Source: an optimization exercise on an open RTL-to-GDS flow (aim: small area, a short achievable clock period and few clock cycles). Production flows keep margins and buffers that such runs may drop.
Where RTL was checked, it was by simulation tests only, not by an equivalence proof against the original.
The series may have gaps, and a smaller design here may also do less where the tests do not look.
For runs 1, 2 and 5, only the layout was checked, not whether the RTL still works.

**flow/run.sh**
```bash
#!/bin/bash
# synth_recipe.tcl (not shown) runs the flow's synth.tcl, then flattens the netlist and writes it again
# the make line also repeats each setting of config.mk as NAME=value (left out here)
make -C /OpenROAD-flow-scripts/flow DESIGN_CONFIG=/design/flow/config.mk WORK_HOME=/design/flow/orfs CLKGATE_MAP_FILE= SYNTH_SCRIPT=/design/flow/synth_recipe.tcl finish
```
**flow/config.mk**
```make
export PLATFORM = sky130hd
export DESIGN_NAME = geofence
export DESIGN_NICKNAME = geofence
export VERILOG_FILES = /design/flow/design.v
export SDC_FILE = /design/flow/constraint.sdc
export NUM_CORES = 4
export LEC_CHECK = 0
export ABC_CLOCK_PERIOD_IN_PS = 6000
export CAP_MARGIN = 20
export CORE_MARGIN = 2
export CORE_UTILIZATION = 70
export SETUP_SLACK_MARGIN = 5
export SLEW_MARGIN = 20
```
**flow/constraint.sdc**
```tcl
create_clock -name core_clock -period 12.0 [get_ports {clk}]
set_input_delay 2.4000 -clock core_clock [delete_from_list [all_inputs] [get_ports {clk}]]
set_output_delay 2.4000 -clock core_clock [all_outputs]
set_load 0.01 [all_outputs]
```
**flow/design.v**
```verilog
module geofence (clk, reset, X, Y, valid, is_inside);
    input clk;
    input reset;
    input [9:0] X;
    input [9:0] Y;
    output valid;
    output is_inside;
    reg [3:0] phase;
    reg [9:0] tx, ty;
    reg       vsx, vsy, lsx, lsy, rsx, rsy;
    reg [9:0] vmx, vmy, lmx, lmy, rmx, rmy;
    reg       inside_acc;
    reg       _valid, _inside;
    assign valid = _valid;
    assign is_inside = _inside;
    wire [10:0] ex = {1'b0, X} + {1'b0, ~tx};
    wire [10:0] ey = {1'b0, Y} + {1'b0, ~ty};
    wire        dsx = ~ex[10];
    wire        dsy = ~ey[10];
    wire [9:0]  dmx = dsx ? ~ex[9:0] : ex[9:0] + 10'd1;
    wire [9:0]  dmy = dsy ? ~ey[9:0] : ey[9:0] + 10'd1;
    wire ge_l, ge_r;   
    geofence_cmp cmp_l (.a(lmx), .b(vmy), .c(vmx), .d(lmy), .msb(ge_l));
    geofence_cmp cmp_r (.a(rmx), .b(vmy), .c(vmx), .d(rmy), .msb(ge_r));
    wire s1l = lsx ^ vsy, s2l = vsx ^ lsy;
    wire s1r = rsx ^ vsy, s2r = vsx ^ rsy;
    wire nl = (s1l == s2l) ? ~(s1l ^ ge_l) : s1l;
    wire nr = (s1r == s2r) ? ~(s1r ^ ge_r) : s1r;
    wire wrap = nl & ~nr;
    always @(posedge clk or posedge reset) begin
        if (reset) begin
            phase <= 4'd0;
            _valid <= 1'b0;
            _inside <= 1'b0;
        end else begin
            phase <= (phase == 4'd8) ? 4'd0 : phase + 4'd1;
            _valid <= (phase == 4'd7);
            if (phase == 4'd7) _inside <= inside_acc | wrap;
        end
    end
    always @(posedge clk) begin
        if (phase == 4'd0) begin
            tx <= X;
            ty <= Y;
        end
        vsx <= dsx; vsy <= dsy; vmx <= dmx; vmy <= dmy;
        if (phase == 4'd2) begin
            lsx <= vsx; lsy <= vsy; lmx <= vmx; lmy <= vmy;
            rsx <= vsx; rsy <= vsy; rmx <= vmx; rmy <= vmy;
            inside_acc <= 1'b0;
        end else if (phase >= 4'd3 && phase <= 4'd7) begin
            if (nl & nr) begin
                lsx <= vsx; lsy <= vsy; lmx <= vmx; lmy <= vmy;
            end
            if (~nl & ~nr) begin
                rsx <= vsx; rsy <= vsy; rmx <= vmx; rmy <= vmy;
            end
            if (wrap) inside_acc <= 1'b1;
        end
    end
endmodule
module geofence_cmp(input [9:0] a,b,c,d, output msb);
  wire t1 = a[0] & b[0];
  wire t2 = ~(c[0] & d[0]);
  wire t3 = a[1] & b[0];
  wire t4 = ~(c[1] & d[0]);
  wire t5 = a[2] & b[0];
  wire t6 = ~(c[2] & d[0]);
  wire t7 = a[3] & b[0];
  wire t8 = ~(c[3] & d[0]);
  wire t9 = a[4] & b[0];
  wire t10 = ~(c[4] & d[0]);
  wire t11 = a[5] & b[0];
  wire t12 = ~(c[5] & d[0]);
  wire t13 = a[6] & b[0];
  wire t14 = ~(c[6] & d[0]);
  wire t15 = a[7] & b[0];
  wire t16 = ~(c[7] & d[0]);
  wire t17 = a[8] & b[0];
  wire t18 = ~(c[8] & d[0]);
  wire t19 = a[9] & b[0];
  wire t20 = ~(c[9] & d[0]);
  wire t21 = a[0] & b[1];
  wire t22 = ~(c[0] & d[1]);
  wire t23 = a[1] & b[1];
  wire t24 = ~(c[1] & d[1]);
  wire t25 = a[2] & b[1];
  wire t26 = ~(c[2] & d[1]);
  wire t27 = a[3] & b[1];
  wire t28 = ~(c[3] & d[1]);
  wire t29 = a[4] & b[1];
  wire t30 = ~(c[4] & d[1]);
  wire t31 = a[5] & b[1];
  wire t32 = ~(c[5] & d[1]);
  wire t33 = a[6] & b[1];
  wire t34 = ~(c[6] & d[1]);
  wire t35 = a[7] & b[1];
  wire t36 = ~(c[7] & d[1]);
  wire t37 = a[8] & b[1];
  wire t38 = ~(c[8] & d[1]);
  wire t39 = a[9] & b[1];
  wire t40 = ~(c[9] & d[1]);
  wire t41 = a[0] & b[2];
  wire t42 = ~(c[0] & d[2]);
  wire t43 = a[1] & b[2];
  wire t44 = ~(c[1] & d[2]);
  wire t45 = a[2] & b[2];
  wire t46 = ~(c[2] & d[2]);
  wire t47 = a[3] & b[2];
  wire t48 = ~(c[3] & d[2]);
  wire t49 = a[4] & b[2];
  wire t50 = ~(c[4] & d[2]);
  wire t51 = a[5] & b[2];
  wire t52 = ~(c[5] & d[2]);
  wire t53 = a[6] & b[2];
  wire t54 = ~(c[6] & d[2]);
  wire t55 = a[7] & b[2];
  wire t56 = ~(c[7] & d[2]);
  wire t57 = a[8] & b[2];
  wire t58 = ~(c[8] & d[2]);
  wire t59 = a[9] & b[2];
  wire t60 = ~(c[9] & d[2]);
  wire t61 = a[0] & b[3];
  wire t62 = ~(c[0] & d[3]);
  wire t63 = a[1] & b[3];
  wire t64 = ~(c[1] & d[3]);
  wire t65 = a[2] & b[3];
  wire t66 = ~(c[2] & d[3]);
  wire t67 = a[3] & b[3];
  wire t68 = ~(c[3] & d[3]);
  wire t69 = a[4] & b[3];
  wire t70 = ~(c[4] & d[3]);
  wire t71 = a[5] & b[3];
  wire t72 = ~(c[5] & d[3]);
  wire t73 = a[6] & b[3];
  wire t74 = ~(c[6] & d[3]);
  wire t75 = a[7] & b[3];
  wire t76 = ~(c[7] & d[3]);
  wire t77 = a[8] & b[3];
  wire t78 = ~(c[8] & d[3]);
  wire t79 = a[9] & b[3];
  wire t80 = ~(c[9] & d[3]);
  wire t81 = a[0] & b[4];
  wire t82 = ~(c[0] & d[4]);
  wire t83 = a[1] & b[4];
  wire t84 = ~(c[1] & d[4]);
  wire t85 = a[2] & b[4];
  wire t86 = ~(c[2] & d[4]);
  wire t87 = a[3] & b[4];
  wire t88 = ~(c[3] & d[4]);
  wire t89 = a[4] & b[4];
  wire t90 = ~(c[4] & d[4]);
  wire t91 = a[5] & b[4];
  wire t92 = ~(c[5] & d[4]);
  wire t93 = a[6] & b[4];
  wire t94 = ~(c[6] & d[4]);
  wire t95 = a[7] & b[4];
  wire t96 = ~(c[7] & d[4]);
  wire t97 = a[8] & b[4];
  wire t98 = ~(c[8] & d[4]);
  wire t99 = a[9] & b[4];
  wire t100 = ~(c[9] & d[4]);
  wire t101 = a[0] & b[5];
  wire t102 = ~(c[0] & d[5]);
  wire t103 = a[1] & b[5];
  wire t104 = ~(c[1] & d[5]);
  wire t105 = a[2] & b[5];
  wire t106 = ~(c[2] & d[5]);
  wire t107 = a[3] & b[5];
  wire t108 = ~(c[3] & d[5]);
  wire t109 = a[4] & b[5];
  wire t110 = ~(c[4] & d[5]);
  wire t111 = a[5] & b[5];
  wire t112 = ~(c[5] & d[5]);
  wire t113 = a[6] & b[5];
  wire t114 = ~(c[6] & d[5]);
  wire t115 = a[7] & b[5];
  wire t116 = ~(c[7] & d[5]);
  wire t117 = a[8] & b[5];
  wire t118 = ~(c[8] & d[5]);
  wire t119 = a[9] & b[5];
  wire t120 = ~(c[9] & d[5]);
  wire t121 = a[0] & b[6];
  wire t122 = ~(c[0] & d[6]);
  wire t123 = a[1] & b[6];
  wire t124 = ~(c[1] & d[6]);
  wire t125 = a[2] & b[6];
  wire t126 = ~(c[2] & d[6]);
  wire t127 = a[3] & b[6];
  wire t128 = ~(c[3] & d[6]);
  wire t129 = a[4] & b[6];
  wire t130 = ~(c[4] & d[6]);
  wire t131 = a[5] & b[6];
  wire t132 = ~(c[5] & d[6]);
  wire t133 = a[6] & b[6];
  wire t134 = ~(c[6] & d[6]);
  wire t135 = a[7] & b[6];
  wire t136 = ~(c[7] & d[6]);
  wire t137 = a[8] & b[6];
  wire t138 = ~(c[8] & d[6]);
  wire t139 = a[9] & b[6];
  wire t140 = ~(c[9] & d[6]);
  wire t141 = a[0] & b[7];
  wire t142 = ~(c[0] & d[7]);
  wire t143 = a[1] & b[7];
  wire t144 = ~(c[1] & d[7]);
  wire t145 = a[2] & b[7];
  wire t146 = ~(c[2] & d[7]);
  wire t147 = a[3] & b[7];
  wire t148 = ~(c[3] & d[7]);
  wire t149 = a[4] & b[7];
  wire t150 = ~(c[4] & d[7]);
  wire t151 = a[5] & b[7];
  wire t152 = ~(c[5] & d[7]);
  wire t153 = a[6] & b[7];
  wire t154 = ~(c[6] & d[7]);
  wire t155 = a[7] & b[7];
  wire t156 = ~(c[7] & d[7]);
  wire t157 = a[8] & b[7];
  wire t158 = ~(c[8] & d[7]);
  wire t159 = a[9] & b[7];
  wire t160 = ~(c[9] & d[7]);
  wire t161 = a[0] & b[8];
  wire t162 = ~(c[0] & d[8]);
  wire t163 = a[1] & b[8];
  wire t164 = ~(c[1] & d[8]);
  wire t165 = a[2] & b[8];
  wire t166 = ~(c[2] & d[8]);
  wire t167 = a[3] & b[8];
  wire t168 = ~(c[3] & d[8]);
  wire t169 = a[4] & b[8];
  wire t170 = ~(c[4] & d[8]);
  wire t171 = a[5] & b[8];
  wire t172 = ~(c[5] & d[8]);
  wire t173 = a[6] & b[8];
  wire t174 = ~(c[6] & d[8]);
  wire t175 = a[7] & b[8];
  wire t176 = ~(c[7] & d[8]);
  wire t177 = a[8] & b[8];
  wire t178 = ~(c[8] & d[8]);
  wire t179 = a[9] & b[8];
  wire t180 = ~(c[9] & d[8]);
  wire t181 = a[0] & b[9];
  wire t182 = ~(c[0] & d[9]);
  wire t183 = a[1] & b[9];
  wire t184 = ~(c[1] & d[9]);
  wire t185 = a[2] & b[9];
  wire t186 = ~(c[2] & d[9]);
  wire t187 = a[3] & b[9];
  wire t188 = ~(c[3] & d[9]);
  wire t189 = a[4] & b[9];
  wire t190 = ~(c[4] & d[9]);
  wire t191 = a[5] & b[9];
  wire t192 = ~(c[5] & d[9]);
  wire t193 = a[6] & b[9];
  wire t194 = ~(c[6] & d[9]);
  wire t195 = a[7] & b[9];
  wire t196 = ~(c[7] & d[9]);
  wire t197 = a[8] & b[9];
  wire t198 = ~(c[8] & d[9]);
  wire t199 = a[9] & b[9];
  wire t200 = ~(c[9] & d[9]);
  wire t201, t202;
  assign {t202, t201} = t19 + t20 + t37;
  wire t203 = t39 ^ t40;
  wire t204 = t39 & t40;
  wire t205, t206;
  assign {t206, t205} = t13 + t14 + t31;
  wire t207, t208;
  assign {t208, t207} = t15 + t16 + t33;
  wire t209, t210;
  assign {t210, t209} = t34 + t51 + t52;
  wire t211 = t69 ^ t70;
  wire t212 = t69 & t70;
  wire t213, t214;
  assign {t214, t213} = t17 + t18 + t35;
  wire t215, t216;
  assign {t216, t215} = t36 + t53 + t54;
  wire t217, t218;
  assign {t218, t217} = t71 + t72 + t89;
  wire t219, t220;
  assign {t220, t219} = t90 + t107 + t108;
  wire t221 = t125 ^ t126;
  wire t222 = t125 & t126;
  wire t223, t224;
  assign {t224, t223} = t38 + t55 + t56;
  wire t225, t226;
  assign {t226, t225} = t73 + t74 + t91;
  wire t227, t228;
  assign {t228, t227} = t92 + t109 + t110;
  wire t229, t230;
  assign {t230, t229} = t127 + t128 + t145;
  wire t231, t232;
  assign {t232, t231} = t146 + t163 + t164;
  wire t233 = t181 ^ t182;
  wire t234 = t181 & t182;
  wire t235, t236;
  assign {t236, t235} = t57 + t58 + t75;
  wire t237, t238;
  assign {t238, t237} = t76 + t93 + t94;
  wire t239, t240;
  assign {t240, t239} = t111 + t112 + t129;
  wire t241, t242;
  assign {t242, t241} = t130 + t147 + t148;
  wire t243, t244;
  assign {t244, t243} = t165 + t166 + t183;
  wire t245, t246;
  assign {t246, t245} = t184 + 1'b1 + t202;
  wire t247, t248;
  assign {t248, t247} = t59 + t60 + t77;
  wire t249, t250;
  assign {t250, t249} = t78 + t95 + t96;
  wire t251, t252;
  assign {t252, t251} = t113 + t114 + t131;
  wire t253, t254;
  assign {t254, t253} = t132 + t149 + t150;
  wire t255, t256;
  assign {t256, t255} = t167 + t168 + t185;
  wire t257, t258;
  assign {t258, t257} = t79 + t80 + t97;
  wire t259, t260;
  assign {t260, t259} = t98 + t115 + t116;
  wire t261, t262;
  assign {t262, t261} = t133 + t134 + t151;
  wire t263, t264;
  assign {t264, t263} = t99 + t100 + t117;
  wire t265, t266;
  assign {t266, t265} = t9 + t10 + t27;
  wire t267, t268;
  assign {t268, t267} = t11 + t12 + t29;
  wire t269, t270;
  assign {t270, t269} = t30 + t47 + t48;
  wire t271 = t65 ^ t66;
  wire t272 = t65 & t66;
  wire t273, t274;
  assign {t274, t273} = t32 + t49 + t50;
  wire t275, t276;
  assign {t276, t275} = t67 + t68 + t85;
  wire t277, t278;
  assign {t278, t277} = t86 + t103 + t104;
  wire t279 = t121 ^ t122;
  wire t280 = t121 & t122;
  wire t281, t282;
  assign {t282, t281} = t87 + t88 + t105;
  wire t283, t284;
  assign {t284, t283} = t106 + t123 + t124;
  wire t285, t286;
  assign {t286, t285} = t141 + t142 + 1'b1;
  wire t287, t288;
  assign {t288, t287} = t206 + t207 + t209;
  wire t289, t290;
  assign {t290, t289} = t143 + t144 + t161;
  wire t291, t292;
  assign {t292, t291} = t162 + 1'b1 + t208;
  wire t293, t294;
  assign {t294, t293} = t210 + t212 + t213;
  wire t295, t296;
  assign {t296, t295} = t215 + t217 + t219;
  wire t297, t298;
  assign {t298, t297} = 1'b1 + t201 + t214;
  wire t299, t300;
  assign {t300, t299} = t216 + t218 + t220;
  wire t301, t302;
  assign {t302, t301} = t222 + t223 + t225;
  wire t303, t304;
  assign {t304, t303} = t227 + t229 + t231;
  wire t305, t306;
  assign {t306, t305} = t203 + t224 + t226;
  wire t307, t308;
  assign {t308, t307} = t228 + t230 + t232;
  wire t309, t310;
  assign {t310, t309} = t234 + t235 + t237;
  wire t311, t312;
  assign {t312, t311} = t239 + t241 + t243;
  wire t313, t314;
  assign {t314, t313} = t186 + t204 + t236;
  wire t315, t316;
  assign {t316, t315} = t238 + t240 + t242;
  wire t317, t318;
  assign {t318, t317} = t244 + t246 + t247;
  wire t319, t320;
  assign {t320, t319} = t249 + t251 + t253;
  wire t321, t322;
  assign {t322, t321} = t152 + t169 + t170;
  wire t323, t324;
  assign {t324, t323} = t187 + t188 + t248;
  wire t325, t326;
  assign {t326, t325} = t250 + t252 + t254;
  wire t327, t328;
  assign {t328, t327} = t256 + t257 + t259;
  wire t329, t330;
  assign {t330, t329} = t118 + t135 + t136;
  wire t331, t332;
  assign {t332, t331} = t153 + t154 + t171;
  wire t333, t334;
  assign {t334, t333} = t172 + t189 + t190;
  wire t335, t336;
  assign {t336, t335} = t258 + t260 + t262;
  wire t337, t338;
  assign {t338, t337} = t119 + t120 + t137;
  wire t339, t340;
  assign {t340, t339} = t138 + t155 + t156;
  wire t341, t342;
  assign {t342, t341} = t173 + t174 + t191;
  wire t343, t344;
  assign {t344, t343} = t139 + t140 + t157;
  wire t345 = t5 ^ t6;
  wire t346 = t5 & t6;
  wire t347, t348;
  assign {t348, t347} = t7 + t8 + t25;
  wire t349, t350;
  assign {t350, t349} = t26 + t43 + t44;
  wire t351, t352;
  assign {t352, t351} = t28 + t45 + t46;
  wire t353, t354;
  assign {t354, t353} = t63 + t64 + t81;
  wire t355 = t82 ^ 1'b1;
  wire t356 = t82 & 1'b1;
  wire t357, t358;
  assign {t358, t357} = t83 + t84 + t101;
  wire t359, t360;
  assign {t360, t359} = t102 + 1'b1 + t266;
  wire t361, t362;
  assign {t362, t361} = t267 + t269 + t271;
  wire t363, t364;
  assign {t364, t363} = 1'b1 + t205 + t268;
  wire t365, t366;
  assign {t366, t365} = t270 + t272 + t273;
  wire t367, t368;
  assign {t368, t367} = t275 + t277 + t279;
  wire t369, t370;
  assign {t370, t369} = t211 + t274 + t276;
  wire t371, t372;
  assign {t372, t371} = t278 + t280 + t281;
  wire t373, t374;
  assign {t374, t373} = t283 + t285 + t287;
  wire t375, t376;
  assign {t376, t375} = t221 + t282 + t284;
  wire t377, t378;
  assign {t378, t377} = t286 + t288 + t289;
  wire t379, t380;
  assign {t380, t379} = t291 + t293 + t295;
  wire t381, t382;
  assign {t382, t381} = t233 + t290 + t292;
  wire t383, t384;
  assign {t384, t383} = t294 + t296 + t297;
  wire t385, t386;
  assign {t386, t385} = t299 + t301 + t303;
  wire t387, t388;
  assign {t388, t387} = t245 + t298 + t300;
  wire t389, t390;
  assign {t390, t389} = t302 + t304 + t305;
  wire t391, t392;
  assign {t392, t391} = t307 + t309 + t311;
  wire t393, t394;
  assign {t394, t393} = t255 + t306 + t308;
  wire t395, t396;
  assign {t396, t395} = t310 + t312 + t313;
  wire t397, t398;
  assign {t398, t397} = t315 + t317 + t319;
  wire t399, t400;
  assign {t400, t399} = t261 + t314 + t316;
  wire t401, t402;
  assign {t402, t401} = t318 + t320 + t321;
  wire t403, t404;
  assign {t404, t403} = t323 + t325 + t327;
  wire t405, t406;
  assign {t406, t405} = t263 + t322 + t324;
  wire t407, t408;
  assign {t408, t407} = t326 + t328 + t329;
  wire t409, t410;
  assign {t410, t409} = t331 + t333 + t335;
  wire t411, t412;
  assign {t412, t411} = t192 + t264 + t330;
  wire t413, t414;
  assign {t414, t413} = t332 + t334 + t336;
  wire t415, t416;
  assign {t416, t415} = t337 + t339 + t341;
  wire t417, t418;
  assign {t418, t417} = t158 + t175 + t176;
  wire t419, t420;
  assign {t420, t419} = t193 + t194 + t338;
  wire t421, t422;
  assign {t422, t421} = t340 + t342 + t343;
  wire t423, t424;
  assign {t424, t423} = t159 + t160 + t177;
  wire t425, t426;
  assign {t426, t425} = t178 + t195 + t196;
  wire t427 = t3 ^ t4;
  wire t428 = t3 & t4;
  wire t429, t430;
  assign {t430, t429} = t23 + t24 + t41;
  wire t431 = t42 ^ 1'b1;
  wire t432 = t42 & 1'b1;
  wire t433, t434;
  assign {t434, t433} = t61 + t62 + 1'b1;
  wire t435, t436;
  assign {t436, t435} = t346 + t347 + t349;
  wire t437, t438;
  assign {t438, t437} = t265 + t348 + t350;
  wire t439, t440;
  assign {t440, t439} = t351 + t353 + t355;
  wire t441, t442;
  assign {t442, t441} = t352 + t354 + t356;
  wire t443, t444;
  assign {t444, t443} = t357 + t359 + t361;
  wire t445, t446;
  assign {t446, t445} = t358 + t360 + t362;
  wire t447, t448;
  assign {t448, t447} = t363 + t365 + t367;
  wire t449, t450;
  assign {t450, t449} = t364 + t366 + t368;
  wire t451, t452;
  assign {t452, t451} = t369 + t371 + t373;
  wire t453, t454;
  assign {t454, t453} = t370 + t372 + t374;
  wire t455, t456;
  assign {t456, t455} = t375 + t377 + t379;
  wire t457, t458;
  assign {t458, t457} = t376 + t378 + t380;
  wire t459, t460;
  assign {t460, t459} = t381 + t383 + t385;
  wire t461, t462;
  assign {t462, t461} = t382 + t384 + t386;
  wire t463, t464;
  assign {t464, t463} = t387 + t389 + t391;
  wire t465, t466;
  assign {t466, t465} = t388 + t390 + t392;
  wire t467, t468;
  assign {t468, t467} = t393 + t395 + t397;
  wire t469, t470;
  assign {t470, t469} = t394 + t396 + t398;
  wire t471, t472;
  assign {t472, t471} = t399 + t401 + t403;
  wire t473, t474;
  assign {t474, t473} = t400 + t402 + t404;
  wire t475, t476;
  assign {t476, t475} = t405 + t407 + t409;
  wire t477, t478;
  assign {t478, t477} = t406 + t408 + t410;
  wire t479, t480;
  assign {t480, t479} = t411 + t413 + t415;
  wire t481, t482;
  assign {t482, t481} = t412 + t414 + t416;
  wire t483, t484;
  assign {t484, t483} = t417 + t419 + t421;
  wire t485, t486;
  assign {t486, t485} = t344 + t418 + t420;
  wire t487, t488;
  assign {t488, t487} = t422 + t423 + t425;
  wire t489, t490;
  assign {t490, t489} = t179 + t180 + t197;
  wire t491, t492;
  assign {t492, t491} = t198 + t424 + t426;
  wire t493 = t21 ^ t22;
  wire t494 = t21 & t22;
  wire t495, t496;
  assign {t496, t495} = t345 + t428 + t429;
  wire t497, t498;
  assign {t498, t497} = t430 + t432 + t433;
  wire t499, t500;
  assign {t500, t499} = t434 + t436 + t437;
  wire t501, t502;
  assign {t502, t501} = t438 + t440 + t441;
  wire t503, t504;
  assign {t504, t503} = t442 + t444 + t445;
  wire t505, t506;
  assign {t506, t505} = t446 + t448 + t449;
  wire t507, t508;
  assign {t508, t507} = t450 + t452 + t453;
  wire t509, t510;
  assign {t510, t509} = t454 + t456 + t457;
  wire t511, t512;
  assign {t512, t511} = t458 + t460 + t461;
  wire t513, t514;
  assign {t514, t513} = t462 + t464 + t465;
  wire t515, t516;
  assign {t516, t515} = t466 + t468 + t469;
  wire t517, t518;
  assign {t518, t517} = t470 + t472 + t473;
  wire t519, t520;
  assign {t520, t519} = t474 + t476 + t477;
  wire t521, t522;
  assign {t522, t521} = t478 + t480 + t481;
  wire t523, t524;
  assign {t524, t523} = t482 + t484 + t485;
  wire t525, t526;
  assign {t526, t525} = t486 + t488 + t489;
  wire t527, t528;
  assign {t528, t527} = t199 + t200 + t490;
  wire t529 = t1 ^ t2;
  wire t530 = t1 & t2;
  wire t531, t532;
  assign {t532, t531} = 1'b1 + t427 + t493;
  wire t533, t534;
  assign {t534, t533} = t431 + t494 + t495;
  wire t535, t536;
  assign {t536, t535} = t435 + t496 + t497;
  wire t537, t538;
  assign {t538, t537} = t439 + t498 + t499;
  wire t539, t540;
  assign {t540, t539} = t443 + t500 + t501;
  wire t541, t542;
  assign {t542, t541} = t447 + t502 + t503;
  wire t543, t544;
  assign {t544, t543} = t451 + t504 + t505;
  wire t545, t546;
  assign {t546, t545} = t455 + t506 + t507;
  wire t547, t548;
  assign {t548, t547} = t459 + t508 + t509;
  wire t549, t550;
  assign {t550, t549} = t463 + t510 + t511;
  wire t551, t552;
  assign {t552, t551} = t467 + t512 + t513;
  wire t553, t554;
  assign {t554, t553} = t471 + t514 + t515;
  wire t555, t556;
  assign {t556, t555} = t475 + t516 + t517;
  wire t557, t558;
  assign {t558, t557} = t479 + t518 + t519;
  wire t559, t560;
  assign {t560, t559} = t483 + t520 + t521;
  wire t561, t562;
  assign {t562, t561} = t487 + t522 + t523;
  wire t563, t564;
  assign {t564, t563} = t491 + t524 + t525;
  wire t565, t566;
  assign {t566, t565} = t492 + t526 + t527;
  wire [20:0] r0 = {1'b0, t528, t564, t562, t560, t558, t556, t554, t552, t550, t548, t546, t544, t542, t540, t538, t536, t534, t532, t530, 1'b1};
  wire [20:0] r1 = {1'b0, t566, t565, t563, t561, t559, t557, t555, t553, t551, t549, t547, t545, t543, t541, t539, t537, t535, t533, t531, t529};
  wire [20:0] s = r0 + r1;
  assign msb = s[20];
endmodule
```
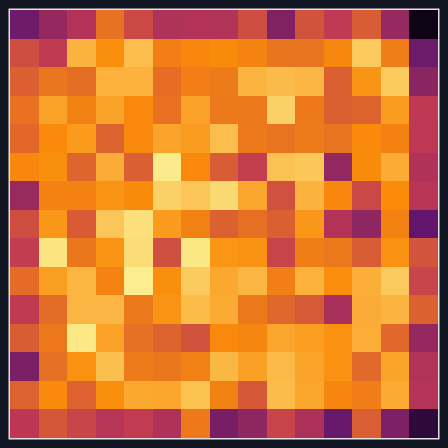
**Above:** run 1 (cell area per tile).
The die is cut into 15 by 15 equal tiles; black is low, pale yellow is high, 0 to 100% covered.
fullest tile	96%
tiles over 75% full	37%
mean over tiles	68%
initial core utilization: 71.09%
Core Util, Final: 74.58%
core area: 20,960 um^2

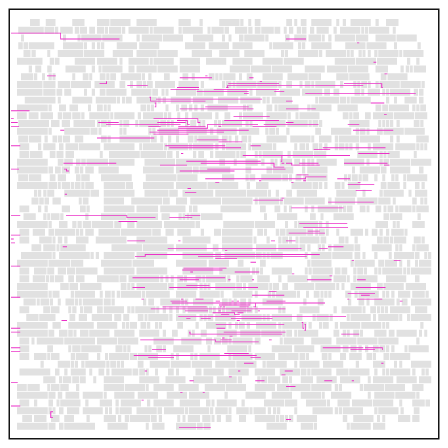
**Above:** run 1 (the metal 3 layer).
longest straight run	61.0 um
nets with wire on the layer	113

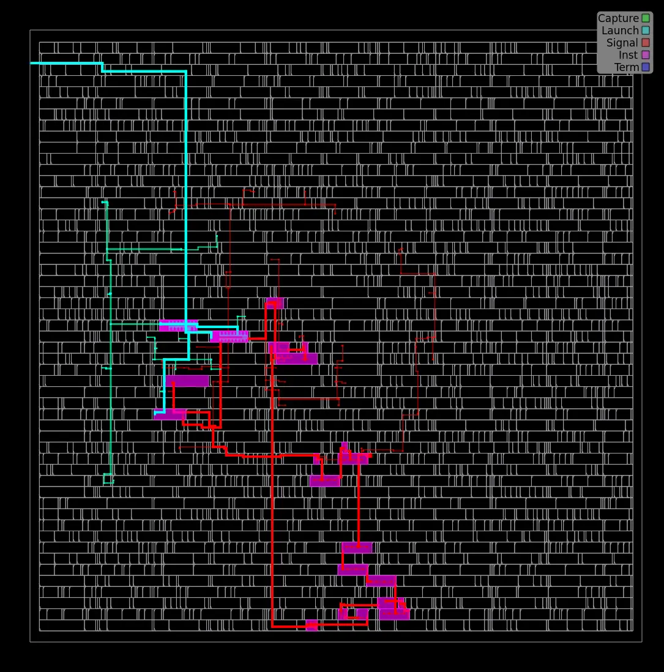
**Above:** run 1 (the worst timing path).
final setup TNS: 0 ns
fin crit period: 6.815 ns
post-route setup slack: 5.185 ns

==> results.sh, run 1 <==
export IMPL_drtPass1Iterations=7
export IMPL_first_iter_violations=598
export IMPL_grt_pass1_vias=10800
export IMPL_num_vias=9912
export IMPL_grt_max_degree=23
export IMPL_path_cells="nand2_1 -> fa_1 -> inv_1 -> fa_1 -> fa_1 -> fa_1 -> fa_1 -> fa_1 -> inv_1 -> ha_1 -> nand4_1 -> or4_1 -> o211ai_1 -> mux2i_2 -> inv_2 -> o41ai_4 -> buf_6"
export IMPL_synth_yosys_seq_area_share_pct=17.00
export IMPL_end_kind="flip-flop"
export IMPL_place_gp_congestion=0.8890
export IMPL_cts_tree="yes"
export IMPL_cp_required_ns=12.02
export IMPL_relSlewSlack_pct=36.25
export IMPL_cts_sinks=93
export IMPL_grt_pass1_wl_mm=53.12
export IMPL_status="complete, no violations"
export IMPL_r2r_setup_slack_ns=5.19
export IMPL_die_y_um=149.9
export IMPL_register_area_um2=2555
export IMPL_ant_nets=0
export IMPL_nets=1900
export IMPL_path_max_fanout=22
export IMPL_fillCellCount=1531
export IMPL_drc=0
export IMPL_synth_most_common_cell="fa_1"
export IMPL_finalCritPeriodShare_pct=56.79
export IMPL_final_hold_violation_count=0
export IMPL_clock_fmax_mhz=146.7
export IMPL_root_buffer="clkbuf_16"
export IMPL_fp_dieW_um=149.9
export IMPL_maxCapViolCount=0
export IMPL_via_per_inst=5.726
export IMPL_die_area_um2=22460
export IMPL_syn_inst=1484
export IMPL_setup_viol=0
export IMPL_synth_cell_types=56
export IMPL_cts_hold_buf=0
export IMPL_synth_area_top_cells="fa_1 (44%), edfxtp_1 (13%), ha_1 (8.3%), inv_1 (7.1%), and2_1 (6.7%)"
export IMPL_synthTopCellsByCount="fa_1 (328), inv_1 (282), nand2_1 (262)"
export IMPL_cp_start_kind="flip-flop"
export IMPL_clkLatencyLatePin_ns=0.33
export IMPL_area_delta_synth_final_pct=4.905
export IMPL_io_pins=24
export IMPL_critical_path_class="flip-flop to flip-flop"
export IMPL_clk_path_buf_depth=2
==> run 1: logic make-up (layout without fill, tap and decap cells) <==
logic type / count (synthesis) / count (layout) / share of synthesized area, %
buffers and inverters: 363 / 335 / 9.147
AND/OR/NAND/NOR: 482 / 482 / 15.41
adder cells (fa/ha/maj): 427 / 427 / 52.39
XOR/XNOR: 33 / 33 / 1.940
multiplexers: 3 / 3 / 0.2352
AO/OA/AOI/OAI: 83 / 83 / 3.872
flip-flops: 93 / 93 / 17.00
==> run 1: path summary, 6_finish.rpt <==
kind	cells after the start	startpoint	endpoint
setup reg to reg	17	vmx[7]	rmx[6]
hold reg to reg	2	inside_acc	inside_acc
setup / recovery	17	vmx[7]	rmx[6]
hold / removal	2	inside_acc	inside_acc
max in group asynchronous	2	reset	phase[1]
min in group asynchronous	2	reset	phase[3]
==> run 1: flip-flops by register name, indices dropped and copies added (netlist names) <==
signal      count
lmx            10
lmy            10
rmx            10
rmy            10
tx             10
ty             10
vmx            10
vmy            10
phase           4
_inside         1
_valid          1
inside_acc      1
lsx             1
lsy             1
rsx             1
rsy             1
vsx             1
vsy             1
==> run 1: cell usage in the layout (no fill, tap or decap), drive strengths merged, types with 2 or more instances in the layout <==
master	instances
fa	328
inv	285
nand2	262
and2	159
ha	99
edfxtp	64
a21oi	25
clkdlybuf4s50	23
nor2	23
dfxtp	23
xnor2	20
o21ai	19
xor2	13
nand3	13
buf	12
clkbuf	10
a31oi	9
nand4	8
a21o	7
dfrtp	6
nand2b	3
nor3	3
a211oi	3
o21a	2
o21bai	2
o211ai	2
clkinv	2
clkinvlp	2
or2	2
o31ai	2
nor2b	2
o41ai	2
mux2i	2
==> run 1: area by class of cell <==
type                    instances  area share, %
flip-flops and latches         93          16.35
inverters                     284          6.821
well taps                     275          2.202
clock inverters                 6         0.4564
clock buffers                  10          1.465
multi-input cells            1028          70.63
repair buffers                 35          2.074
==> run 1: routing by layer <==
layer | vias up | global-route usage [%] | wire [um]
li1 | 4367 | - | -
met1 | 5059 | 39.98 | 12140
met2 | 382 | 54.95 | 16450
met3 | 104 | 4.116 | 2106
met4 | 0 | 11.98 | 1372
met5 | - | 0 | 0
==> run 1: per-stage QoR <==
stage                     instance area, um^2  hold slack [ns]  cells  util, %
after floorplan                         14920           0.4252   1484        -
after global placement                  15270           0.4413   1713    72.89
after detailed placement                15270           0.4641   1713    72.89
after CTS                               15590           0.4733   1729    74.40
after global routing                    15630           0.4968   1731    74.58
final                                   15630           0.4904   1731    74.58
==> run 1: timing repair <==
| action | CTS | global route |
|---|---|---|
| buffers inserted | 0 | 2 |
| resized for setup | 12 | 7 |
| pin swaps | 0 | 1 |
| setup endpoints to repair | 44 | 44 |
==> run 1: worst max-delay path: cells and delay by family, from the launching register on <==
family,cells,cell delay [ns]
fa+ha+maj,7,3.38
simple gates,3,0.80
compound gates,2,0.79
flops,1,0.63
mux,1,0.46
buf+inv,4,0.44
--- run 2 (diff from run 1) ---
==> flow/flow/run.sh (new file) <==
#!/bin/bash
# The standard layout (standard.sh), with gate resizing allowed in
# ORFS's timing repair: sky130hd's config sets MATCH_CELL_FOOTPRINT=1, which
# keeps repair_timing from changing a cell's drive strength.
# make's output goes to make.log; ORFS keeps each step's log in orfs/logs.
set -euo pipefail
bash standard.sh MATCH_CELL_FOOTPRINT=0 finish > make.log 2>&1
==> flow/standard.sh (new file) <==
#!/bin/bash
# synth_recipe.tcl (not shown) runs the flow's synth.tcl, then flattens the netlist and writes it again
# the make line also repeats each setting of config.mk as NAME=value (left out here)
make -C /OpenROAD-flow-scripts/flow DESIGN_CONFIG=/design/flow/config.mk WORK_HOME=/design/flow/orfs CLKGATE_MAP_FILE= SYNTH_SCRIPT=/design/flow/synth_recipe.tcl "${@:-finish}"
--- a/flow/config.mk
+++ b/flow/config.mk
@@ -8,6 +8,6 @@
 export ABC_CLOCK_PERIOD_IN_PS = 6000
 export CAP_MARGIN = 20
 export CORE_MARGIN = 2
-export CORE_UTILIZATION = 70
+export CORE_UTILIZATION = 60
 export SETUP_SLACK_MARGIN = 5
 export SLEW_MARGIN = 20
removed: flow/run.sh
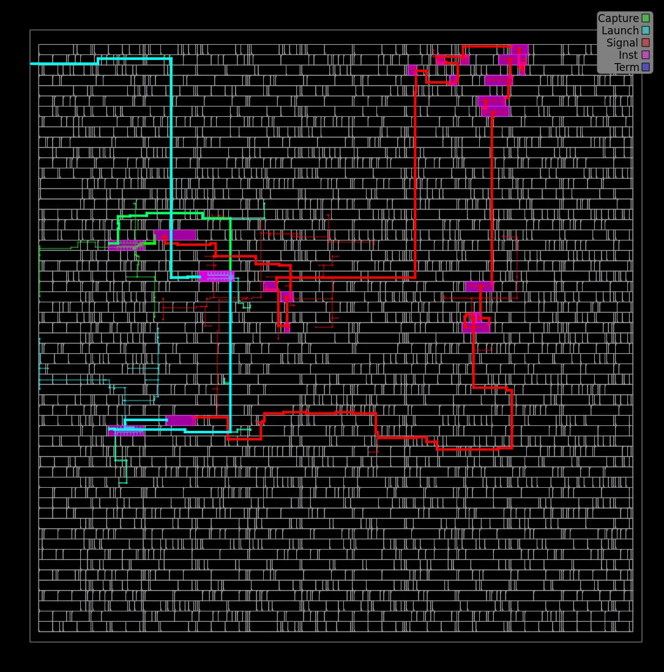
**Above:** run 2 (the worst timing path).
Layout Cells excl Fill: 1,779
post-route setup slack: 5.204 ns
fin crit period: 6.796 ns
Core Util, Final: 64.43%

==> run 2 against run 1 <==
  * Still clean on timing, DRC and antenna
  * Non-clock buffer count decreased by 1
  * Synthesized cell count unchanged
  * Utilization decreased by 10 points
  * Critical path type unchanged
  * Critical endpoint is now lmy[8]
  * Highest routed layer unchanged
==> results.sh, run 2 <==
export IMPL_path_cells="nand2_1 -> fa_1 -> inv_1 -> fa_1 -> fa_1 -> fa_1 -> fa_1 -> fa_1 -> inv_1 -> ha_1 -> nand4_1 -> nor4_1 -> o21ai_1 -> nand4_1 -> mux2i_1 -> nand2_1 -> o21ai_2"
export IMPL_maxCapViolCount=0
export IMPL_startpoint="vmx[5]"
export IMPL_clock_fmax_mhz=147.1
export IMPL_synth_area_top_cells="fa_1 (44%), edfxtp_1 (13%), ha_1 (8.3%), inv_1 (7.1%), and2_1 (6.7%)"
export IMPL_place_gp_congestion=0.8593
export IMPL_die_area_um2=26100
export IMPL_min_from="inside_acc"
export IMPL_finalCritPeriodShare_pct=56.64
export IMPL_nets=1899
export IMPL_syn_inst=1484
export IMPL_cp_required_ns=11.95
export IMPL_end_kind="flip-flop"
export IMPL_root_buffer="clkbuf_16"
export IMPL_cp_start_kind="flip-flop"
export IMPL_clk_path_buf_depth=2
export IMPL_drtPass1Iterations=7
export IMPL_via_per_inst=5.398
export IMPL_setup_viol=0
export IMPL_start_util_pct=61.25
export IMPL_final_hold_violation_count=0
export IMPL_synth_cell_types=56
export IMPL_synth_most_common_cell="fa_1"
export IMPL_critical_path_class="flip-flop to flip-flop"
export IMPL_grt_use_met1_pct=36.34
export IMPL_status="complete, no violations"
export IMPL_busiest_layer="met2"
export IMPL_clkLatencyLatePin_ns=0.34
export IMPL_critPathTopFamily="adder cells"
export IMPL_first_iter_violations=465
export IMPL_relSlewSlack_pct=30.62
export IMPL_use_met2_pct=48.74
export IMPL_die_y_um=161.6
export IMPL_drc=0
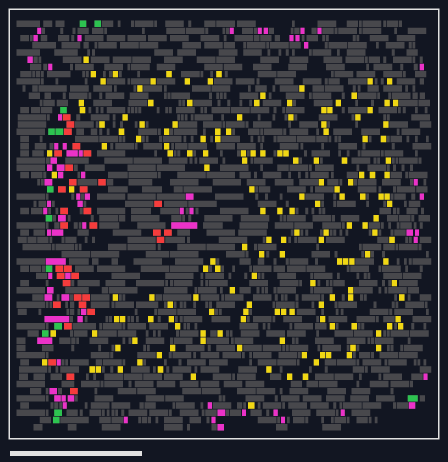
**Above:** run 2 (gate families picked out).
The bar under the picture is 50 um long.
family	color	cells
inverting AOI/OAI gates	magenta	70
XOR/XNOR gates	red	33
AND-OR and OR-AND gates	green	13
AND and OR gates	yellow	164
multi-input combinational area share: 70.39%
most common cell after layout, fill and taps aside: fa_1

run 2: worst paths after layout:
check	to	cells after the start	slack, ns
hold reg to reg	inside_acc	2	0.46
hold / removal	inside_acc	2	0.46
setup / recovery	lmy[8]	17	5.20
min in group asynchronous	_inside	2	2.27
setup reg to reg	lmy[8]	17	5.20
max in group asynchronous	phase[1]	2	9.54
run 2: cell type report:
type / instances / area, um^2
multi-input combinational: 1028 / 11030
fill: 2041 / 8650
sequential: 93 / 2557
inverter: 284 / 1066
tap: 324 / 405.4
timing repair buffer: 34 / 316.6
clock buffer: 12 / 246.5
clock inverter: 4 / 47.55
run 2: cell families (layout without fill, tap and decap cells):
logic type      count (synthesis)  after routing  share of synthesized area [%]
flops                          93             93                          17.00
mux                             3              3                         0.2352
buf+inv                       363            334                          9.147
compound gates                 83             83                          3.872
simple gates                  482            482                          15.41
xor+xnor                       33             33                          1.940
fa+ha+maj                     427            427                          52.39
run 2: worst reg2reg max path, stage by stage, from the launching register on:
cell	delay [ns]
dfxtp_2	0.65
nand2_1	0.17
fa_1	0.56
inv_1	0.06
fa_1	0.55
fa_1	0.47
fa_1	0.52
fa_1	0.52
fa_1	0.54
inv_1	0.04
ha_1	0.28
nand4_1	0.12
nor4_1	0.22
o21ai_1	0.12
nand4_1	0.20
mux2i_1	0.42
nand2_1	0.14
o21ai_2	0.83
run 2: per-layer routing:
| metal | share of wire (%) | routed length [um] |
|---|---|---|
| met1 | 41 | 13490 |
| met3 | 4.5 | 1482 |
| met5 | 0 | 0 |
| met4 | 3.2 | 1043 |
| met2 | 51 | 16720 |
run 2: stage by stage:
step	area (um^2)	hold slack (ns)
6_report	15670	0.4610
3_3_place_gp	15330	0.4457
3_5_place_dp	15330	0.4497
2_1_floorplan	14920	0.4252
5_1_grt	15670	0.4902
4_1_cts	15640	0.4595
run 2: what timing repair did:
item / CTS / global route
buffers inserted: 0 / 2
endpoints found under the setup margin: 44 / 44
pin swaps: 0 / 1
hold buffers: 0 / 0
gates resized for setup: 13 / 6
--- run 3 (diff from run 2) ---
--- a/flow/design.v
+++ b/flow/design.v
@@ -24,8 +24,15 @@
     geofence_cmp cmp_r (.a(rmx), .b(vmy), .c(vmx), .d(rmy), .msb(ge_r));
     wire s1l = lsx ^ vsy, s2l = vsx ^ lsy;
     wire s1r = rsx ^ vsy, s2r = vsx ^ rsy;
-    wire nl = (s1l == s2l) ? ~(s1l ^ ge_l) : s1l;
-    wire nr = (s1r == s2r) ? ~(s1r ^ ge_r) : s1r;
+    wire nl1 = s1l, nl0 = s1l ^ (s1l == s2l);
+    wire nr1 = s1r, nr0 = s1r ^ (s1r == s2r);
+    wire nl = ge_l ? nl1 : nl0;
+    wire nr = ge_r ? nr1 : nr0;
+    wire active = (phase >= 4'd3) && (phase <= 4'd7);
+    wire [3:0] upd_l_t = {nl1 & nr1, nl1 & nr0, nl0 & nr1, nl0 & nr0};
+    wire [3:0] upd_r_t = {~nl1 & ~nr1, ~nl1 & ~nr0, ~nl0 & ~nr1, ~nl0 & ~nr0};
+    wire upd_l = active & upd_l_t[{ge_l, ge_r}];
+    wire upd_r = active & upd_r_t[{ge_l, ge_r}];
     wire wrap = nl & ~nr;
     always @(posedge clk or posedge reset) begin
         if (reset) begin
@@ -48,14 +55,14 @@
             lsx <= vsx; lsy <= vsy; lmx <= vmx; lmy <= vmy;
             rsx <= vsx; rsy <= vsy; rmx <= vmx; rmy <= vmy;
             inside_acc <= 1'b0;
-        end else if (phase >= 4'd3 && phase <= 4'd7) begin
-            if (nl & nr) begin
+        end else begin
+            if (upd_l) begin
                 lsx <= vsx; lsy <= vsy; lmx <= vmx; lmy <= vmy;
             end
-            if (~nl & ~nr) begin
+            if (upd_r) begin
                 rsx <= vsx; rsy <= vsy; rmx <= vmx; rmy <= vmy;
             end
-            if (wrap) inside_acc <= 1'b1;
+            if (active & wrap) inside_acc <= 1'b1;
         end
     end
 endmodule
==> flow/run.sh (new file) <==
#!/bin/bash
# synth_recipe.tcl (not shown) runs the flow's synth.tcl, then flattens the netlist and writes it again
# the make line also repeats each setting of config.mk as NAME=value (left out here)
make -C /OpenROAD-flow-scripts/flow DESIGN_CONFIG=/design/flow/config.mk WORK_HOME=/design/flow/orfs CLKGATE_MAP_FILE= SYNTH_SCRIPT=/design/flow/synth_recipe.tcl finish
removed: flow/flow/run.sh
removed: flow/standard.sh
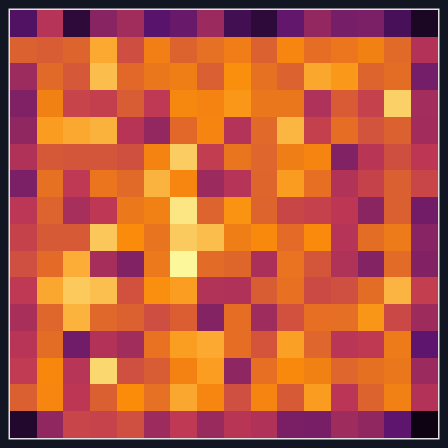
**Above:** run 3 (cell area per tile).
The die is cut into 16 by 16 equal tiles; black is low, pale yellow is high, 0 to 100% covered.
mean over tiles	59%
tiles over 75% full	14%
densest ninth of the die	center
fullest tile	98%

==> run 3 against run 2 <==
  * Still clean on timing, DRC and antenna
  * Critical path depth is the same
  * Via count up 2.0%
  * Hold slack improved by 0.020 ns
  * Clock skew hardly changed
  * Register-to-register slack better by 0.13 ns
  * Design area grew 1.0%
  * First-iteration DRC count grew 21%
  * Utilization up 0.29 points
  * Final cell count is 0.56% higher
  * Global-route usage is 0.14 points higher
  * Critical endpoint is now rmy[3]
  * Largest cell class unchanged
  * Highest routed layer unchanged
==> results.sh, run 3 <==
export IMPL_place_gp_congestion=0.8645
export IMPL_root_buffer="clkbuf_16"
export IMPL_grt_use_met3_pct=2.979
export IMPL_dpl_cell_area_um2=15450
export IMPL_status="complete, no violations"
export IMPL_coreArea_um2=24460
export IMPL_synth_most_common_cell="fa_1"
export IMPL_final_hold_violation_count=0
export IMPL_cts_tree="yes"
export IMPL_area_delta_synth_final_pct=5.169
export IMPL_period_needed_ns=6.670
export IMPL_die_y_um=162.4
export IMPL_grt_use_met1_pct=36.03
export IMPL_synth_yosys_seq_area_share_pct=16.82
export IMPL_clkLatencyLatePin_ns=0.34
export IMPL_cp_required_ns=11.99
export IMPL_busiest_layer="met2"
export IMPL_cp_start_kind="flip-flop"
export IMPL_relSlewSlack_pct=43.05
export IMPL_synth_area_top_cells="fa_1 (44%), edfxtp_1 (13%), ha_1 (8.2%), inv_1 (7.0%), and2_1 (6.7%)"
export IMPL_num_vias=9798
export IMPL_nets=1909
export IMPL_start_util_pct=61.55
export IMPL_grt_pass1_wl_mm=55.66
export IMPL_min_from="phase[0]"
export IMPL_via_per_inst=5.477
export IMPL_path_max_fanout=22
export IMPL_critical_path_class="flip-flop to flip-flop"
export IMPL_cts_hold_buf=0
Testbench counts for the RTL of run 3, summed over its fixed seeds: cycles 10,800.
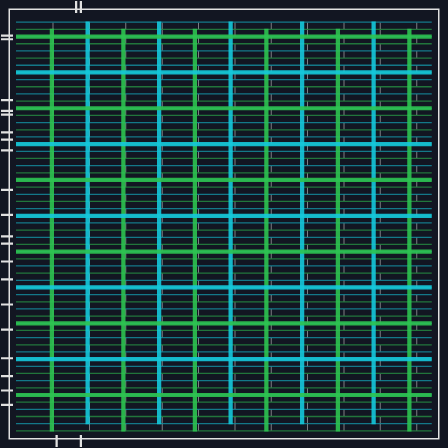
**Above:** run 3 (floorplan with the power grid).
Pins as bars on the die edge. Tap cells in gray.
net	color
VSS	green
VDD	cyan
met5 straps	11
rows	57
signal pins	24

## run 3: worst max-delay path by stage
stage | slack (ns) | cells past startpoint | end
2_1_floorplan | 5.04 | 18 | lmx[0]
3_3_place_gp | 4.47 | 17 | rmy[7]
3_5_place_dp | 4.43 | 17 | rmx[0]
4_1_cts | 5.05 | 17 | rsy
5_1_grt | 4.98 | 17 | rmy[8]
6_report | 5.33 | 17 | rmy[3]
## run 3: metrics by stage
step / hold WS (ns) / cells / setup slack (ns)
3_5_place_dp: 0.4785 / 1769 / 4.434
2_1_floorplan: 0.4437 / 1494 / 5.042
5_1_grt: 0.5044 / 1789 / 4.983
6_report: 0.4809 / 1789 / 5.330
4_1_cts: 0.4848 / 1786 / 5.047
3_3_place_gp: 0.4924 / 1769 / 4.472
## run 3: kinds of logic (layout without fill, tap and decap cells)
kind of cell / Yosys count / count (layout) / share of synthesized area [%]
buffers and inverters: 361 / 331 / 9.033
adders and majority gates: 427 / 427 / 51.84
and+or+nand+nor: 493 / 493 / 15.71
AOI/OAI and AO/OA: 83 / 84 / 4.081
DFF: 93 / 93 / 16.82
muxes: 2 / 2 / 0.1330
xor gates and xnor gates: 35 / 35 / 2.385
## run 3: critical path, stage by stage (launching register included)
cell	delay [ns]
dfxtp_2	0.72
nand2_1	0.16
fa_1	0.53
inv_1	0.07
fa_1	0.50
fa_1	0.48
fa_1	0.52
fa_1	0.52
fa_1	0.54
inv_1	0.04
ha_1	0.16
a21oi_1	0.18
o21ai_0	0.17
a221oi_2	0.44
nand3_1	0.28
mux2i_2	0.38
nand2_1	0.21
o21ai_4	0.40
## run 3: final cells by class
cell class              count  area [um^2]  share of cell area [%]
well taps                 324        405.4                   2.560
inverters                 283         1067                   6.740
clock inverters             6        62.56                  0.3951
repair buffers             32        297.8                   1.881
clock buffers              10        229.0                   1.446
flip-flops and latches     93         2560                   16.17
multi-input cells        1041        11210                   70.81
## run 3: per-layer routing
layer,vias up,wire (um)
li1,4400,-
met1,5046,13240
met2,279,17490
met3,73,1870
met4,0,1079
met5,-,0
## run 3: repair_timing
action / CTS / global route
gates cloned: 1 / 0
buffers inserted: 0 / 3
setup endpoints to repair: 44 / 44
resized for setup: 17 / 6
--- run 4 (diff from run 3) ---
==> flow/flow/run.sh (new file) <==
#!/bin/bash
# The standard layout, with one step added after synthesis: flow/fapol.py
# picks the polarity of each full-adder cell (a full adder is self-dual) so
# that fewer inverters are left between the adders of the carry-save trees.
# It changes only combinational cells; the registers keep their names and cells.
# Each tool's output goes to a log here: synth.log, fapol.log, finish.log
# (ORFS also keeps each step's log under orfs/logs).
set -euo pipefail
R=orfs/results/$FLOW_PLATFORM/geofence/base
bash standard.sh synth > synth.log 2>&1
cp $R/1_2_yosys.v $R/1_2_yosys.std.v
python3 flow/fapol.py $R/1_2_yosys.std.v $R/1_2_yosys.v > fapol.log 2>&1
rm -f $R/1_synth.odb $R/1_synth.sdc
bash standard.sh finish > finish.log 2>&1
==> flow/flow/fapol.py (new file) <==
#!/usr/bin/env python3
"""Chooses the polarity of each full adder in a Yosys netlist to remove inverters.

A full adder is self-dual: FA(~a, ~b, ~c) = (~sum, ~cout). Each sky130 fa cell
may be flipped (its inputs and outputs taken complemented); inverters are then
put back only where a load needs the other polarity of a net (at most one per
net). The flips are chosen by simulated annealing on the inverter count.
Inverters that drive a port or an assign are left alone.
usage: fapol2.py in.v out.v [seed]
"""
import re, sys, random, math
from collections import defaultdict

src = open(sys.argv[1]).read()
seed = int(sys.argv[3]) if len(sys.argv) > 3 else 1
mstart = src.index('module ')
head_end = src.index(');', mstart) + 2
body = src[head_end:src.rindex('endmodule')]
stmts = re.findall(r'\s*(.*?;)', body, re.S)
decls = []; insts = []; others = []
inst_re = re.compile(r'(\S+)\s+(\S+)\s*\((.*)\)\s*;', re.S)
for s in stmts:
    t = s.strip()
    if t.startswith(('wire', 'input', 'output', 'reg')):
        decls.append(t)
    elif t.startswith('assign'):
        others.append(t)
    else:
        m = inst_re.match(t)
        assert m, t
        typ, name, pins = m.groups()
        pm = [(p, n.strip()) for p, n in re.findall(r'\.(\w+)\(([^()]*)\)', pins)]
        insts.append([typ, name, pm])

OUTP = {'X', 'Y', 'Q', 'Q_N', 'SUM', 'COUT', 'HI', 'LO'}
def is_inv(t): return re.fullmatch(r'sky130_fd_sc_hd__inv_\d+', t) is not None
def is_fa(t): return re.fullmatch(r'sky130_fd_sc_hd__fa_\d+', t) is not None

protected = set()
for o in others:
    for w in re.findall(r'\\?[A-Za-z_][\w$]*(?:\s*\[\d+\])?', o):
        protected.add(w.replace(' ', ''))
for d in decls:
    if d.startswith(('input', 'output')):
        for nm in re.sub(r'^(input|output)\s+(\[[^\]]*\]\s*)?', '', d).rstrip(';').split(','):
            protected.add(nm.strip())
# bus ports: any net whose base name is a port is protected
pbase = set(p.split('[')[0].strip() for p in protected)
def is_prot(n): return n in protected or n.split('[')[0].strip() in pbase

drv = {}
for k, (t, n, pm) in enumerate(insts):
    for p, net in pm:
        if p in OUTP: drv[net] = k

# removable inverters: input driven by a cell output, output not protected
removable = set()
for k, (t, n, pm) in enumerate(insts):
    if is_inv(t):
        d = dict(pm)
        if not is_prot(d['Y']) and d['A'] in drv:
            removable.add(k)

def root(net):
    """follow removable inverters back: (root net, parity)"""
    par = 0
    while net in drv and drv[net] in removable:
        net = dict(insts[drv[net]][2])['A']; par ^= 1
    return net, par

# loads of each root net: (inst, pin index, parity)
loads = defaultdict(list)
for k, (t, n, pm) in enumerate(insts):
    if k in removable: continue
    for i, (p, net) in enumerate(pm):
        if p in OUTP: continue
        r, par = root(net)
        if r != net or par:
            loads[r].append((k, i, par))
        else:
            loads[r].append((k, i, 0))
fa_ids = [k for k, (t, n, pm) in enumerate(insts) if is_fa(t)
          and not any(is_prot(net) for p, net in pm if p in OUTP)]
flip = defaultdict(int)
fa_set = set(fa_ids)
def drv_flip(r):
    k = drv.get(r)
    return flip[k] if k in fa_set else 0
def net_cost(r):
    fd = drv_flip(r)
    for (k, i, par) in loads[r]:
        if par ^ fd ^ (flip[k] if k in fa_set else 0): return 1
    return 0
# nets touched by each FA
touch = {}
for k in fa_ids:
    s = set()
    for p, net in insts[k][2]:
        s.add(root(net)[0] if p not in OUTP else net)
    touch[k] = s
allnets = list(loads.keys())
cost = sum(net_cost(r) for r in allnets)
start = cost
rng = random.Random(seed)
T = 1.0
best = cost; bestflip = dict(flip)
steps = 200000
for step in range(steps):
    T = 2.0 * (1 - step / steps) + 0.01
    k = rng.choice(fa_ids)
    before = sum(net_cost(r) for r in touch[k])
    flip[k] ^= 1
    after = sum(net_cost(r) for r in touch[k])
    d = after - before
    if d <= 0 or rng.random() < math.exp(-d / T):
        cost += d
        if cost < best:
            best = cost; bestflip = dict(flip)
    else:
        flip[k] ^= 1
flip = defaultdict(int, bestflip)
sys.stderr.write(f'removable inverters {len(removable)}; nets needing an inverter {start} -> {best}; flipped {sum(flip.values())}\n')

# rebuild
new_insts = []
new_wires = []
invnet = {}
def get_inv(r):
    if r not in invnet:
        n = f'_pol{len(invnet)}_'
        invnet[r] = n
        new_wires.append(n)
        new_insts.append(['sky130_fd_sc_hd__inv_1', f'_polinv{len(invnet)}_', [('A', r), ('Y', n)]])
    return invnet[r]
rewired = {}
for r, ls in loads.items():
    fd = drv_flip(r)
    for (k, i, par) in ls:
        q = par ^ fd ^ (flip[k] if k in fa_set else 0)
        rewired[(k, i)] = get_inv(r) if q else r
out_insts = []
for k, (t, n, pm) in enumerate(insts):
    if k in removable: continue
    pm2 = [(p, rewired.get((k, i), net)) for i, (p, net) in enumerate(pm)]
    out_insts.append([t, n, pm2])
out_insts += new_insts
out = [src[:head_end]]
for d in decls: out.append('  ' + d)
for w in new_wires: out.append(f'  wire {w};')
for t, n, pm in out_insts:
    pins = ',\n'.join(f'    .{p}({v}' + (' )' if v.startswith('\\') else ')') for p, v in pm)
    out.append(f'  {t} {n} (\n{pins}\n  );')
for o in others: out.append('  ' + o)
out.append('endmodule')
open(sys.argv[2], 'w').write('\n'.join(out) + '\n')
ninv = sum(1 for t, n, pm in out_insts if is_inv(t))
sys.stderr.write(f'inverters in netlist {sum(1 for t,n,pm in insts if is_inv(t))} -> {ninv}\n')
==> flow/standard.sh (new file) <==
#!/bin/bash
# synth_recipe.tcl (not shown) runs the flow's synth.tcl, then flattens the netlist and writes it again
# the make line also repeats each setting of config.mk as NAME=value (left out here)
make -C /OpenROAD-flow-scripts/flow DESIGN_CONFIG=/design/flow/config.mk WORK_HOME=/design/flow/orfs CLKGATE_MAP_FILE= SYNTH_SCRIPT=/design/flow/synth_recipe.tcl "${@:-finish}"
removed: flow/run.sh
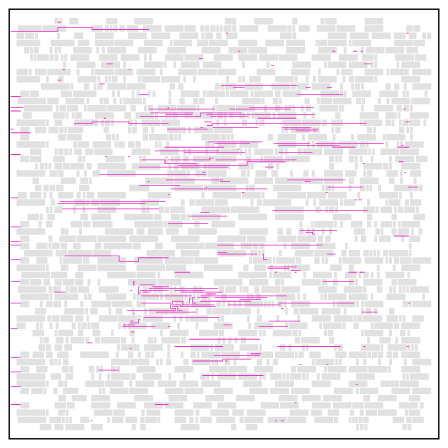
**Above:** run 4 (the metal 3 layer).
nets with wire on the layer	102
share of all routed wire	5.9%
wire length on this layer	1,970 um
main direction	horizontal
Via Count: 9,549
final WL: 33.40 mm
met3 usage: 4.236%

==> run 4 against run 3 <==
  * Still clean on timing, DRC and antenna
  * Count of clock-buffer cells in the layout up 2
  * Setup slack lost 0.023 ns
  * Register-to-register slack lost 0.02 ns
  * Via count fell by 2.5%
  * Non-clock buffer count fell by 2
  * Critical path type unchanged
==> results.sh, run 4 <==
export IMPL_setup_viol=0
export IMPL_register_area_um2=2549
export IMPL_crit_path_frequent_cell="fa_1"
export IMPL_end_kind="flip-flop"
export IMPL_start_util_pct=60.90
export IMPL_relSlewSlack_pct=42.23
export IMPL_cts_sinks=93
export IMPL_finish_utilization_pct=64.00
export IMPL_die_area_um2=25810
export IMPL_io_pins=24
export IMPL_status="complete, no violations"
export IMPL_place_gp_congestion=0.8430
export IMPL_post_cts_setup_buffers=0
export IMPL_cts_hold_buf=0
export IMPL_maxCapViolCount=0
export IMPL_final_hold_violation_count=0
export IMPL_final_common_cell="fa_1"
export IMPL_clock_fmax_mhz=149.4
export IMPL_grt_pass1_vias=10720
export IMPL_drc=0
export IMPL_path_max_fanout=22
export IMPL_cp_slowest_cell="dfxtp_2"
export IMPL_path_buf_inv=1
export IMPL_area_delta_synth_final_pct=5.081
export IMPL_syn_inst=1407
export IMPL_nets=1820
export IMPL_fillCellCount=1999
export IMPL_clk_path_buf_depth=2
export IMPL_path_cells="nand2_1 -> fa_1 -> inv_1 -> fa_1 -> fa_1 -> fa_1 -> fa_1 -> fa_1 -> ha_1 -> a21oi_1 -> o21ai_0 -> a221oi_2 -> nand3_1 -> mux2i_2 -> nand2_1 -> o21ai_4"
export IMPL_final_cell_mix="fa_1 (328), nand2_1 (267), inv_1 (196), and2_1 (161), ha_1 (99)"
export IMPL_clkLatencyLatePin_ns=0.35
export IMPL_max_stage_delay_ns=0.72
export IMPL_cp_start_kind="flip-flop"
export IMPL_finalCritPeriodShare_pct=55.78
export IMPL_critPathTopFamily="adder cells"
export IMPL_worst_slack_ns=5.306
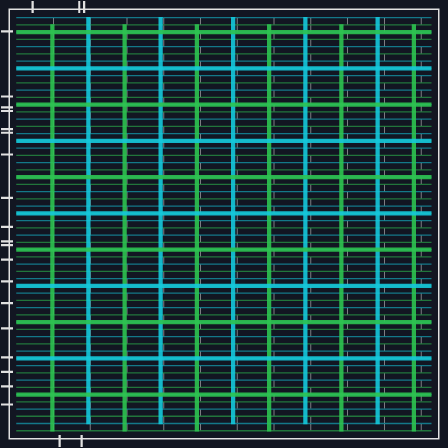
**Above:** run 4 (floorplan with the power grid).
Pins as bars on the die edge. Tap cells in gray.
net	color
VSS	green
VDD	cyan
signal pins	24
met5 straps	11
core area: 24,180 um^2
Die Y: 160.7 um
Die W: 160.7 um

==> run 4: per-layer routing <==
| metal | GRT usage, % | routed length (um) | up-vias |
|---|---|---|---|
| met2 | 48.47 | 16910 | 316 |
| met4 | 12.29 | 1436 | 0 |
| met3 | 4.236 | 1966 | 82 |
| li1 | - | - | 4219 |
| met5 | 0 | 0 | - |
| met1 | 36.61 | 13090 | 4932 |
==> run 4: path summary, 6_finish.rpt <==
path	endpoint	startpoint	slack, ns	cells past startpoint
min reg2reg	phase[0]	phase[0]	0.48	1
max in group asynchronous	phase[1]	reset	9.56	2
min	phase[0]	phase[0]	0.48	1
max reg2reg	rmx[2]	vmy[4]	5.31	16
min in group asynchronous	phase[0]	reset	2.26	2
max	rmx[2]	vmy[4]	5.31	16
==> run 4: worst register-to-register path: stages (launching register included) <==
cell and delay [ns]:
dfxtp_2 0.72, nand2_1 0.18, fa_1 0.56, inv_1 0.05, fa_1 0.48, fa_1 0.46
fa_1 0.52, fa_1 0.52, fa_1 0.49, ha_1 0.30, a21oi_1 0.16, o21ai_0 0.13
a221oi_2 0.44, nand3_1 0.34, mux2i_2 0.41, nand2_1 0.20, o21ai_4 0.39
==> run 4: layout make-up <==
class | instances | share of cell area [%]
Timing Repair Buffer | 30 | 1.828
Multi-Input combinational cell | 1041 | 72.46
Tap cell | 324 | 2.620
Inverter | 196 | 4.755
Clock inverter | 4 | 0.2022
Sequential cell | 93 | 16.47
Clock buffer | 12 | 1.658
==> run 4: per-stage QoR <==
step           area, um^2  std cells  hold slack (ns)
2_1_floorplan       14720       1407           0.4437
3_3_place_gp        15130       1683           0.4792
3_5_place_dp        15130       1683           0.4763
4_1_cts             15460       1700           0.4836
5_1_grt             15470       1700           0.5073
6_report            15470       1700           0.4793
==> run 4: timing repair <==
action	in CTS	in global routing
gates resized for setup	16	2
cloned	1	0
hold endpoints to repair	0	0
setup endpoints to repair	44	44
--- run 5 (diff from run 4) ---
--- a/flow/design.v
+++ b/flow/design.v
@@ -9,6 +9,7 @@
     reg [9:0] tx, ty;
     reg       vsx, vsy, lsx, lsy, rsx, rsy;
     reg [9:0] vmx, vmy, lmx, lmy, rmx, rmy;
+    reg [9:0] vmx_n, vmy_n;   
     reg       inside_acc;
     reg       _valid, _inside;
     assign valid = _valid;
@@ -21,7 +22,7 @@
     wire [9:0]  dmy = dsy ? ~ey[9:0] : ey[9:0] + 10'd1;
     wire ge_l, ge_r;   
     geofence_cmp cmp_l (.a(lmx), .b(vmy), .c(vmx), .d(lmy), .msb(ge_l));
-    geofence_cmp cmp_r (.a(rmx), .b(vmy), .c(vmx), .d(rmy), .msb(ge_r));
+    geofence_cmp cmp_r (.a(rmx), .b(~vmy_n), .c(~vmx_n), .d(rmy), .msb(ge_r));
     wire s1l = lsx ^ vsy, s2l = vsx ^ lsy;
     wire s1r = rsx ^ vsy, s2r = vsx ^ rsy;
     wire nl1 = s1l, nl0 = s1l ^ (s1l == s2l);
@@ -51,6 +52,7 @@
             ty <= Y;
         end
         vsx <= dsx; vsy <= dsy; vmx <= dmx; vmy <= dmy;
+        vmx_n <= ~dmx; vmy_n <= ~dmy;
         if (phase == 4'd2) begin
             lsx <= vsx; lsy <= vsy; lmx <= vmx; lmy <= vmy;
             rsx <= vsx; rsy <= vsy; rmx <= vmx; rmy <= vmy;
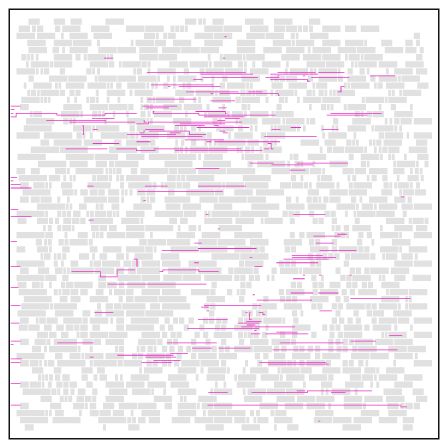
**Above:** run 5 (the metal 3 layer).
nets with wire on the layer	110
wire length on this layer	1,930 um
Via Count: 9,663
final WL: 35.19 mm
met3 usage: 4.012%

==> run 5 against run 4 <==
  * Flip-flop and latch count up 20
  * Area after synthesis grew 3.8%
  * Utilization up 1.5 points
  * Synthesized cell count shrank 0.64%
  * Largest cell class unchanged
  * Routed wire length up 5.4%
  * Die area grew 3.7%
  * First-iteration DRC count up 0.86%
  * Fmax is 0.75% higher
  * Final cell count rose by 2.8%
  * Critical path depth unchanged
==> results.sh, run 5 <==
export IMPL_status="complete, no violations"
export IMPL_cts_tree="yes"
export IMPL_grt_pass1_wl_mm=57.95
export IMPL_critPathTopFamily="adder cells"
export IMPL_die_area_um2=26750
export IMPL_io_pins=24
export IMPL_clock_fmax_mhz=150.5
export IMPL_end_kind="flip-flop"
export IMPL_start_util_pct=60.84
export IMPL_finish_utilization_pct=65.54
export IMPL_first_iter_violations=589
export IMPL_relSlewSlack_pct=49.23
export IMPL_cts_hold_buf=0
export IMPL_crit_path_frequent_cell="fa_1"
export IMPL_final_hold_violation_count=0
export IMPL_nets=1854
export IMPL_post_cts_setup_buffers=0
export IMPL_cp_start_kind="flip-flop"
export IMPL_path_max_fanout=11
export IMPL_fp_dieW_um=163.6
export IMPL_startpoint="rmy[4]"
export IMPL_path_buf_inv=1
export IMPL_r2r_setup_slack_ns=5.36
export IMPL_r2r_start="rmy[4]"
export IMPL_grt_max_degree=23
export IMPL_root_buffer="clkbuf_16"
export IMPL_ant_nets=0
export IMPL_drtPass1Iterations=5
export IMPL_period_needed_ns=6.644
export IMPL_via_per_inst=5.528
export IMPL_path_cells="nor2b_1 -> fa_1 -> inv_1 -> fa_1 -> fa_1 -> fa_1 -> fa_1 -> fa_1 -> ha_1 -> o21ai_0 -> o21bai_2 -> a41oi_1 -> o31ai_2 -> mux2i_2 -> nor3b_2 -> a21bo_2"
export IMPL_cts_sinks=113
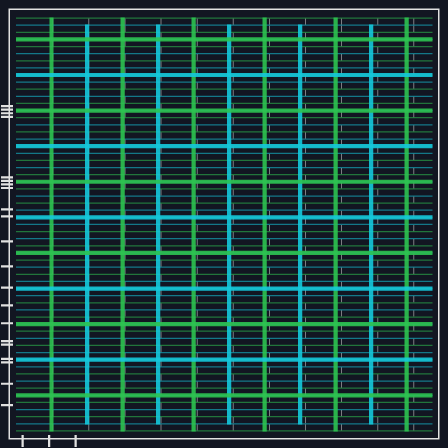
**Above:** run 5 (floorplan with the power grid).
Pins as bars on the die edge. Tap cells in gray.
net	color
VDD	cyan
VSS	green
tap cells	330
met1 rails	59
met4 straps	11
rows	58
Die Y: 163.6 um
core area: 25,110 um^2

run 5: metal layers:
layer	GRT usage [%]	wire [um]
met3	4.012	1933
met1	40.24	15390
met4	8.214	767
met2	48.41	17100
met5	0	0
run 5: how the worst min path moves through the flow:
stage	end	cells after the start	slack, ns	start
3_5_place_dp	phase[0]	1	0.48	phase[0]
2_1_floorplan	lmx[0]	0	0.42	vmx[0]
4_1_cts	phase[0]	1	0.49	phase[0]
5_1_grt	phase[0]	1	0.51	phase[0]
6_report	phase[0]	1	0.49	phase[0]
3_3_place_gp	phase[0]	1	0.48	phase[0]
run 5: worst reg2reg max path, stage by stage (launching register included):
cell      delay [ns]
edfxtp_1        0.60
nor2b_1         0.25
fa_1            0.56
inv_1           0.06
fa_1            0.55
fa_1            0.46
fa_1            0.45
fa_1            0.47
fa_1            0.51
ha_1            0.31
o21ai_0         0.11
o21bai_2        0.26
a41oi_1         0.16
o31ai_2         0.49
mux2i_2         0.41
nor3b_2         0.32
a21bo_2         0.36
run 5: area by class of cell:
| cell class | count | area [um^2] | share of cell area (%) |
|---|---|---|---|
| Multi-Input combinational cell | 1046 | 11510 | 69.92 |
| Sequential cell | 113 | 2933 | 17.82 |
| Inverter | 202 | 758.2 | 4.607 |
| Clock buffer | 17 | 425.4 | 2.585 |
| Tap cell | 330 | 412.9 | 2.509 |
| Timing Repair Buffer | 25 | 245.2 | 1.490 |
| Clock inverter | 15 | 176.4 | 1.072 |
run 5: metrics by stage:
step | worst slack (ns) | hold slack, ns | instance area (um^2)
floorplan | 5.457 | 0.4237 | 15280
global placement | 4.783 | 0.4768 | 15820
detailed placement | 4.775 | 0.4790 | 15820
CTS | 5.015 | 0.4944 | 16430
global route | 5.074 | 0.5123 | 16460
finish | 5.356 | 0.4923 | 16460
run 5: timing repair:
| item | in CTS | in global routing |
|---|---|---|
| gates resized for setup | 2 | 4 |
| pin swaps | 0 | 2 |
| cloned | 0 | 1 |
| endpoints found under the setup margin | 22 | 22 |
--- run 6 (diff from run 5) ---
--- a/flow/design.v
+++ b/flow/design.v
@@ -9,7 +9,6 @@
     reg [9:0] tx, ty;
     reg       vsx, vsy, lsx, lsy, rsx, rsy;
     reg [9:0] vmx, vmy, lmx, lmy, rmx, rmy;
-    reg [9:0] vmx_n, vmy_n;   
     reg       inside_acc;
     reg       _valid, _inside;
     assign valid = _valid;
@@ -22,7 +21,7 @@
     wire [9:0]  dmy = dsy ? ~ey[9:0] : ey[9:0] + 10'd1;
     wire ge_l, ge_r;   
     geofence_cmp cmp_l (.a(lmx), .b(vmy), .c(vmx), .d(lmy), .msb(ge_l));
-    geofence_cmp cmp_r (.a(rmx), .b(~vmy_n), .c(~vmx_n), .d(rmy), .msb(ge_r));
+    geofence_cmp cmp_r (.a(rmx), .b(vmy), .c(vmx), .d(rmy), .msb(ge_r));
     wire s1l = lsx ^ vsy, s2l = vsx ^ lsy;
     wire s1r = rsx ^ vsy, s2r = vsx ^ rsy;
     wire nl1 = s1l, nl0 = s1l ^ (s1l == s2l);
@@ -52,7 +51,6 @@
             ty <= Y;
         end
         vsx <= dsx; vsy <= dsy; vmx <= dmx; vmy <= dmy;
-        vmx_n <= ~dmx; vmy_n <= ~dmy;
         if (phase == 4'd2) begin
             lsx <= vsx; lsy <= vsy; lmx <= vmx; lmy <= vmy;
             rsx <= vsx; rsy <= vsy; rmx <= vmx; rmy <= vmy;
--- a/flow/flow/run.sh
+++ b/flow/flow/run.sh
@@ -1,7 +1,8 @@
 #!/bin/bash
 # The standard layout, with one step added after synthesis: flow/fapol.py
 # picks the polarity of each full-adder cell (a full adder is self-dual) so
-# that fewer inverters are left between the adders of the carry-save trees.
+# that fewer inverters are left between the adders of the carry-save trees,
+# and puts each adder's latest-arriving input on its fastest pin (CIN).
 # It changes only combinational cells; the registers keep their names and cells.
 # Each tool's output goes to a log here: synth.log, fapol.log, finish.log
 # (ORFS also keeps each step's log under orfs/logs).
--- a/flow/flow/fapol.py
+++ b/flow/flow/fapol.py
@@ -1,11 +1,13 @@
 #!/usr/bin/env python3
-"""Chooses the polarity of each full adder in a Yosys netlist to remove inverters.
+"""Chooses the polarity and the input order of each full adder in a Yosys netlist.
 
 A full adder is self-dual: FA(~a, ~b, ~c) = (~sum, ~cout). Each sky130 fa cell
 may be flipped (its inputs and outputs taken complemented); inverters are then
 put back only where a load needs the other polarity of a net (at most one per
 net). The flips are chosen by simulated annealing on the inverter count.
 Inverters that drive a port or an assign are left alone.
+Then each adder's inputs are reordered by estimated arrival time: the latest
+net goes to CIN, the fastest input, and the earliest to A.
 usage: fapol2.py in.v out.v [seed]
 """
 import re, sys, random, math
@@ -144,6 +146,49 @@
     pm2 = [(p, rewired.get((k, i), net)) for i, (p, net) in enumerate(pm)]
     out_insts.append([t, n, pm2])
 out_insts += new_insts
+# Pin order: the inputs of a full adder are interchangeable, and CIN is its
+# fastest input, A its slowest; give the latest-arriving net CIN, the earliest A.
+FA_D = {'A': (0.57, 0.45), 'B': (0.54, 0.42), 'CIN': (0.52, 0.40)}
+odrv = {}
+for idx, (t, n, pm) in enumerate(out_insts):
+    for p, net in pm:
+        if p in OUTP: odrv[net] = (idx, p)
+arr = {}
+SEQ = ('dfxtp', 'dfrtp', 'edfxtp', 'dfstp', 'dfbbp', 'dfxbp', 'dfrbp', 'sdf', 'dlx', 'conb')
+def arrival(net, depth=0):
+    if net in arr: return arr[net]
+    d = odrv.get(net)
+    if d is None or depth > 500:
+        arr[net] = 0.0; return 0.0
+    t, n, pm = out_insts[d[0]]
+    base = t[16:]
+    if base.startswith(SEQ):
+        arr[net] = 0.4; return 0.4
+    ins = [(p, v) for p, v in pm if p not in OUTP]
+    if is_fa(t):
+        k = 0 if d[1] == 'SUM' else 1
+        a = max(arrival(v, depth + 1) + FA_D[p][k] for p, v in ins)
+    else:
+        dl = 0.06 if is_inv(t) else 0.3 if 'ha_' in t else 0.2
+        a = max([arrival(v, depth + 1) for p, v in ins] or [0.0]) + dl
+    arr[net] = a
+    return a
+import sys as _s
+_s.setrecursionlimit(100000)
+# adders in order of their inputs' arrival, so that each sees final arrivals
+swapped = 0
+for _ in range(3):
+    arr.clear()
+    for idx, (t, n, pm) in enumerate(out_insts):
+        if not is_fa(t): continue
+        d = dict(pm)
+        nets = sorted([d['A'], d['B'], d['CIN']], key=lambda v: arrival(v))
+        new = {'A': nets[0], 'B': nets[1], 'CIN': nets[2]}
+        if new != {'A': d['A'], 'B': d['B'], 'CIN': d['CIN']}:
+            swapped += 1
+            out_insts[idx][2] = [(p, new.get(p, v)) for p, v in pm]
+sys.stderr.write(f'adders with inputs reordered: {swapped}\n')
+
 out = [src[:head_end]]
 for d in decls: out.append('  ' + d)
 for w in new_wires: out.append(f'  wire {w};')
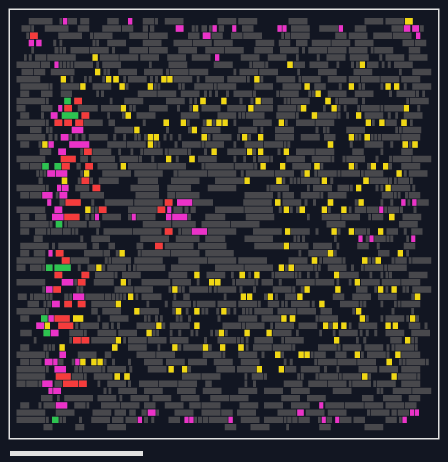
**Above:** run 6 (gate families picked out).
The bar under the picture is 50 um long.
family	color	cells
AND-OR and OR-AND gates	green	10
AND and OR gates	yellow	170
inverting AOI/OAI gates	magenta	74
XOR/XNOR gates	red	35

==> run 6 against run 5 <==
  * Global-route usage is 0.33 points lower
  * Utilization is 1.6 points lower
  * Die area is 3.5% lower
  * Flip-flop and latch count is 20 lower
  * Clock skew is 0.00095 ns lower
  * Final cell count is 2.6% lower
  * Count of clock-buffer cells in the layout is 8 lower
  * Hold slack better by 0.015 ns
  * Critical path type unchanged
  * Largest cell class unchanged
  * Highest routed layer unchanged
==> results.sh, run 6 <==
export IMPL_wirelength_mm=33.34
export IMPL_maxCapViolCount=0
export IMPL_setup_viol=0
export IMPL_io_pins=24
export IMPL_grt_pass1_wl_mm=56.66
export IMPL_clkLatencyLatePin_ns=0.33
export IMPL_cts_sinks=93
export IMPL_tns_ns=0
export IMPL_area_delta_synth_final_pct=5.064
export IMPL_multi_input_area_um2=11200
export IMPL_cts_tree="yes"
export IMPL_ant_nets=0
export IMPL_register_area_um2=2545
export IMPL_max_stage_delay_ns=0.68
export IMPL_dp_slack_ns=4.857
export IMPL_cts_hold_buf=0
export IMPL_path_buf_inv=2
export IMPL_final_common_cell="fa_1"
export IMPL_die_area_um2=25810
export IMPL_start_util_pct=60.90
export IMPL_cp_start_kind="flip-flop"
export IMPL_worst_slack_ns=5.384
export IMPL_post_cts_setup_buffers=0
export IMPL_via_per_inst=5.591
export IMPL_place_gp_congestion=0.8277
export IMPL_relSlewSlack_pct=41.29
export IMPL_fillCellCount=1965
export IMPL_hold_worst_slack_ns=0.5074
export IMPL_fin_area_um2=15470
export IMPL_path_max_fanout=12
export IMPL_end_kind="flip-flop"
export IMPL_drc=0
export IMPL_startpoint="vmy[6]"
export IMPL_clk_path_buf_depth=2
export IMPL_status="complete, no violations"
export IMPL_fp_dieW_um=160.7
Testbench counts for the RTL of run 6, summed over its fixed seeds: cycles 10,800.
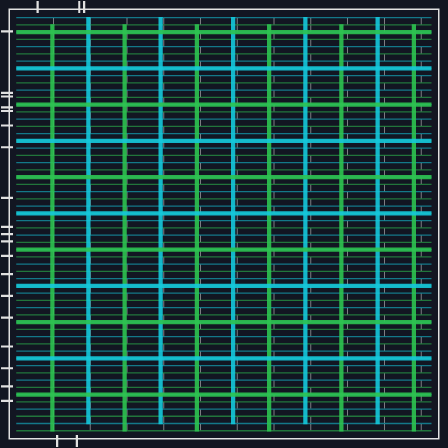
**Above:** run 6 (floorplan with the power grid).
Pins as bars on the die edge. Tap cells in gray.
net	color
VDD	cyan
VSS	green
rows	57
met1 rails	58
tap cells	324
Die Y: 160.7 um
core area: 24,180 um^2

==> run 6: path summary, 6_finish.rpt <==
check,to,slack [ns],cells past startpoint
min,phase[0],0.51,1
max in group asynchronous,phase[3],9.53,2
min in group asynchronous,phase[0],2.28,2
max,rmx[1],5.38,17
max reg2reg,rmx[1],5.38,17
min reg2reg,phase[0],0.51,1
==> run 6: layout make-up <==
| cell class | count | area share (%) |
|---|---|---|
| clock buffers | 9 | 1.456 |
| clock inverters | 7 | 0.3316 |
| inverters | 196 | 4.756 |
| multi-input cells | 1041 | 72.41 |
| flip-flops and latches | 93 | 16.45 |
| well taps | 324 | 2.621 |
| repair buffers | 33 | 1.973 |
==> run 6: timing repair <==
item                       CTS  global route
gates cloned                 0             1
gates resized for setup      2            11
setup endpoints to repair   44            44
==> run 6: through the flow <==
step,util (%),std cells
final,63.99,1703
after global routing,63.99,1703
after CTS,63.84,1702
after detailed placement,62.66,1686
after global placement,62.66,1686
after floorplan,-,1407
==> run 6: worst reg2reg max path: cells and delay by family, from the launching register on <==
| family | cells | cell delay (ns) |
|---|---|---|
| multiplexers | 1 | 0.46 |
| AO/OA/AOI/OAI | 2 | 0.56 |
| flip-flops | 1 | 0.68 |
| adder cells (fa/ha/maj) | 7 | 3.17 |
| AND/OR/NAND/NOR | 5 | 1.06 |
| buffers and inverters | 2 | 0.37 |
==> run 6: per-layer routing <==
| metal | GRT usage (%) | vias up | wire length (um) |
|---|---|---|---|
| li1 | - | 4225 | - |
| met1 | 37.11 | 4932 | 13320 |
| met2 | 50.53 | 295 | 17170 |
| met3 | 3.280 | 69 | 1718 |
| met4 | 10.20 | 0 | 1128 |
| met5 | 0 | - | 0 |
--- run 7 (diff from run 6) ---
==> flow/flow/run.sh (replaced) <==
#!/bin/bash
# The standard layout, with one step added after synthesis: flow/fapol.py
# picks the polarity of each full-adder cell (a full adder is self-dual), of
# each half adder (rebuilt from an xor and an and-type gate) and of 2-input
# and/or gates, so that few inverters are left in the carry-save trees, and
# puts each full adder's latest-arriving input on its fastest pin (CIN).
# It changes only combinational cells; the registers keep their names and cells.
# Each tool's output goes to a log here: synth.log, fapol.log, finish.log
# (ORFS also keeps each step's log under orfs/logs).
set -euo pipefail
R=orfs/results/$FLOW_PLATFORM/geofence/base
bash standard.sh synth > synth.log 2>&1
cp $R/1_2_yosys.v $R/1_2_yosys.std.v
python3 flow/fapol.py $R/1_2_yosys.std.v $R/1_2_yosys.v > fapol.log 2>&1
rm -f $R/1_synth.odb $R/1_synth.sdc
bash standard.sh finish > finish.log 2>&1
==> flow/flow/fapol.py (replaced) <==
#!/usr/bin/env python3
"""Picks signal polarities around the full and half adders of a Yosys netlist.

A full adder is self-dual: FA(~a, ~b, ~c) = (~sum, ~cout), so each sky130 fa
cell may be flipped (inputs and outputs taken complemented). A half adder is
rebuilt from an xor2/xnor2 and a 2-input and-type gate, which take inputs in
either polarity and give outputs in either polarity. 2-input and/nand/or/nor
gates may give their output complemented (and2 <-> nand2, or2 <-> nor2).
Inverters are put back only where a load needs the other polarity of a net
(at most one per net). Flips are chosen by simulated annealing on inverter
count and gate area. Then each full adder gets its latest-arriving input on
CIN, its fastest pin, and its earliest on A. Registers are not touched;
inverters that drive a port or an assign are left alone.
usage: fapol.py in.v out.v [seed]
"""
import re, sys, random, math
from collections import defaultdict
sys.setrecursionlimit(100000)

src = re.sub(r'\(\*.*?\*\)', '', open(sys.argv[1]).read())
seed = int(sys.argv[3]) if len(sys.argv) > 3 else 1
mstart = src.index('module ')
head_end = src.index(');', mstart) + 2
body = src[head_end:src.rindex('endmodule')]
stmts = re.findall(r'\s*(.*?;)', body, re.S)
decls = []; insts = []; others = []
inst_re = re.compile(r'(\S+)\s+(\S+)\s*\((.*)\)\s*;', re.S)
for s in stmts:
    t = s.strip()
    if t.startswith(('wire', 'input', 'output', 'reg')):
        decls.append(t)
    elif t.startswith('assign'):
        others.append(t)
    else:
        m = inst_re.match(t)
        assert m, t
        typ, name, pins = m.groups()
        pm = [(p, n.strip()) for p, n in re.findall(r'\.(\w+)\(([^()]*)\)', pins)]
        insts.append([typ, name, pm])

OUTP = {'X', 'Y', 'Q', 'Q_N', 'SUM', 'COUT', 'HI', 'LO'}
PFX = 'sky130_fd_sc_hd__'
def kind(t):
    b = t[len(PFX):] if t.startswith(PFX) else t
    m = re.fullmatch(r'(\w+?)_(\d+)', b)
    return (m.group(1), m.group(2)) if m else (b, '')
def is_inv(t): return kind(t)[0] == 'inv'
def is_fa(t): return kind(t)[0] == 'fa'
def is_ha(t): return kind(t)[0] == 'ha' and kind(t)[1] == '1'
FLEX = {'and2': 'nand2', 'nand2': 'and2', 'or2': 'nor2', 'nor2': 'or2'}
CHEAP = {'nand2', 'nor2'}
def is_flex(t):
    k, d = kind(t)
    return k in FLEX and d in ('0', '1', '2', '4') and (FLEX[k] + '_' + d) in LIBCELLS
LIBCELLS = set(re.findall(r'cell \("' + PFX + r'(\w+)"\)', open('/OpenROAD-flow-scripts/flow/platforms/sky130hd/lib/sky130_fd_sc_hd__tt_025C_1v80.lib').read()))

protected = set()
for o in others:
    for w in re.findall(r'\\?[A-Za-z_][\w$]*(?:\s*\[\d+\])?', o):
        protected.add(w.replace(' ', ''))
for d in decls:
    if d.startswith(('input', 'output')):
        for nm in re.sub(r'^(input|output)\s+(\[[^\]]*\]\s*)?', '', d).rstrip(';').split(','):
            protected.add(nm.strip())
pbase = set(p.split('[')[0].strip() for p in protected)
def is_prot(n): return n in protected or n.split('[')[0].strip() in pbase

drv = {}
for k, (t, n, pm) in enumerate(insts):
    for p, net in pm:
        if p in OUTP: drv[net] = k
removable = set()
for k, (t, n, pm) in enumerate(insts):
    if is_inv(t):
        d = dict(pm)
        if not is_prot(d['Y']) and d['A'] in drv:
            removable.add(k)
def root(net):
    par = 0
    while net in drv and drv[net] in removable:
        net = dict(insts[drv[net]][2])['A']; par ^= 1
    return net, par

fa_set = set(k for k, (t, n, pm) in enumerate(insts) if is_fa(t)
             and not any(is_prot(net) for p, net in pm if p in OUTP))
ha_set = set(k for k, (t, n, pm) in enumerate(insts) if is_ha(t)
             and not any(is_prot(net) for p, net in pm if p in OUTP))
flex_set = set(k for k, (t, n, pm) in enumerate(insts) if k not in removable and is_flex(t)
               and not any(is_prot(net) for p, net in pm if p in OUTP))
fa_ids = sorted(fa_set)

loads = defaultdict(list)   # root net -> [(inst, pin index, parity)]
for k, (t, n, pm) in enumerate(insts):
    if k in removable: continue
    for i, (p, net) in enumerate(pm):
        if p in OUTP: continue
        r, par = root(net)
        loads[r].append((k, i, par))
flip = defaultdict(int)
def drv_kind(r):
    k = drv.get(r)
    if k in fa_set: return 'fa'
    if k in ha_set or k in flex_set: return 'free'
    return 'fixed'
def wants(r):
    w = set()
    for (k, i, par) in loads[r]:
        if k in ha_set: continue          # a half adder takes either polarity
        w.add(par ^ (flip[k] if k in fa_set else 0))
    return w
def choose(r):
    """(driver polarity, cost) for root net r"""
    w = wants(r)
    dk = drv_kind(r)
    if dk == 'fa':
        d = flip[drv[r]]
    elif dk == 'free':
        if len(w) == 1: d = next(iter(w))
        else:
            d = 1 if kind(insts[drv[r]][0])[0] in FLEX and FLEX.get(kind(insts[drv[r]][0])[0]) in CHEAP and len(w) == 2 else 0
            if kind(insts[drv[r]][0])[0] in CHEAP: d = 0
    else:
        d = 0
    cost = 1.0 if any(x != d for x in w) else 0.0
    k = drv.get(r)
    if k in flex_set:
        base = kind(insts[k][0])[0]
        now = base if d == 0 else FLEX[base]
        if now not in CHEAP: cost += 0.67
    return d, cost
touch = {}
for k in fa_ids:
    s = set()
    for p, net in insts[k][2]:
        s.add(root(net)[0] if p not in OUTP else net)
    touch[k] = s
allnets = list(set(loads.keys()) | set(n for n in drv if drv[n] not in removable))
cost = sum(choose(r)[1] for r in allnets)
start = cost
rng = random.Random(seed)
best = cost; bestflip = dict(flip)
steps = 300000
for step in range(steps):
    T = 2.0 * (1 - step / steps) + 0.01
    k = rng.choice(fa_ids)
    before = sum(choose(r)[1] for r in touch[k])
    flip[k] ^= 1
    after = sum(choose(r)[1] for r in touch[k])
    d = after - before
    if d <= 0 or rng.random() < math.exp(-d / T):
        cost += d
        if cost < best - 1e-9:
            best = cost; bestflip = dict(flip)
    else:
        flip[k] ^= 1
flip = defaultdict(int, bestflip)
sys.stderr.write(f'cost {start:.1f} -> {best:.1f}; flipped {sum(flip.values())} of {len(fa_ids)} adders\n')

# rebuild
pol = {}
for r in allnets: pol[r] = choose(r)[0]
new_insts = []; new_wires = []; invnet = {}
cnt = [0]
def fresh(prefix):
    cnt[0] += 1
    return f'_{prefix}{cnt[0]}_'
def get_inv(r):
    if r not in invnet:
        n = fresh('pol'); invnet[r] = n; new_wires.append(n)
        new_insts.append([PFX + 'inv_1', fresh('polinv'), [('A', r), ('Y', n)]])
    return invnet[r]
rewired = {}; inpol = {}
for r, ls in loads.items():
    d = pol.get(r, 0)
    for (k, i, par) in ls:
        if k in ha_set:
            rewired[(k, i)] = r
            inpol[(k, i)] = par ^ d        # physical = wanted ^ inpol
            continue
        w = par ^ (flip[k] if k in fa_set else 0)
        rewired[(k, i)] = get_inv(r) if w != d else r
out_insts = []
for k, (t, n, pm) in enumerate(insts):
    if k in removable: continue
    pm2 = [(p, rewired.get((k, i), net)) for i, (p, net) in enumerate(pm)]
    if k in flex_set:
        outn = [v for p, v in pm2 if p in OUTP][0]
        if pol.get(outn, 0):
            b, dstr = kind(t)
            t = PFX + FLEX[b] + '_' + dstr
            op = 'Y' if FLEX[b] in CHEAP else 'X'
            pm2 = [((op if p in ('X', 'Y') else p), v) for p, v in pm2]
    if k in ha_set:
        d = dict(pm2)
        pa = inpol[(k, [p for p, v in pm].index('A'))]
        pb = inpol[(k, [p for p, v in pm].index('B'))]
        ps = pol.get(d['SUM'], 0); pc = pol.get(d['COUT'], 0)
        A, B = d['A'], d['B']
        xt = 'xor2_1' if (pa ^ pb ^ ps) == 0 else 'xnor2_1'
        out_insts.append([PFX + xt, n + 's', [('A', A), ('B', B), ('X' if xt == 'xor2_1' else 'Y', d['SUM'])]])
        # carry: a & b, inputs physical A = a ^ pa, B = b ^ pb, output c ^ pc
        if pa == 0 and pb == 0:
            ct, pins = ('and2_1', 'X') if pc == 0 else ('nand2_1', 'Y'), [('A', A), ('B', B)]
        elif pa == 1 and pb == 1:
            ct, pins = ('nor2_1', 'Y') if pc == 0 else ('or2_1', 'X'), [('A', A), ('B', B)]
        else:
            An, Bp = (A, B) if pa == 1 else (B, A)   # An carries ~x, Bp carries y
            ct, pins = ('and2b_1', 'X') if pc == 0 else ('nand2b_1', 'Y'), [('A_N', An), ('B', Bp)]
        out_insts.append([PFX + ct[0], n + 'c', pins + [(ct[1], d['COUT'])]])
        continue
    out_insts.append([t, n, pm2])
out_insts += new_insts

# pin order of full adders by estimated arrival
FA_D = {'A': (0.57, 0.45), 'B': (0.54, 0.42), 'CIN': (0.52, 0.40)}
odrv = {}
for idx, (t, n, pm) in enumerate(out_insts):
    for p, net in pm:
        if p in OUTP: odrv[net] = (idx, p)
SEQ = ('dfxtp', 'dfrtp', 'edfxtp', 'dfstp', 'dfbbp', 'dfxbp', 'dfrbp', 'sdf', 'dlx', 'conb')
arr = {}
def arrival(net):
    if net in arr: return arr[net]
    d = odrv.get(net)
    if d is None:
        arr[net] = 0.0; return 0.0
    t, n, pm = out_insts[d[0]]
    b = kind(t)[0]
    if b.startswith(SEQ):
        arr[net] = 0.4; return 0.4
    arr[net] = 0.0
    ins = [(p, v) for p, v in pm if p not in OUTP]
    if is_fa(t):
        k = 0 if d[1] == 'SUM' else 1
        a = max(arrival(v) + FA_D[p][k] for p, v in ins)
    else:
        dl = 0.06 if b == 'inv' else 0.25 if b.startswith('x') else 0.2
        a = max([arrival(v) for p, v in ins] or [0.0]) + dl
    arr[net] = a
    return a
swapped = 0
for _ in range(3):
    arr.clear()
    for idx, (t, n, pm) in enumerate(out_insts):
        if not is_fa(t): continue
        d = dict(pm)
        nets = sorted([d['A'], d['B'], d['CIN']], key=arrival)
        new = {'A': nets[0], 'B': nets[1], 'CIN': nets[2]}
        if new != {'A': d['A'], 'B': d['B'], 'CIN': d['CIN']}:
            swapped += 1
            out_insts[idx][2] = [(p, new.get(p, v)) for p, v in pm]
sys.stderr.write(f'adders with inputs reordered: {swapped}\n')

out = [src[:head_end]]
for d in decls: out.append('  ' + d)
for w in new_wires: out.append(f'  wire {w};')
for t, n, pm in out_insts:
    pins = ',\n'.join(f'    .{p}({v}' + (' )' if v.startswith('\\') else ')') for p, v in pm)
    name = n if not n.startswith('\\') else n
    out.append(f'  {t} {name} (\n{pins}\n  );')
for o in others: out.append('  ' + o)
out.append('endmodule')
open(sys.argv[2], 'w').write('\n'.join(out) + '\n')
cnt_inv = sum(1 for t, n, pm in out_insts if is_inv(t))
sys.stderr.write(f'inverters {sum(1 for t,n,pm in insts if is_inv(t))} -> {cnt_inv}\n')
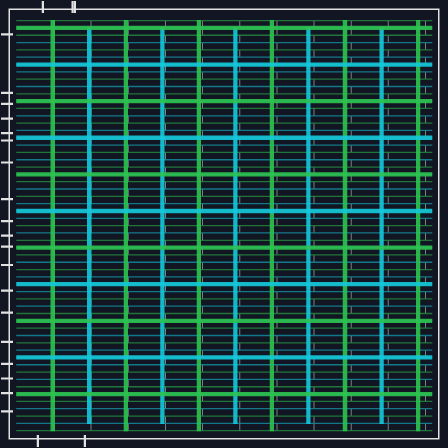
**Above:** run 7 (floorplan with the power grid).
Pins as bars on the die edge. Tap cells in gray.
net	color
VSS	green
VDD	cyan
met4 straps	11
met5 straps	11
met1 rails	57
tap cells	319
Die Y: 159.0 um
Die W: 159.0 um

==> run 7 against run 6 <==
  * Fmax decreased by 0.78%
  * Synthesized cell count down 5.6%
  * Still clean on timing, DRC and antenna
  * Die area down 2.1%
==> results.sh, run 7 <==
export IMPL_die_area_um2=25270
export IMPL_path_cells="nand2_1 -> fa_1 -> fa_1 -> fa_1 -> fa_1 -> fa_1 -> fa_1 -> and2_1 -> a21oi_1 -> o21ai_0 -> a221oi_1 -> nand3_1 -> mux2i_1 -> nand2_1 -> o21ai_2"
export IMPL_via_per_inst=5.764
export IMPL_drtPass1Iterations=5
export IMPL_clkLatencyLatePin_ns=0.34
export IMPL_grt_pass1_wl_mm=55.53
export IMPL_reg2regPathDepth=15
export IMPL_r2r_setup_slack_ns=5.33
export IMPL_cp_start_kind="flip-flop"
export IMPL_r2r_start="vmx[4]"
export IMPL_drc=0
export IMPL_first_iter_violations=675
export IMPL_status="complete, no violations"
export IMPL_whs_endpoint="inside_acc"
export IMPL_clk_path_buf_depth=2
export IMPL_cts_tree="yes"
export IMPL_busiest_layer="met2"
export IMPL_grt_pass1_vias=10630
export IMPL_dp_slack_ns=4.771
export IMPL_syn_inst=1328
export IMPL_cp_slowest_cell="dfxtp_2"
export IMPL_whs_path_depth=2
export IMPL_crit_path_frequent_cell="fa_1"
export IMPL_final_common_cell="fa_1"
export IMPL_critical_path_class="flip-flop to flip-flop"
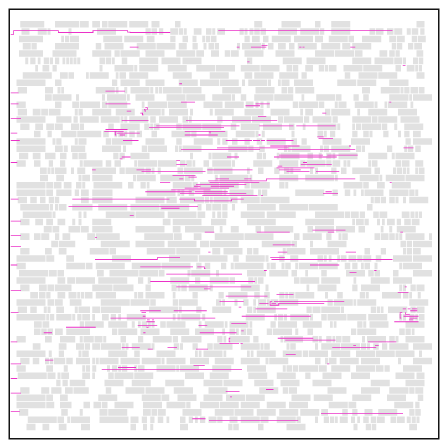
**Above:** run 7 (the metal 3 layer).
share of all routed wire	5.5%
longest straight run	64.4 um
wire length on this layer	1,810 um
final WL: 33.17 mm
Via Count: 9,314
met3 usage: 4.272%

run 7: critical path: cells and delay by family, from the launching register on:
family	cells	cell delay [ns]
adder cells (fa/ha/maj)	6	2.92
AO/OA/AOI/OAI	4	1.34
AND/OR/NAND/NOR	4	0.86
flip-flops	1	0.71
multiplexers	1	0.48
run 7: how the worst max path moves through the flow:
stage / from / endpoint / slack (ns)
2_1_floorplan: vmx[4] / rmx[0] / 5.28
3_3_place_gp: vmx[4] / rmy[6] / 4.99
3_5_place_dp: vmx[7] / rmy[6] / 4.77
4_1_cts: vmx[4] / lmx[6] / 4.99
5_1_grt: vmx[4] / rmy[0] / 5.01
6_report: vmx[4] / rmx[8] / 5.33
run 7: what timing repair did:
item	CTS	global route
gates resized for setup	1	13
cloned	0	1
buffers inserted	0	0
endpoints found under the setup margin	42	44
hold buffers	0	0
run 7: final cells by class:
cell class / instances / area (um^2)
clock buffer: 9 / 225.2
tap: 319 / 399.1
sequential: 93 / 2549
fill: 1947 / 8414
timing repair buffer: 30 / 282.8
multi-input combinational: 1138 / 11540
inverter: 20 / 75.07
clock inverter: 7 / 56.30
run 7: metal layers:
metal | share of wire, % | up-vias | wire, um
met3 | 5.4 | 82 | 1806
li1 | - | 4061 | -
met4 | 3.4 | 0 | 1114
met1 | 39 | 4831 | 12830
met5 | 0 | - | 0
met2 | 53 | 340 | 17420
run 7: per-stage QoR:
stage / instance area (um^2) / cells / hold WS [ns] / utilization [%]
3_3_place_gp: 14810 / 1599 / 0.4860 / 62.89
2_1_floorplan: 14410 / 1328 / 0.4437 / -
6_report: 15130 / 1616 / 0.5238 / 64.26
5_1_grt: 15130 / 1616 / 0.5595 / 64.26
4_1_cts: 15100 / 1615 / 0.5175 / 64.12
3_5_place_dp: 14810 / 1599 / 0.5026 / 62.89
--- run 8 (diff from run 7) ---
--- a/flow/design.v
+++ b/flow/design.v
@@ -8,7 +8,7 @@
     reg [3:0] phase;
     reg [9:0] tx, ty;
     reg       vsx, vsy, lsx, lsy, rsx, rsy;
-    reg [9:0] vmx, vmy, lmx, lmy, rmx, rmy;
+    reg [9:0] vmx, vmy_n, lmx_n, lmy, rmx_n, rmy;
     reg       inside_acc;
     reg       _valid, _inside;
     assign valid = _valid;
@@ -20,8 +20,8 @@
     wire [9:0]  dmx = dsx ? ~ex[9:0] : ex[9:0] + 10'd1;
     wire [9:0]  dmy = dsy ? ~ey[9:0] : ey[9:0] + 10'd1;
     wire ge_l, ge_r;   
-    geofence_cmp cmp_l (.a(lmx), .b(vmy), .c(vmx), .d(lmy), .msb(ge_l));
-    geofence_cmp cmp_r (.a(rmx), .b(vmy), .c(vmx), .d(rmy), .msb(ge_r));
+    geofence_cmp cmp_l (.an(lmx_n), .bn(vmy_n), .c(vmx), .d(lmy), .msb(ge_l));
+    geofence_cmp cmp_r (.an(rmx_n), .bn(vmy_n), .c(vmx), .d(rmy), .msb(ge_r));
     wire s1l = lsx ^ vsy, s2l = vsx ^ lsy;
     wire s1r = rsx ^ vsy, s2r = vsx ^ rsy;
     wire nl1 = s1l, nl0 = s1l ^ (s1l == s2l);
@@ -50,222 +50,222 @@
             tx <= X;
             ty <= Y;
         end
-        vsx <= dsx; vsy <= dsy; vmx <= dmx; vmy <= dmy;
+        vsx <= dsx; vsy <= dsy; vmx <= dmx; vmy_n <= ~dmy;
         if (phase == 4'd2) begin
-            lsx <= vsx; lsy <= vsy; lmx <= vmx; lmy <= vmy;
-            rsx <= vsx; rsy <= vsy; rmx <= vmx; rmy <= vmy;
+            lsx <= vsx; lsy <= vsy; lmx_n <= ~vmx; lmy <= ~vmy_n;
+            rsx <= vsx; rsy <= vsy; rmx_n <= ~vmx; rmy <= ~vmy_n;
             inside_acc <= 1'b0;
         end else begin
             if (upd_l) begin
-                lsx <= vsx; lsy <= vsy; lmx <= vmx; lmy <= vmy;
+                lsx <= vsx; lsy <= vsy; lmx_n <= ~vmx; lmy <= ~vmy_n;
             end
             if (upd_r) begin
-                rsx <= vsx; rsy <= vsy; rmx <= vmx; rmy <= vmy;
+                rsx <= vsx; rsy <= vsy; rmx_n <= ~vmx; rmy <= ~vmy_n;
             end
             if (active & wrap) inside_acc <= 1'b1;
         end
     end
 endmodule
-module geofence_cmp(input [9:0] a,b,c,d, output msb);
-  wire t1 = a[0] & b[0];
+module geofence_cmp(input [9:0] an,bn,c,d, output msb);
+  wire t1 = ~(an[0] | bn[0]);
   wire t2 = ~(c[0] & d[0]);
-  wire t3 = a[1] & b[0];
+  wire t3 = ~(an[1] | bn[0]);
   wire t4 = ~(c[1] & d[0]);
-  wire t5 = a[2] & b[0];
+  wire t5 = ~(an[2] | bn[0]);
   wire t6 = ~(c[2] & d[0]);
-  wire t7 = a[3] & b[0];
+  wire t7 = ~(an[3] | bn[0]);
   wire t8 = ~(c[3] & d[0]);
-  wire t9 = a[4] & b[0];
+  wire t9 = ~(an[4] | bn[0]);
   wire t10 = ~(c[4] & d[0]);
-  wire t11 = a[5] & b[0];
+  wire t11 = ~(an[5] | bn[0]);
   wire t12 = ~(c[5] & d[0]);
-  wire t13 = a[6] & b[0];
+  wire t13 = ~(an[6] | bn[0]);
   wire t14 = ~(c[6] & d[0]);
-  wire t15 = a[7] & b[0];
+  wire t15 = ~(an[7] | bn[0]);
   wire t16 = ~(c[7] & d[0]);
-  wire t17 = a[8] & b[0];
+  wire t17 = ~(an[8] | bn[0]);
   wire t18 = ~(c[8] & d[0]);
-  wire t19 = a[9] & b[0];
+  wire t19 = ~(an[9] | bn[0]);
   wire t20 = ~(c[9] & d[0]);
-  wire t21 = a[0] & b[1];
+  wire t21 = ~(an[0] | bn[1]);
   wire t22 = ~(c[0] & d[1]);
-  wire t23 = a[1] & b[1];
+  wire t23 = ~(an[1] | bn[1]);
   wire t24 = ~(c[1] & d[1]);
-  wire t25 = a[2] & b[1];
+  wire t25 = ~(an[2] | bn[1]);
   wire t26 = ~(c[2] & d[1]);
-  wire t27 = a[3] & b[1];
+  wire t27 = ~(an[3] | bn[1]);
   wire t28 = ~(c[3] & d[1]);
-  wire t29 = a[4] & b[1];
+  wire t29 = ~(an[4] | bn[1]);
   wire t30 = ~(c[4] & d[1]);
-  wire t31 = a[5] & b[1];
+  wire t31 = ~(an[5] | bn[1]);
   wire t32 = ~(c[5] & d[1]);
-  wire t33 = a[6] & b[1];
+  wire t33 = ~(an[6] | bn[1]);
   wire t34 = ~(c[6] & d[1]);
-  wire t35 = a[7] & b[1];
+  wire t35 = ~(an[7] | bn[1]);
   wire t36 = ~(c[7] & d[1]);
-  wire t37 = a[8] & b[1];
+  wire t37 = ~(an[8] | bn[1]);
   wire t38 = ~(c[8] & d[1]);
-  wire t39 = a[9] & b[1];
+  wire t39 = ~(an[9] | bn[1]);
   wire t40 = ~(c[9] & d[1]);
-  wire t41 = a[0] & b[2];
+  wire t41 = ~(an[0] | bn[2]);
   wire t42 = ~(c[0] & d[2]);
-  wire t43 = a[1] & b[2];
+  wire t43 = ~(an[1] | bn[2]);
   wire t44 = ~(c[1] & d[2]);
-  wire t45 = a[2] & b[2];
+  wire t45 = ~(an[2] | bn[2]);
   wire t46 = ~(c[2] & d[2]);
-  wire t47 = a[3] & b[2];
+  wire t47 = ~(an[3] | bn[2]);
   wire t48 = ~(c[3] & d[2]);
-  wire t49 = a[4] & b[2];
+  wire t49 = ~(an[4] | bn[2]);
   wire t50 = ~(c[4] & d[2]);
-  wire t51 = a[5] & b[2];
+  wire t51 = ~(an[5] | bn[2]);
   wire t52 = ~(c[5] & d[2]);
-  wire t53 = a[6] & b[2];
+  wire t53 = ~(an[6] | bn[2]);
   wire t54 = ~(c[6] & d[2]);
-  wire t55 = a[7] & b[2];
+  wire t55 = ~(an[7] | bn[2]);
   wire t56 = ~(c[7] & d[2]);
-  wire t57 = a[8] & b[2];
+  wire t57 = ~(an[8] | bn[2]);
   wire t58 = ~(c[8] & d[2]);
-  wire t59 = a[9] & b[2];
+  wire t59 = ~(an[9] | bn[2]);
   wire t60 = ~(c[9] & d[2]);
-  wire t61 = a[0] & b[3];
+  wire t61 = ~(an[0] | bn[3]);
   wire t62 = ~(c[0] & d[3]);
-  wire t63 = a[1] & b[3];
+  wire t63 = ~(an[1] | bn[3]);
   wire t64 = ~(c[1] & d[3]);
-  wire t65 = a[2] & b[3];
+  wire t65 = ~(an[2] | bn[3]);
   wire t66 = ~(c[2] & d[3]);
-  wire t67 = a[3] & b[3];
+  wire t67 = ~(an[3] | bn[3]);
   wire t68 = ~(c[3] & d[3]);
-  wire t69 = a[4] & b[3];
+  wire t69 = ~(an[4] | bn[3]);
   wire t70 = ~(c[4] & d[3]);
-  wire t71 = a[5] & b[3];
+  wire t71 = ~(an[5] | bn[3]);
   wire t72 = ~(c[5] & d[3]);
-  wire t73 = a[6] & b[3];
+  wire t73 = ~(an[6] | bn[3]);
   wire t74 = ~(c[6] & d[3]);
-  wire t75 = a[7] & b[3];
+  wire t75 = ~(an[7] | bn[3]);
   wire t76 = ~(c[7] & d[3]);
-  wire t77 = a[8] & b[3];
+  wire t77 = ~(an[8] | bn[3]);
   wire t78 = ~(c[8] & d[3]);
-  wire t79 = a[9] & b[3];
+  wire t79 = ~(an[9] | bn[3]);
   wire t80 = ~(c[9] & d[3]);
-  wire t81 = a[0] & b[4];
+  wire t81 = ~(an[0] | bn[4]);
   wire t82 = ~(c[0] & d[4]);
-  wire t83 = a[1] & b[4];
+  wire t83 = ~(an[1] | bn[4]);
   wire t84 = ~(c[1] & d[4]);
-  wire t85 = a[2] & b[4];
+  wire t85 = ~(an[2] | bn[4]);
   wire t86 = ~(c[2] & d[4]);
-  wire t87 = a[3] & b[4];
+  wire t87 = ~(an[3] | bn[4]);
   wire t88 = ~(c[3] & d[4]);
-  wire t89 = a[4] & b[4];
+  wire t89 = ~(an[4] | bn[4]);
   wire t90 = ~(c[4] & d[4]);
-  wire t91 = a[5] & b[4];
+  wire t91 = ~(an[5] | bn[4]);
   wire t92 = ~(c[5] & d[4]);
-  wire t93 = a[6] & b[4];
+  wire t93 = ~(an[6] | bn[4]);
   wire t94 = ~(c[6] & d[4]);
-  wire t95 = a[7] & b[4];
+  wire t95 = ~(an[7] | bn[4]);
   wire t96 = ~(c[7] & d[4]);
-  wire t97 = a[8] & b[4];
+  wire t97 = ~(an[8] | bn[4]);
   wire t98 = ~(c[8] & d[4]);
-  wire t99 = a[9] & b[4];
+  wire t99 = ~(an[9] | bn[4]);
   wire t100 = ~(c[9] & d[4]);
-  wire t101 = a[0] & b[5];
+  wire t101 = ~(an[0] | bn[5]);
   wire t102 = ~(c[0] & d[5]);
-  wire t103 = a[1] & b[5];
+  wire t103 = ~(an[1] | bn[5]);
   wire t104 = ~(c[1] & d[5]);
-  wire t105 = a[2] & b[5];
+  wire t105 = ~(an[2] | bn[5]);
   wire t106 = ~(c[2] & d[5]);
-  wire t107 = a[3] & b[5];
+  wire t107 = ~(an[3] | bn[5]);
   wire t108 = ~(c[3] & d[5]);
-  wire t109 = a[4] & b[5];
+  wire t109 = ~(an[4] | bn[5]);
   wire t110 = ~(c[4] & d[5]);
-  wire t111 = a[5] & b[5];
+  wire t111 = ~(an[5] | bn[5]);
   wire t112 = ~(c[5] & d[5]);
-  wire t113 = a[6] & b[5];
+  wire t113 = ~(an[6] | bn[5]);
   wire t114 = ~(c[6] & d[5]);
-  wire t115 = a[7] & b[5];
+  wire t115 = ~(an[7] | bn[5]);
   wire t116 = ~(c[7] & d[5]);
-  wire t117 = a[8] & b[5];
+  wire t117 = ~(an[8] | bn[5]);
   wire t118 = ~(c[8] & d[5]);
-  wire t119 = a[9] & b[5];
+  wire t119 = ~(an[9] | bn[5]);
   wire t120 = ~(c[9] & d[5]);
-  wire t121 = a[0] & b[6];
+  wire t121 = ~(an[0] | bn[6]);
   wire t122 = ~(c[0] & d[6]);
-  wire t123 = a[1] & b[6];
+  wire t123 = ~(an[1] | bn[6]);
   wire t124 = ~(c[1] & d[6]);
-  wire t125 = a[2] & b[6];
+  wire t125 = ~(an[2] | bn[6]);
   wire t126 = ~(c[2] & d[6]);
-  wire t127 = a[3] & b[6];
+  wire t127 = ~(an[3] | bn[6]);
   wire t128 = ~(c[3] & d[6]);
-  wire t129 = a[4] & b[6];
+  wire t129 = ~(an[4] | bn[6]);
   wire t130 = ~(c[4] & d[6]);
-  wire t131 = a[5] & b[6];
+  wire t131 = ~(an[5] | bn[6]);
   wire t132 = ~(c[5] & d[6]);
-  wire t133 = a[6] & b[6];
+  wire t133 = ~(an[6] | bn[6]);
   wire t134 = ~(c[6] & d[6]);
-  wire t135 = a[7] & b[6];
+  wire t135 = ~(an[7] | bn[6]);
   wire t136 = ~(c[7] & d[6]);
-  wire t137 = a[8] & b[6];
+  wire t137 = ~(an[8] | bn[6]);
   wire t138 = ~(c[8] & d[6]);
-  wire t139 = a[9] & b[6];
+  wire t139 = ~(an[9] | bn[6]);
   wire t140 = ~(c[9] & d[6]);
-  wire t141 = a[0] & b[7];
+  wire t141 = ~(an[0] | bn[7]);
   wire t142 = ~(c[0] & d[7]);
-  wire t143 = a[1] & b[7];
+  wire t143 = ~(an[1] | bn[7]);
   wire t144 = ~(c[1] & d[7]);
-  wire t145 = a[2] & b[7];
+  wire t145 = ~(an[2] | bn[7]);
   wire t146 = ~(c[2] & d[7]);
-  wire t147 = a[3] & b[7];
+  wire t147 = ~(an[3] | bn[7]);
   wire t148 = ~(c[3] & d[7]);
-  wire t149 = a[4] & b[7];
+  wire t149 = ~(an[4] | bn[7]);
   wire t150 = ~(c[4] & d[7]);
-  wire t151 = a[5] & b[7];
+  wire t151 = ~(an[5] | bn[7]);
   wire t152 = ~(c[5] & d[7]);
-  wire t153 = a[6] & b[7];
+  wire t153 = ~(an[6] | bn[7]);
   wire t154 = ~(c[6] & d[7]);
-  wire t155 = a[7] & b[7];
+  wire t155 = ~(an[7] | bn[7]);
   wire t156 = ~(c[7] & d[7]);
-  wire t157 = a[8] & b[7];
+  wire t157 = ~(an[8] | bn[7]);
   wire t158 = ~(c[8] & d[7]);
-  wire t159 = a[9] & b[7];
+  wire t159 = ~(an[9] | bn[7]);
   wire t160 = ~(c[9] & d[7]);
-  wire t161 = a[0] & b[8];
+  wire t161 = ~(an[0] | bn[8]);
   wire t162 = ~(c[0] & d[8]);
-  wire t163 = a[1] & b[8];
+  wire t163 = ~(an[1] | bn[8]);
   wire t164 = ~(c[1] & d[8]);
-  wire t165 = a[2] & b[8];
+  wire t165 = ~(an[2] | bn[8]);
   wire t166 = ~(c[2] & d[8]);
-  wire t167 = a[3] & b[8];
+  wire t167 = ~(an[3] | bn[8]);
   wire t168 = ~(c[3] & d[8]);
-  wire t169 = a[4] & b[8];
+  wire t169 = ~(an[4] | bn[8]);
   wire t170 = ~(c[4] & d[8]);
-  wire t171 = a[5] & b[8];
+  wire t171 = ~(an[5] | bn[8]);
   wire t172 = ~(c[5] & d[8]);
-  wire t173 = a[6] & b[8];
+  wire t173 = ~(an[6] | bn[8]);
   wire t174 = ~(c[6] & d[8]);
-  wire t175 = a[7] & b[8];
+  wire t175 = ~(an[7] | bn[8]);
   wire t176 = ~(c[7] & d[8]);
-  wire t177 = a[8] & b[8];
+  wire t177 = ~(an[8] | bn[8]);
   wire t178 = ~(c[8] & d[8]);
-  wire t179 = a[9] & b[8];
+  wire t179 = ~(an[9] | bn[8]);
   wire t180 = ~(c[9] & d[8]);
-  wire t181 = a[0] & b[9];
+  wire t181 = ~(an[0] | bn[9]);
   wire t182 = ~(c[0] & d[9]);
-  wire t183 = a[1] & b[9];
+  wire t183 = ~(an[1] | bn[9]);
   wire t184 = ~(c[1] & d[9]);
-  wire t185 = a[2] & b[9];
+  wire t185 = ~(an[2] | bn[9]);
   wire t186 = ~(c[2] & d[9]);
-  wire t187 = a[3] & b[9];
+  wire t187 = ~(an[3] | bn[9]);
   wire t188 = ~(c[3] & d[9]);
-  wire t189 = a[4] & b[9];
+  wire t189 = ~(an[4] | bn[9]);
   wire t190 = ~(c[4] & d[9]);
-  wire t191 = a[5] & b[9];
+  wire t191 = ~(an[5] | bn[9]);
   wire t192 = ~(c[5] & d[9]);
-  wire t193 = a[6] & b[9];
+  wire t193 = ~(an[6] | bn[9]);
   wire t194 = ~(c[6] & d[9]);
-  wire t195 = a[7] & b[9];
+  wire t195 = ~(an[7] | bn[9]);
   wire t196 = ~(c[7] & d[9]);
-  wire t197 = a[8] & b[9];
+  wire t197 = ~(an[8] | bn[9]);
   wire t198 = ~(c[8] & d[9]);
-  wire t199 = a[9] & b[9];
+  wire t199 = ~(an[9] | bn[9]);
   wire t200 = ~(c[9] & d[9]);
   wire t201, t202;
   assign {t202, t201} = t19 + t20 + t37;
--- a/flow/config.mk
+++ b/flow/config.mk
@@ -8,6 +8,7 @@
 export ABC_CLOCK_PERIOD_IN_PS = 6000
 export CAP_MARGIN = 20
 export CORE_MARGIN = 2
-export CORE_UTILIZATION = 60
+export CORE_UTILIZATION = 70
+export PLACE_DENSITY = 0.75
 export SETUP_SLACK_MARGIN = 5
 export SLEW_MARGIN = 20
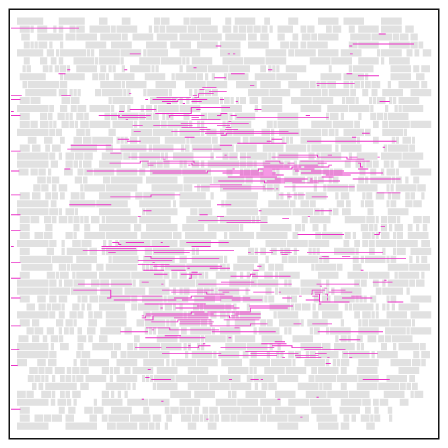
**Above:** run 8 (the metal 3 layer).
main direction	horizontal
wire length on this layer	2,630 um
share of all routed wire	7.9%
longest straight run	51.5 um
nets with wire on the layer	115
met3 usage: 6.063%
Via Count: 9,840
final WL: 33.41 mm

==> run 8 against run 7 <==
  * Global-route usage rose by 5.5 points
  * Count of clock-buffer cells in the layout grew 4
  * Via count up 5.6%
  * Flip-flop and latch count is the same
  * Routed wire length up 0.72%
  * Final cell count shrank 0.37%
  * Critical path depth increased by 2
  * Critical endpoint is now rmy[7]
==> results.sh, run 8 <==
export IMPL_status="complete, no violations"
export IMPL_grt_pass1_wl_mm=55.61
export IMPL_via_per_inst=6.112
export IMPL_final_hold_violation_count=0
export IMPL_dp_hpwl_mm=25.58
export IMPL_drtPass1Iterations=5
export IMPL_critical_path_class="flip-flop to flip-flop"
export IMPL_fp_dieW_um=146.6
export IMPL_maxCapViolCount=0
export IMPL_cts_sinks=93
export IMPL_drc=0
export IMPL_cp_slowest_cell="edfxtp_1"
export IMPL_first_iter_violations=775
export IMPL_wl_per_cell_um=20.75
export IMPL_die_area_um2=21500
export IMPL_fin_area_um2=15060
export IMPL_end_kind="flip-flop"
export IMPL_clkLatencyLatePin_ns=0.33
export IMPL_root_buffer="clkbuf_16"
export IMPL_hold_path_class="flip-flop to flip-flop"
export IMPL_final_cell_mix="fa_1 (328), nand2_1 (214), nor2_2 (124), nor2_1 (90), xor2_1 (76)"
export IMPL_rows=52
export IMPL_syn_inst=1346
export IMPL_io_pins=24
export IMPL_relSlewSlack_pct=43.36
export IMPL_die_y_um=146.6
export IMPL_dpl_cell_area_um2=14730
export IMPL_path_max_fanout=16
export IMPL_clock_fmax_mhz=149.5
export IMPL_ant_nets=0
export IMPL_grt_ovfl_total=0
export IMPL_cp_start_kind="flip-flop"
export IMPL_path_cells="nor2_2 -> fa_1 -> nand2b_1 -> fa_1 -> fa_1 -> fa_1 -> fa_1 -> fa_1 -> xor2_1 -> nand4_1 -> nor2_1 -> nand4_1 -> o211ai_1 -> mux2i_1 -> inv_1 -> o41ai_4 -> buf_4"
export IMPL_place_gp_congestion=0.8774
export IMPL_grt_pass1_vias=11100
export IMPL_area_delta_synth_final_pct=5.782
export IMPL_cts_tree="yes"
export IMPL_rsz0062_at_grt="false"
export IMPL_synth_area_um2=14240
export IMPL_tns_ns=0
export IMPL_final_common_cell="fa_1"
export IMPL_crit_path_frequent_cell="fa_1"
export IMPL_nets=1685
export IMPL_numCtsBuffers=9
export IMPL_setup_viol=0
export IMPL_finalCritPeriodShare_pct=55.74
export IMPL_cts_hold_buf=0
export IMPL_clk_path_buf_depth=2
export IMPL_max_stage_delay_ns=0.75
export IMPL_period_needed_ns=6.688
export IMPL_grt_max_degree=23
export IMPL_cp_required_ns=12.03
Testbench counts for the RTL of run 8, summed over its fixed seeds: cycles 10,800.
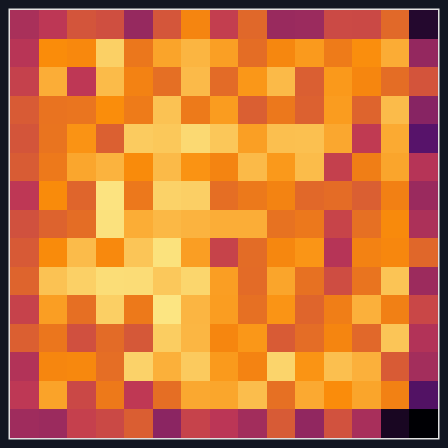
**Above:** run 8 (cell area per tile).
The die is cut into 15 by 15 equal tiles; black is low, pale yellow is high, 0 to 100% covered.
fullest tile	94%
tiles over 75% full	38%
nearly empty tiles	0.40%
mean over tiles	69%
Core Util, Final: 74.92%
core area: 20,100 um^2
initial core utilization: 70.82%

## run 8: cell types whose count changed in the layout (fill, tap and decap cells not counted), moves of 7 or more
cell / delta
dfxtp_2: -10
nor2_1: +61
dfxtp_1: +9
nand2_1: -16
nor2_2: +124
buf_4: +16
and2_1: -191
a21oi_1: +18
inv_1: +23
xnor2_2: -7
a21oi_2: -8
## run 8: worst paths after layout
kind                            startpoint        to  slack (ns)  cells past startpoint
max in group asynchronous            reset  phase[3]        9.53                      2
worst min register to register    phase[0]  phase[0]        0.52                      1
min in group asynchronous            reset  phase[1]        2.28                      2
worst max register to register    rmx_n[9]    rmy[7]        5.31                     17
worst max-delay path              rmx_n[9]    rmy[7]        5.31                     17
worst min-delay path              phase[0]  phase[0]        0.52                      1
## run 8: through the flow
step | setup WS, ns | cells | hold WS (ns)
floorplan | 5.182 | 1346 | 0.4842
global placement | 5.161 | 1590 | 0.5152
detailed placement | 4.981 | 1590 | 0.5150
CTS | 5.113 | 1606 | 0.5245
global route | 5.014 | 1610 | 0.5597
finish | 5.312 | 1610 | 0.5222
## run 8: timing repair
item | in CTS | in global routing
setup buffers | 0 | 4
endpoints found under the setup margin | 16 | 38
gates resized for setup | 1 | 5
## run 8: cell type report
| type | count | area (um^2) |
|---|---|---|
| Multi-Input combinational cell | 1139 | 11310 |
| Fill cell | 1393 | 5042 |
| Sequential cell | 93 | 2540 |
| Timing Repair Buffer | 47 | 422.9 |
| Tap cell | 270 | 337.8 |
| Clock buffer | 13 | 261.5 |
| Inverter | 45 | 168.9 |
| Clock inverter | 3 | 18.77 |
## run 8: worst max-delay path, delay by kind of cell, from the launching register on
| kind | cells | cell delay, ns |
|---|---|---|
| buffers and inverters | 2 | 0.46 |
| multiplexers | 1 | 0.45 |
| flip-flops | 1 | 0.75 |
| AND/OR/NAND/NOR | 5 | 0.74 |
| AO/OA/AOI/OAI | 2 | 0.90 |
| XOR/XNOR | 1 | 0.27 |
| adder cells (fa/ha/maj) | 6 | 2.79 |
## run 8: layer usage
| metal | vias up | global-route usage (%) | share of wire, % |
|---|---|---|---|
| met1 | 4961 | 41.96 | 35 |
| met4 | 2 | 17.23 | 5.8 |
| met5 | - | 1.364 | 0.12 |
| met3 | 169 | 6.063 | 7.9 |
| li1 | 4204 | - | - |
| met2 | 504 | 58.08 | 51 |

## Gallery

Gate families picked out.
The bar under the picture is 50 um long.
(a)
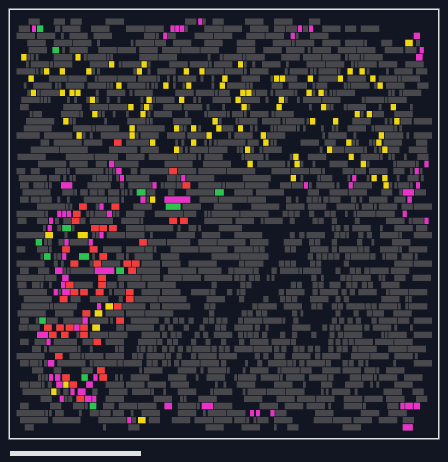
(b)
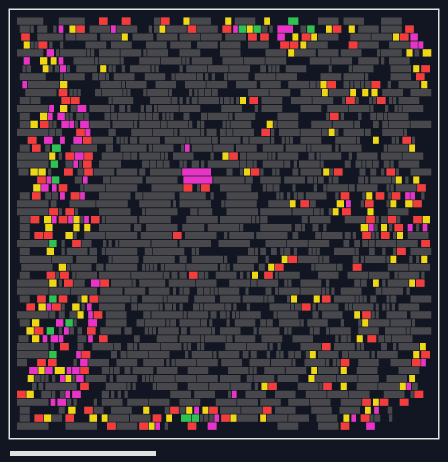
(c)
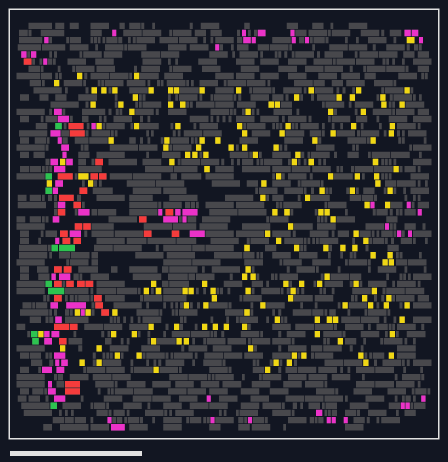
(a): run 5
(c): run 3
(b): run 8
The one with the smallest die is (b).

-- static timing again, ports no longer ideal --
The flow's constraints put no driver on any port. The routed layouts listed below were extracted and timed again, unchanged, in two steps.
Step 1 (the two cells are an assumption about what drives the block):
set clk [get_ports {clk}]
set_driving_cell -lib_cell sky130_fd_sc_hd__clkbuf_16 $clk
set_driving_cell -lib_cell sky130_fd_sc_hd__buf_2 [delete_from_list [all_inputs] $clk]
Step 2 times the ports against the registers' clock, not the clock port: input delays grow and output delays shrink by t, the midpoint of the rising clock arrivals with the driver on.
a / b / c = ideal / step 1 / step 2; a / b = the first two.
| run | t (ns) | slack for setup (ns) | worst setup path after step 2 | clock arrival spread, ns | worst data-port slew with drivers (ns) |
|---|---|---|---|---|---|
| run 1 | 0.371 | 5.185 / 5.185 / 5.185 | register to register | 0.008 / 0.008 | 0.03 |
| run 2 | 0.374 | 5.204 / 5.204 / 5.204 | register to register | 0.008 / 0.009 | 0.03 |
| run 3 | 0.377 | 5.330 / 5.330 / 5.330 | register to register | 0.007 / 0.007 | 0.03 |
| run 4 | 0.386 | 5.306 / 5.306 / 5.306 | register to register | 0.009 / 0.010 | 0.04 |
| run 5 | 0.447 | 5.356 / 5.356 / 5.356 | register to register | 0.012 / 0.012 | 0.03 |
| run 6 | 0.368 | 5.384 / 5.384 / 5.384 | register to register | 0.011 / 0.011 | 0.04 |
| run 7 | 0.385 | 5.332 / 5.332 / 5.332 | register to register | 0.011 / 0.011 | 0.03 |
| run 8 | 0.376 | 5.312 / 5.312 / 5.312 | register to register | 0.008 / 0.008 | 0.03 |
After both steps setup and hold are still met in every run listed.
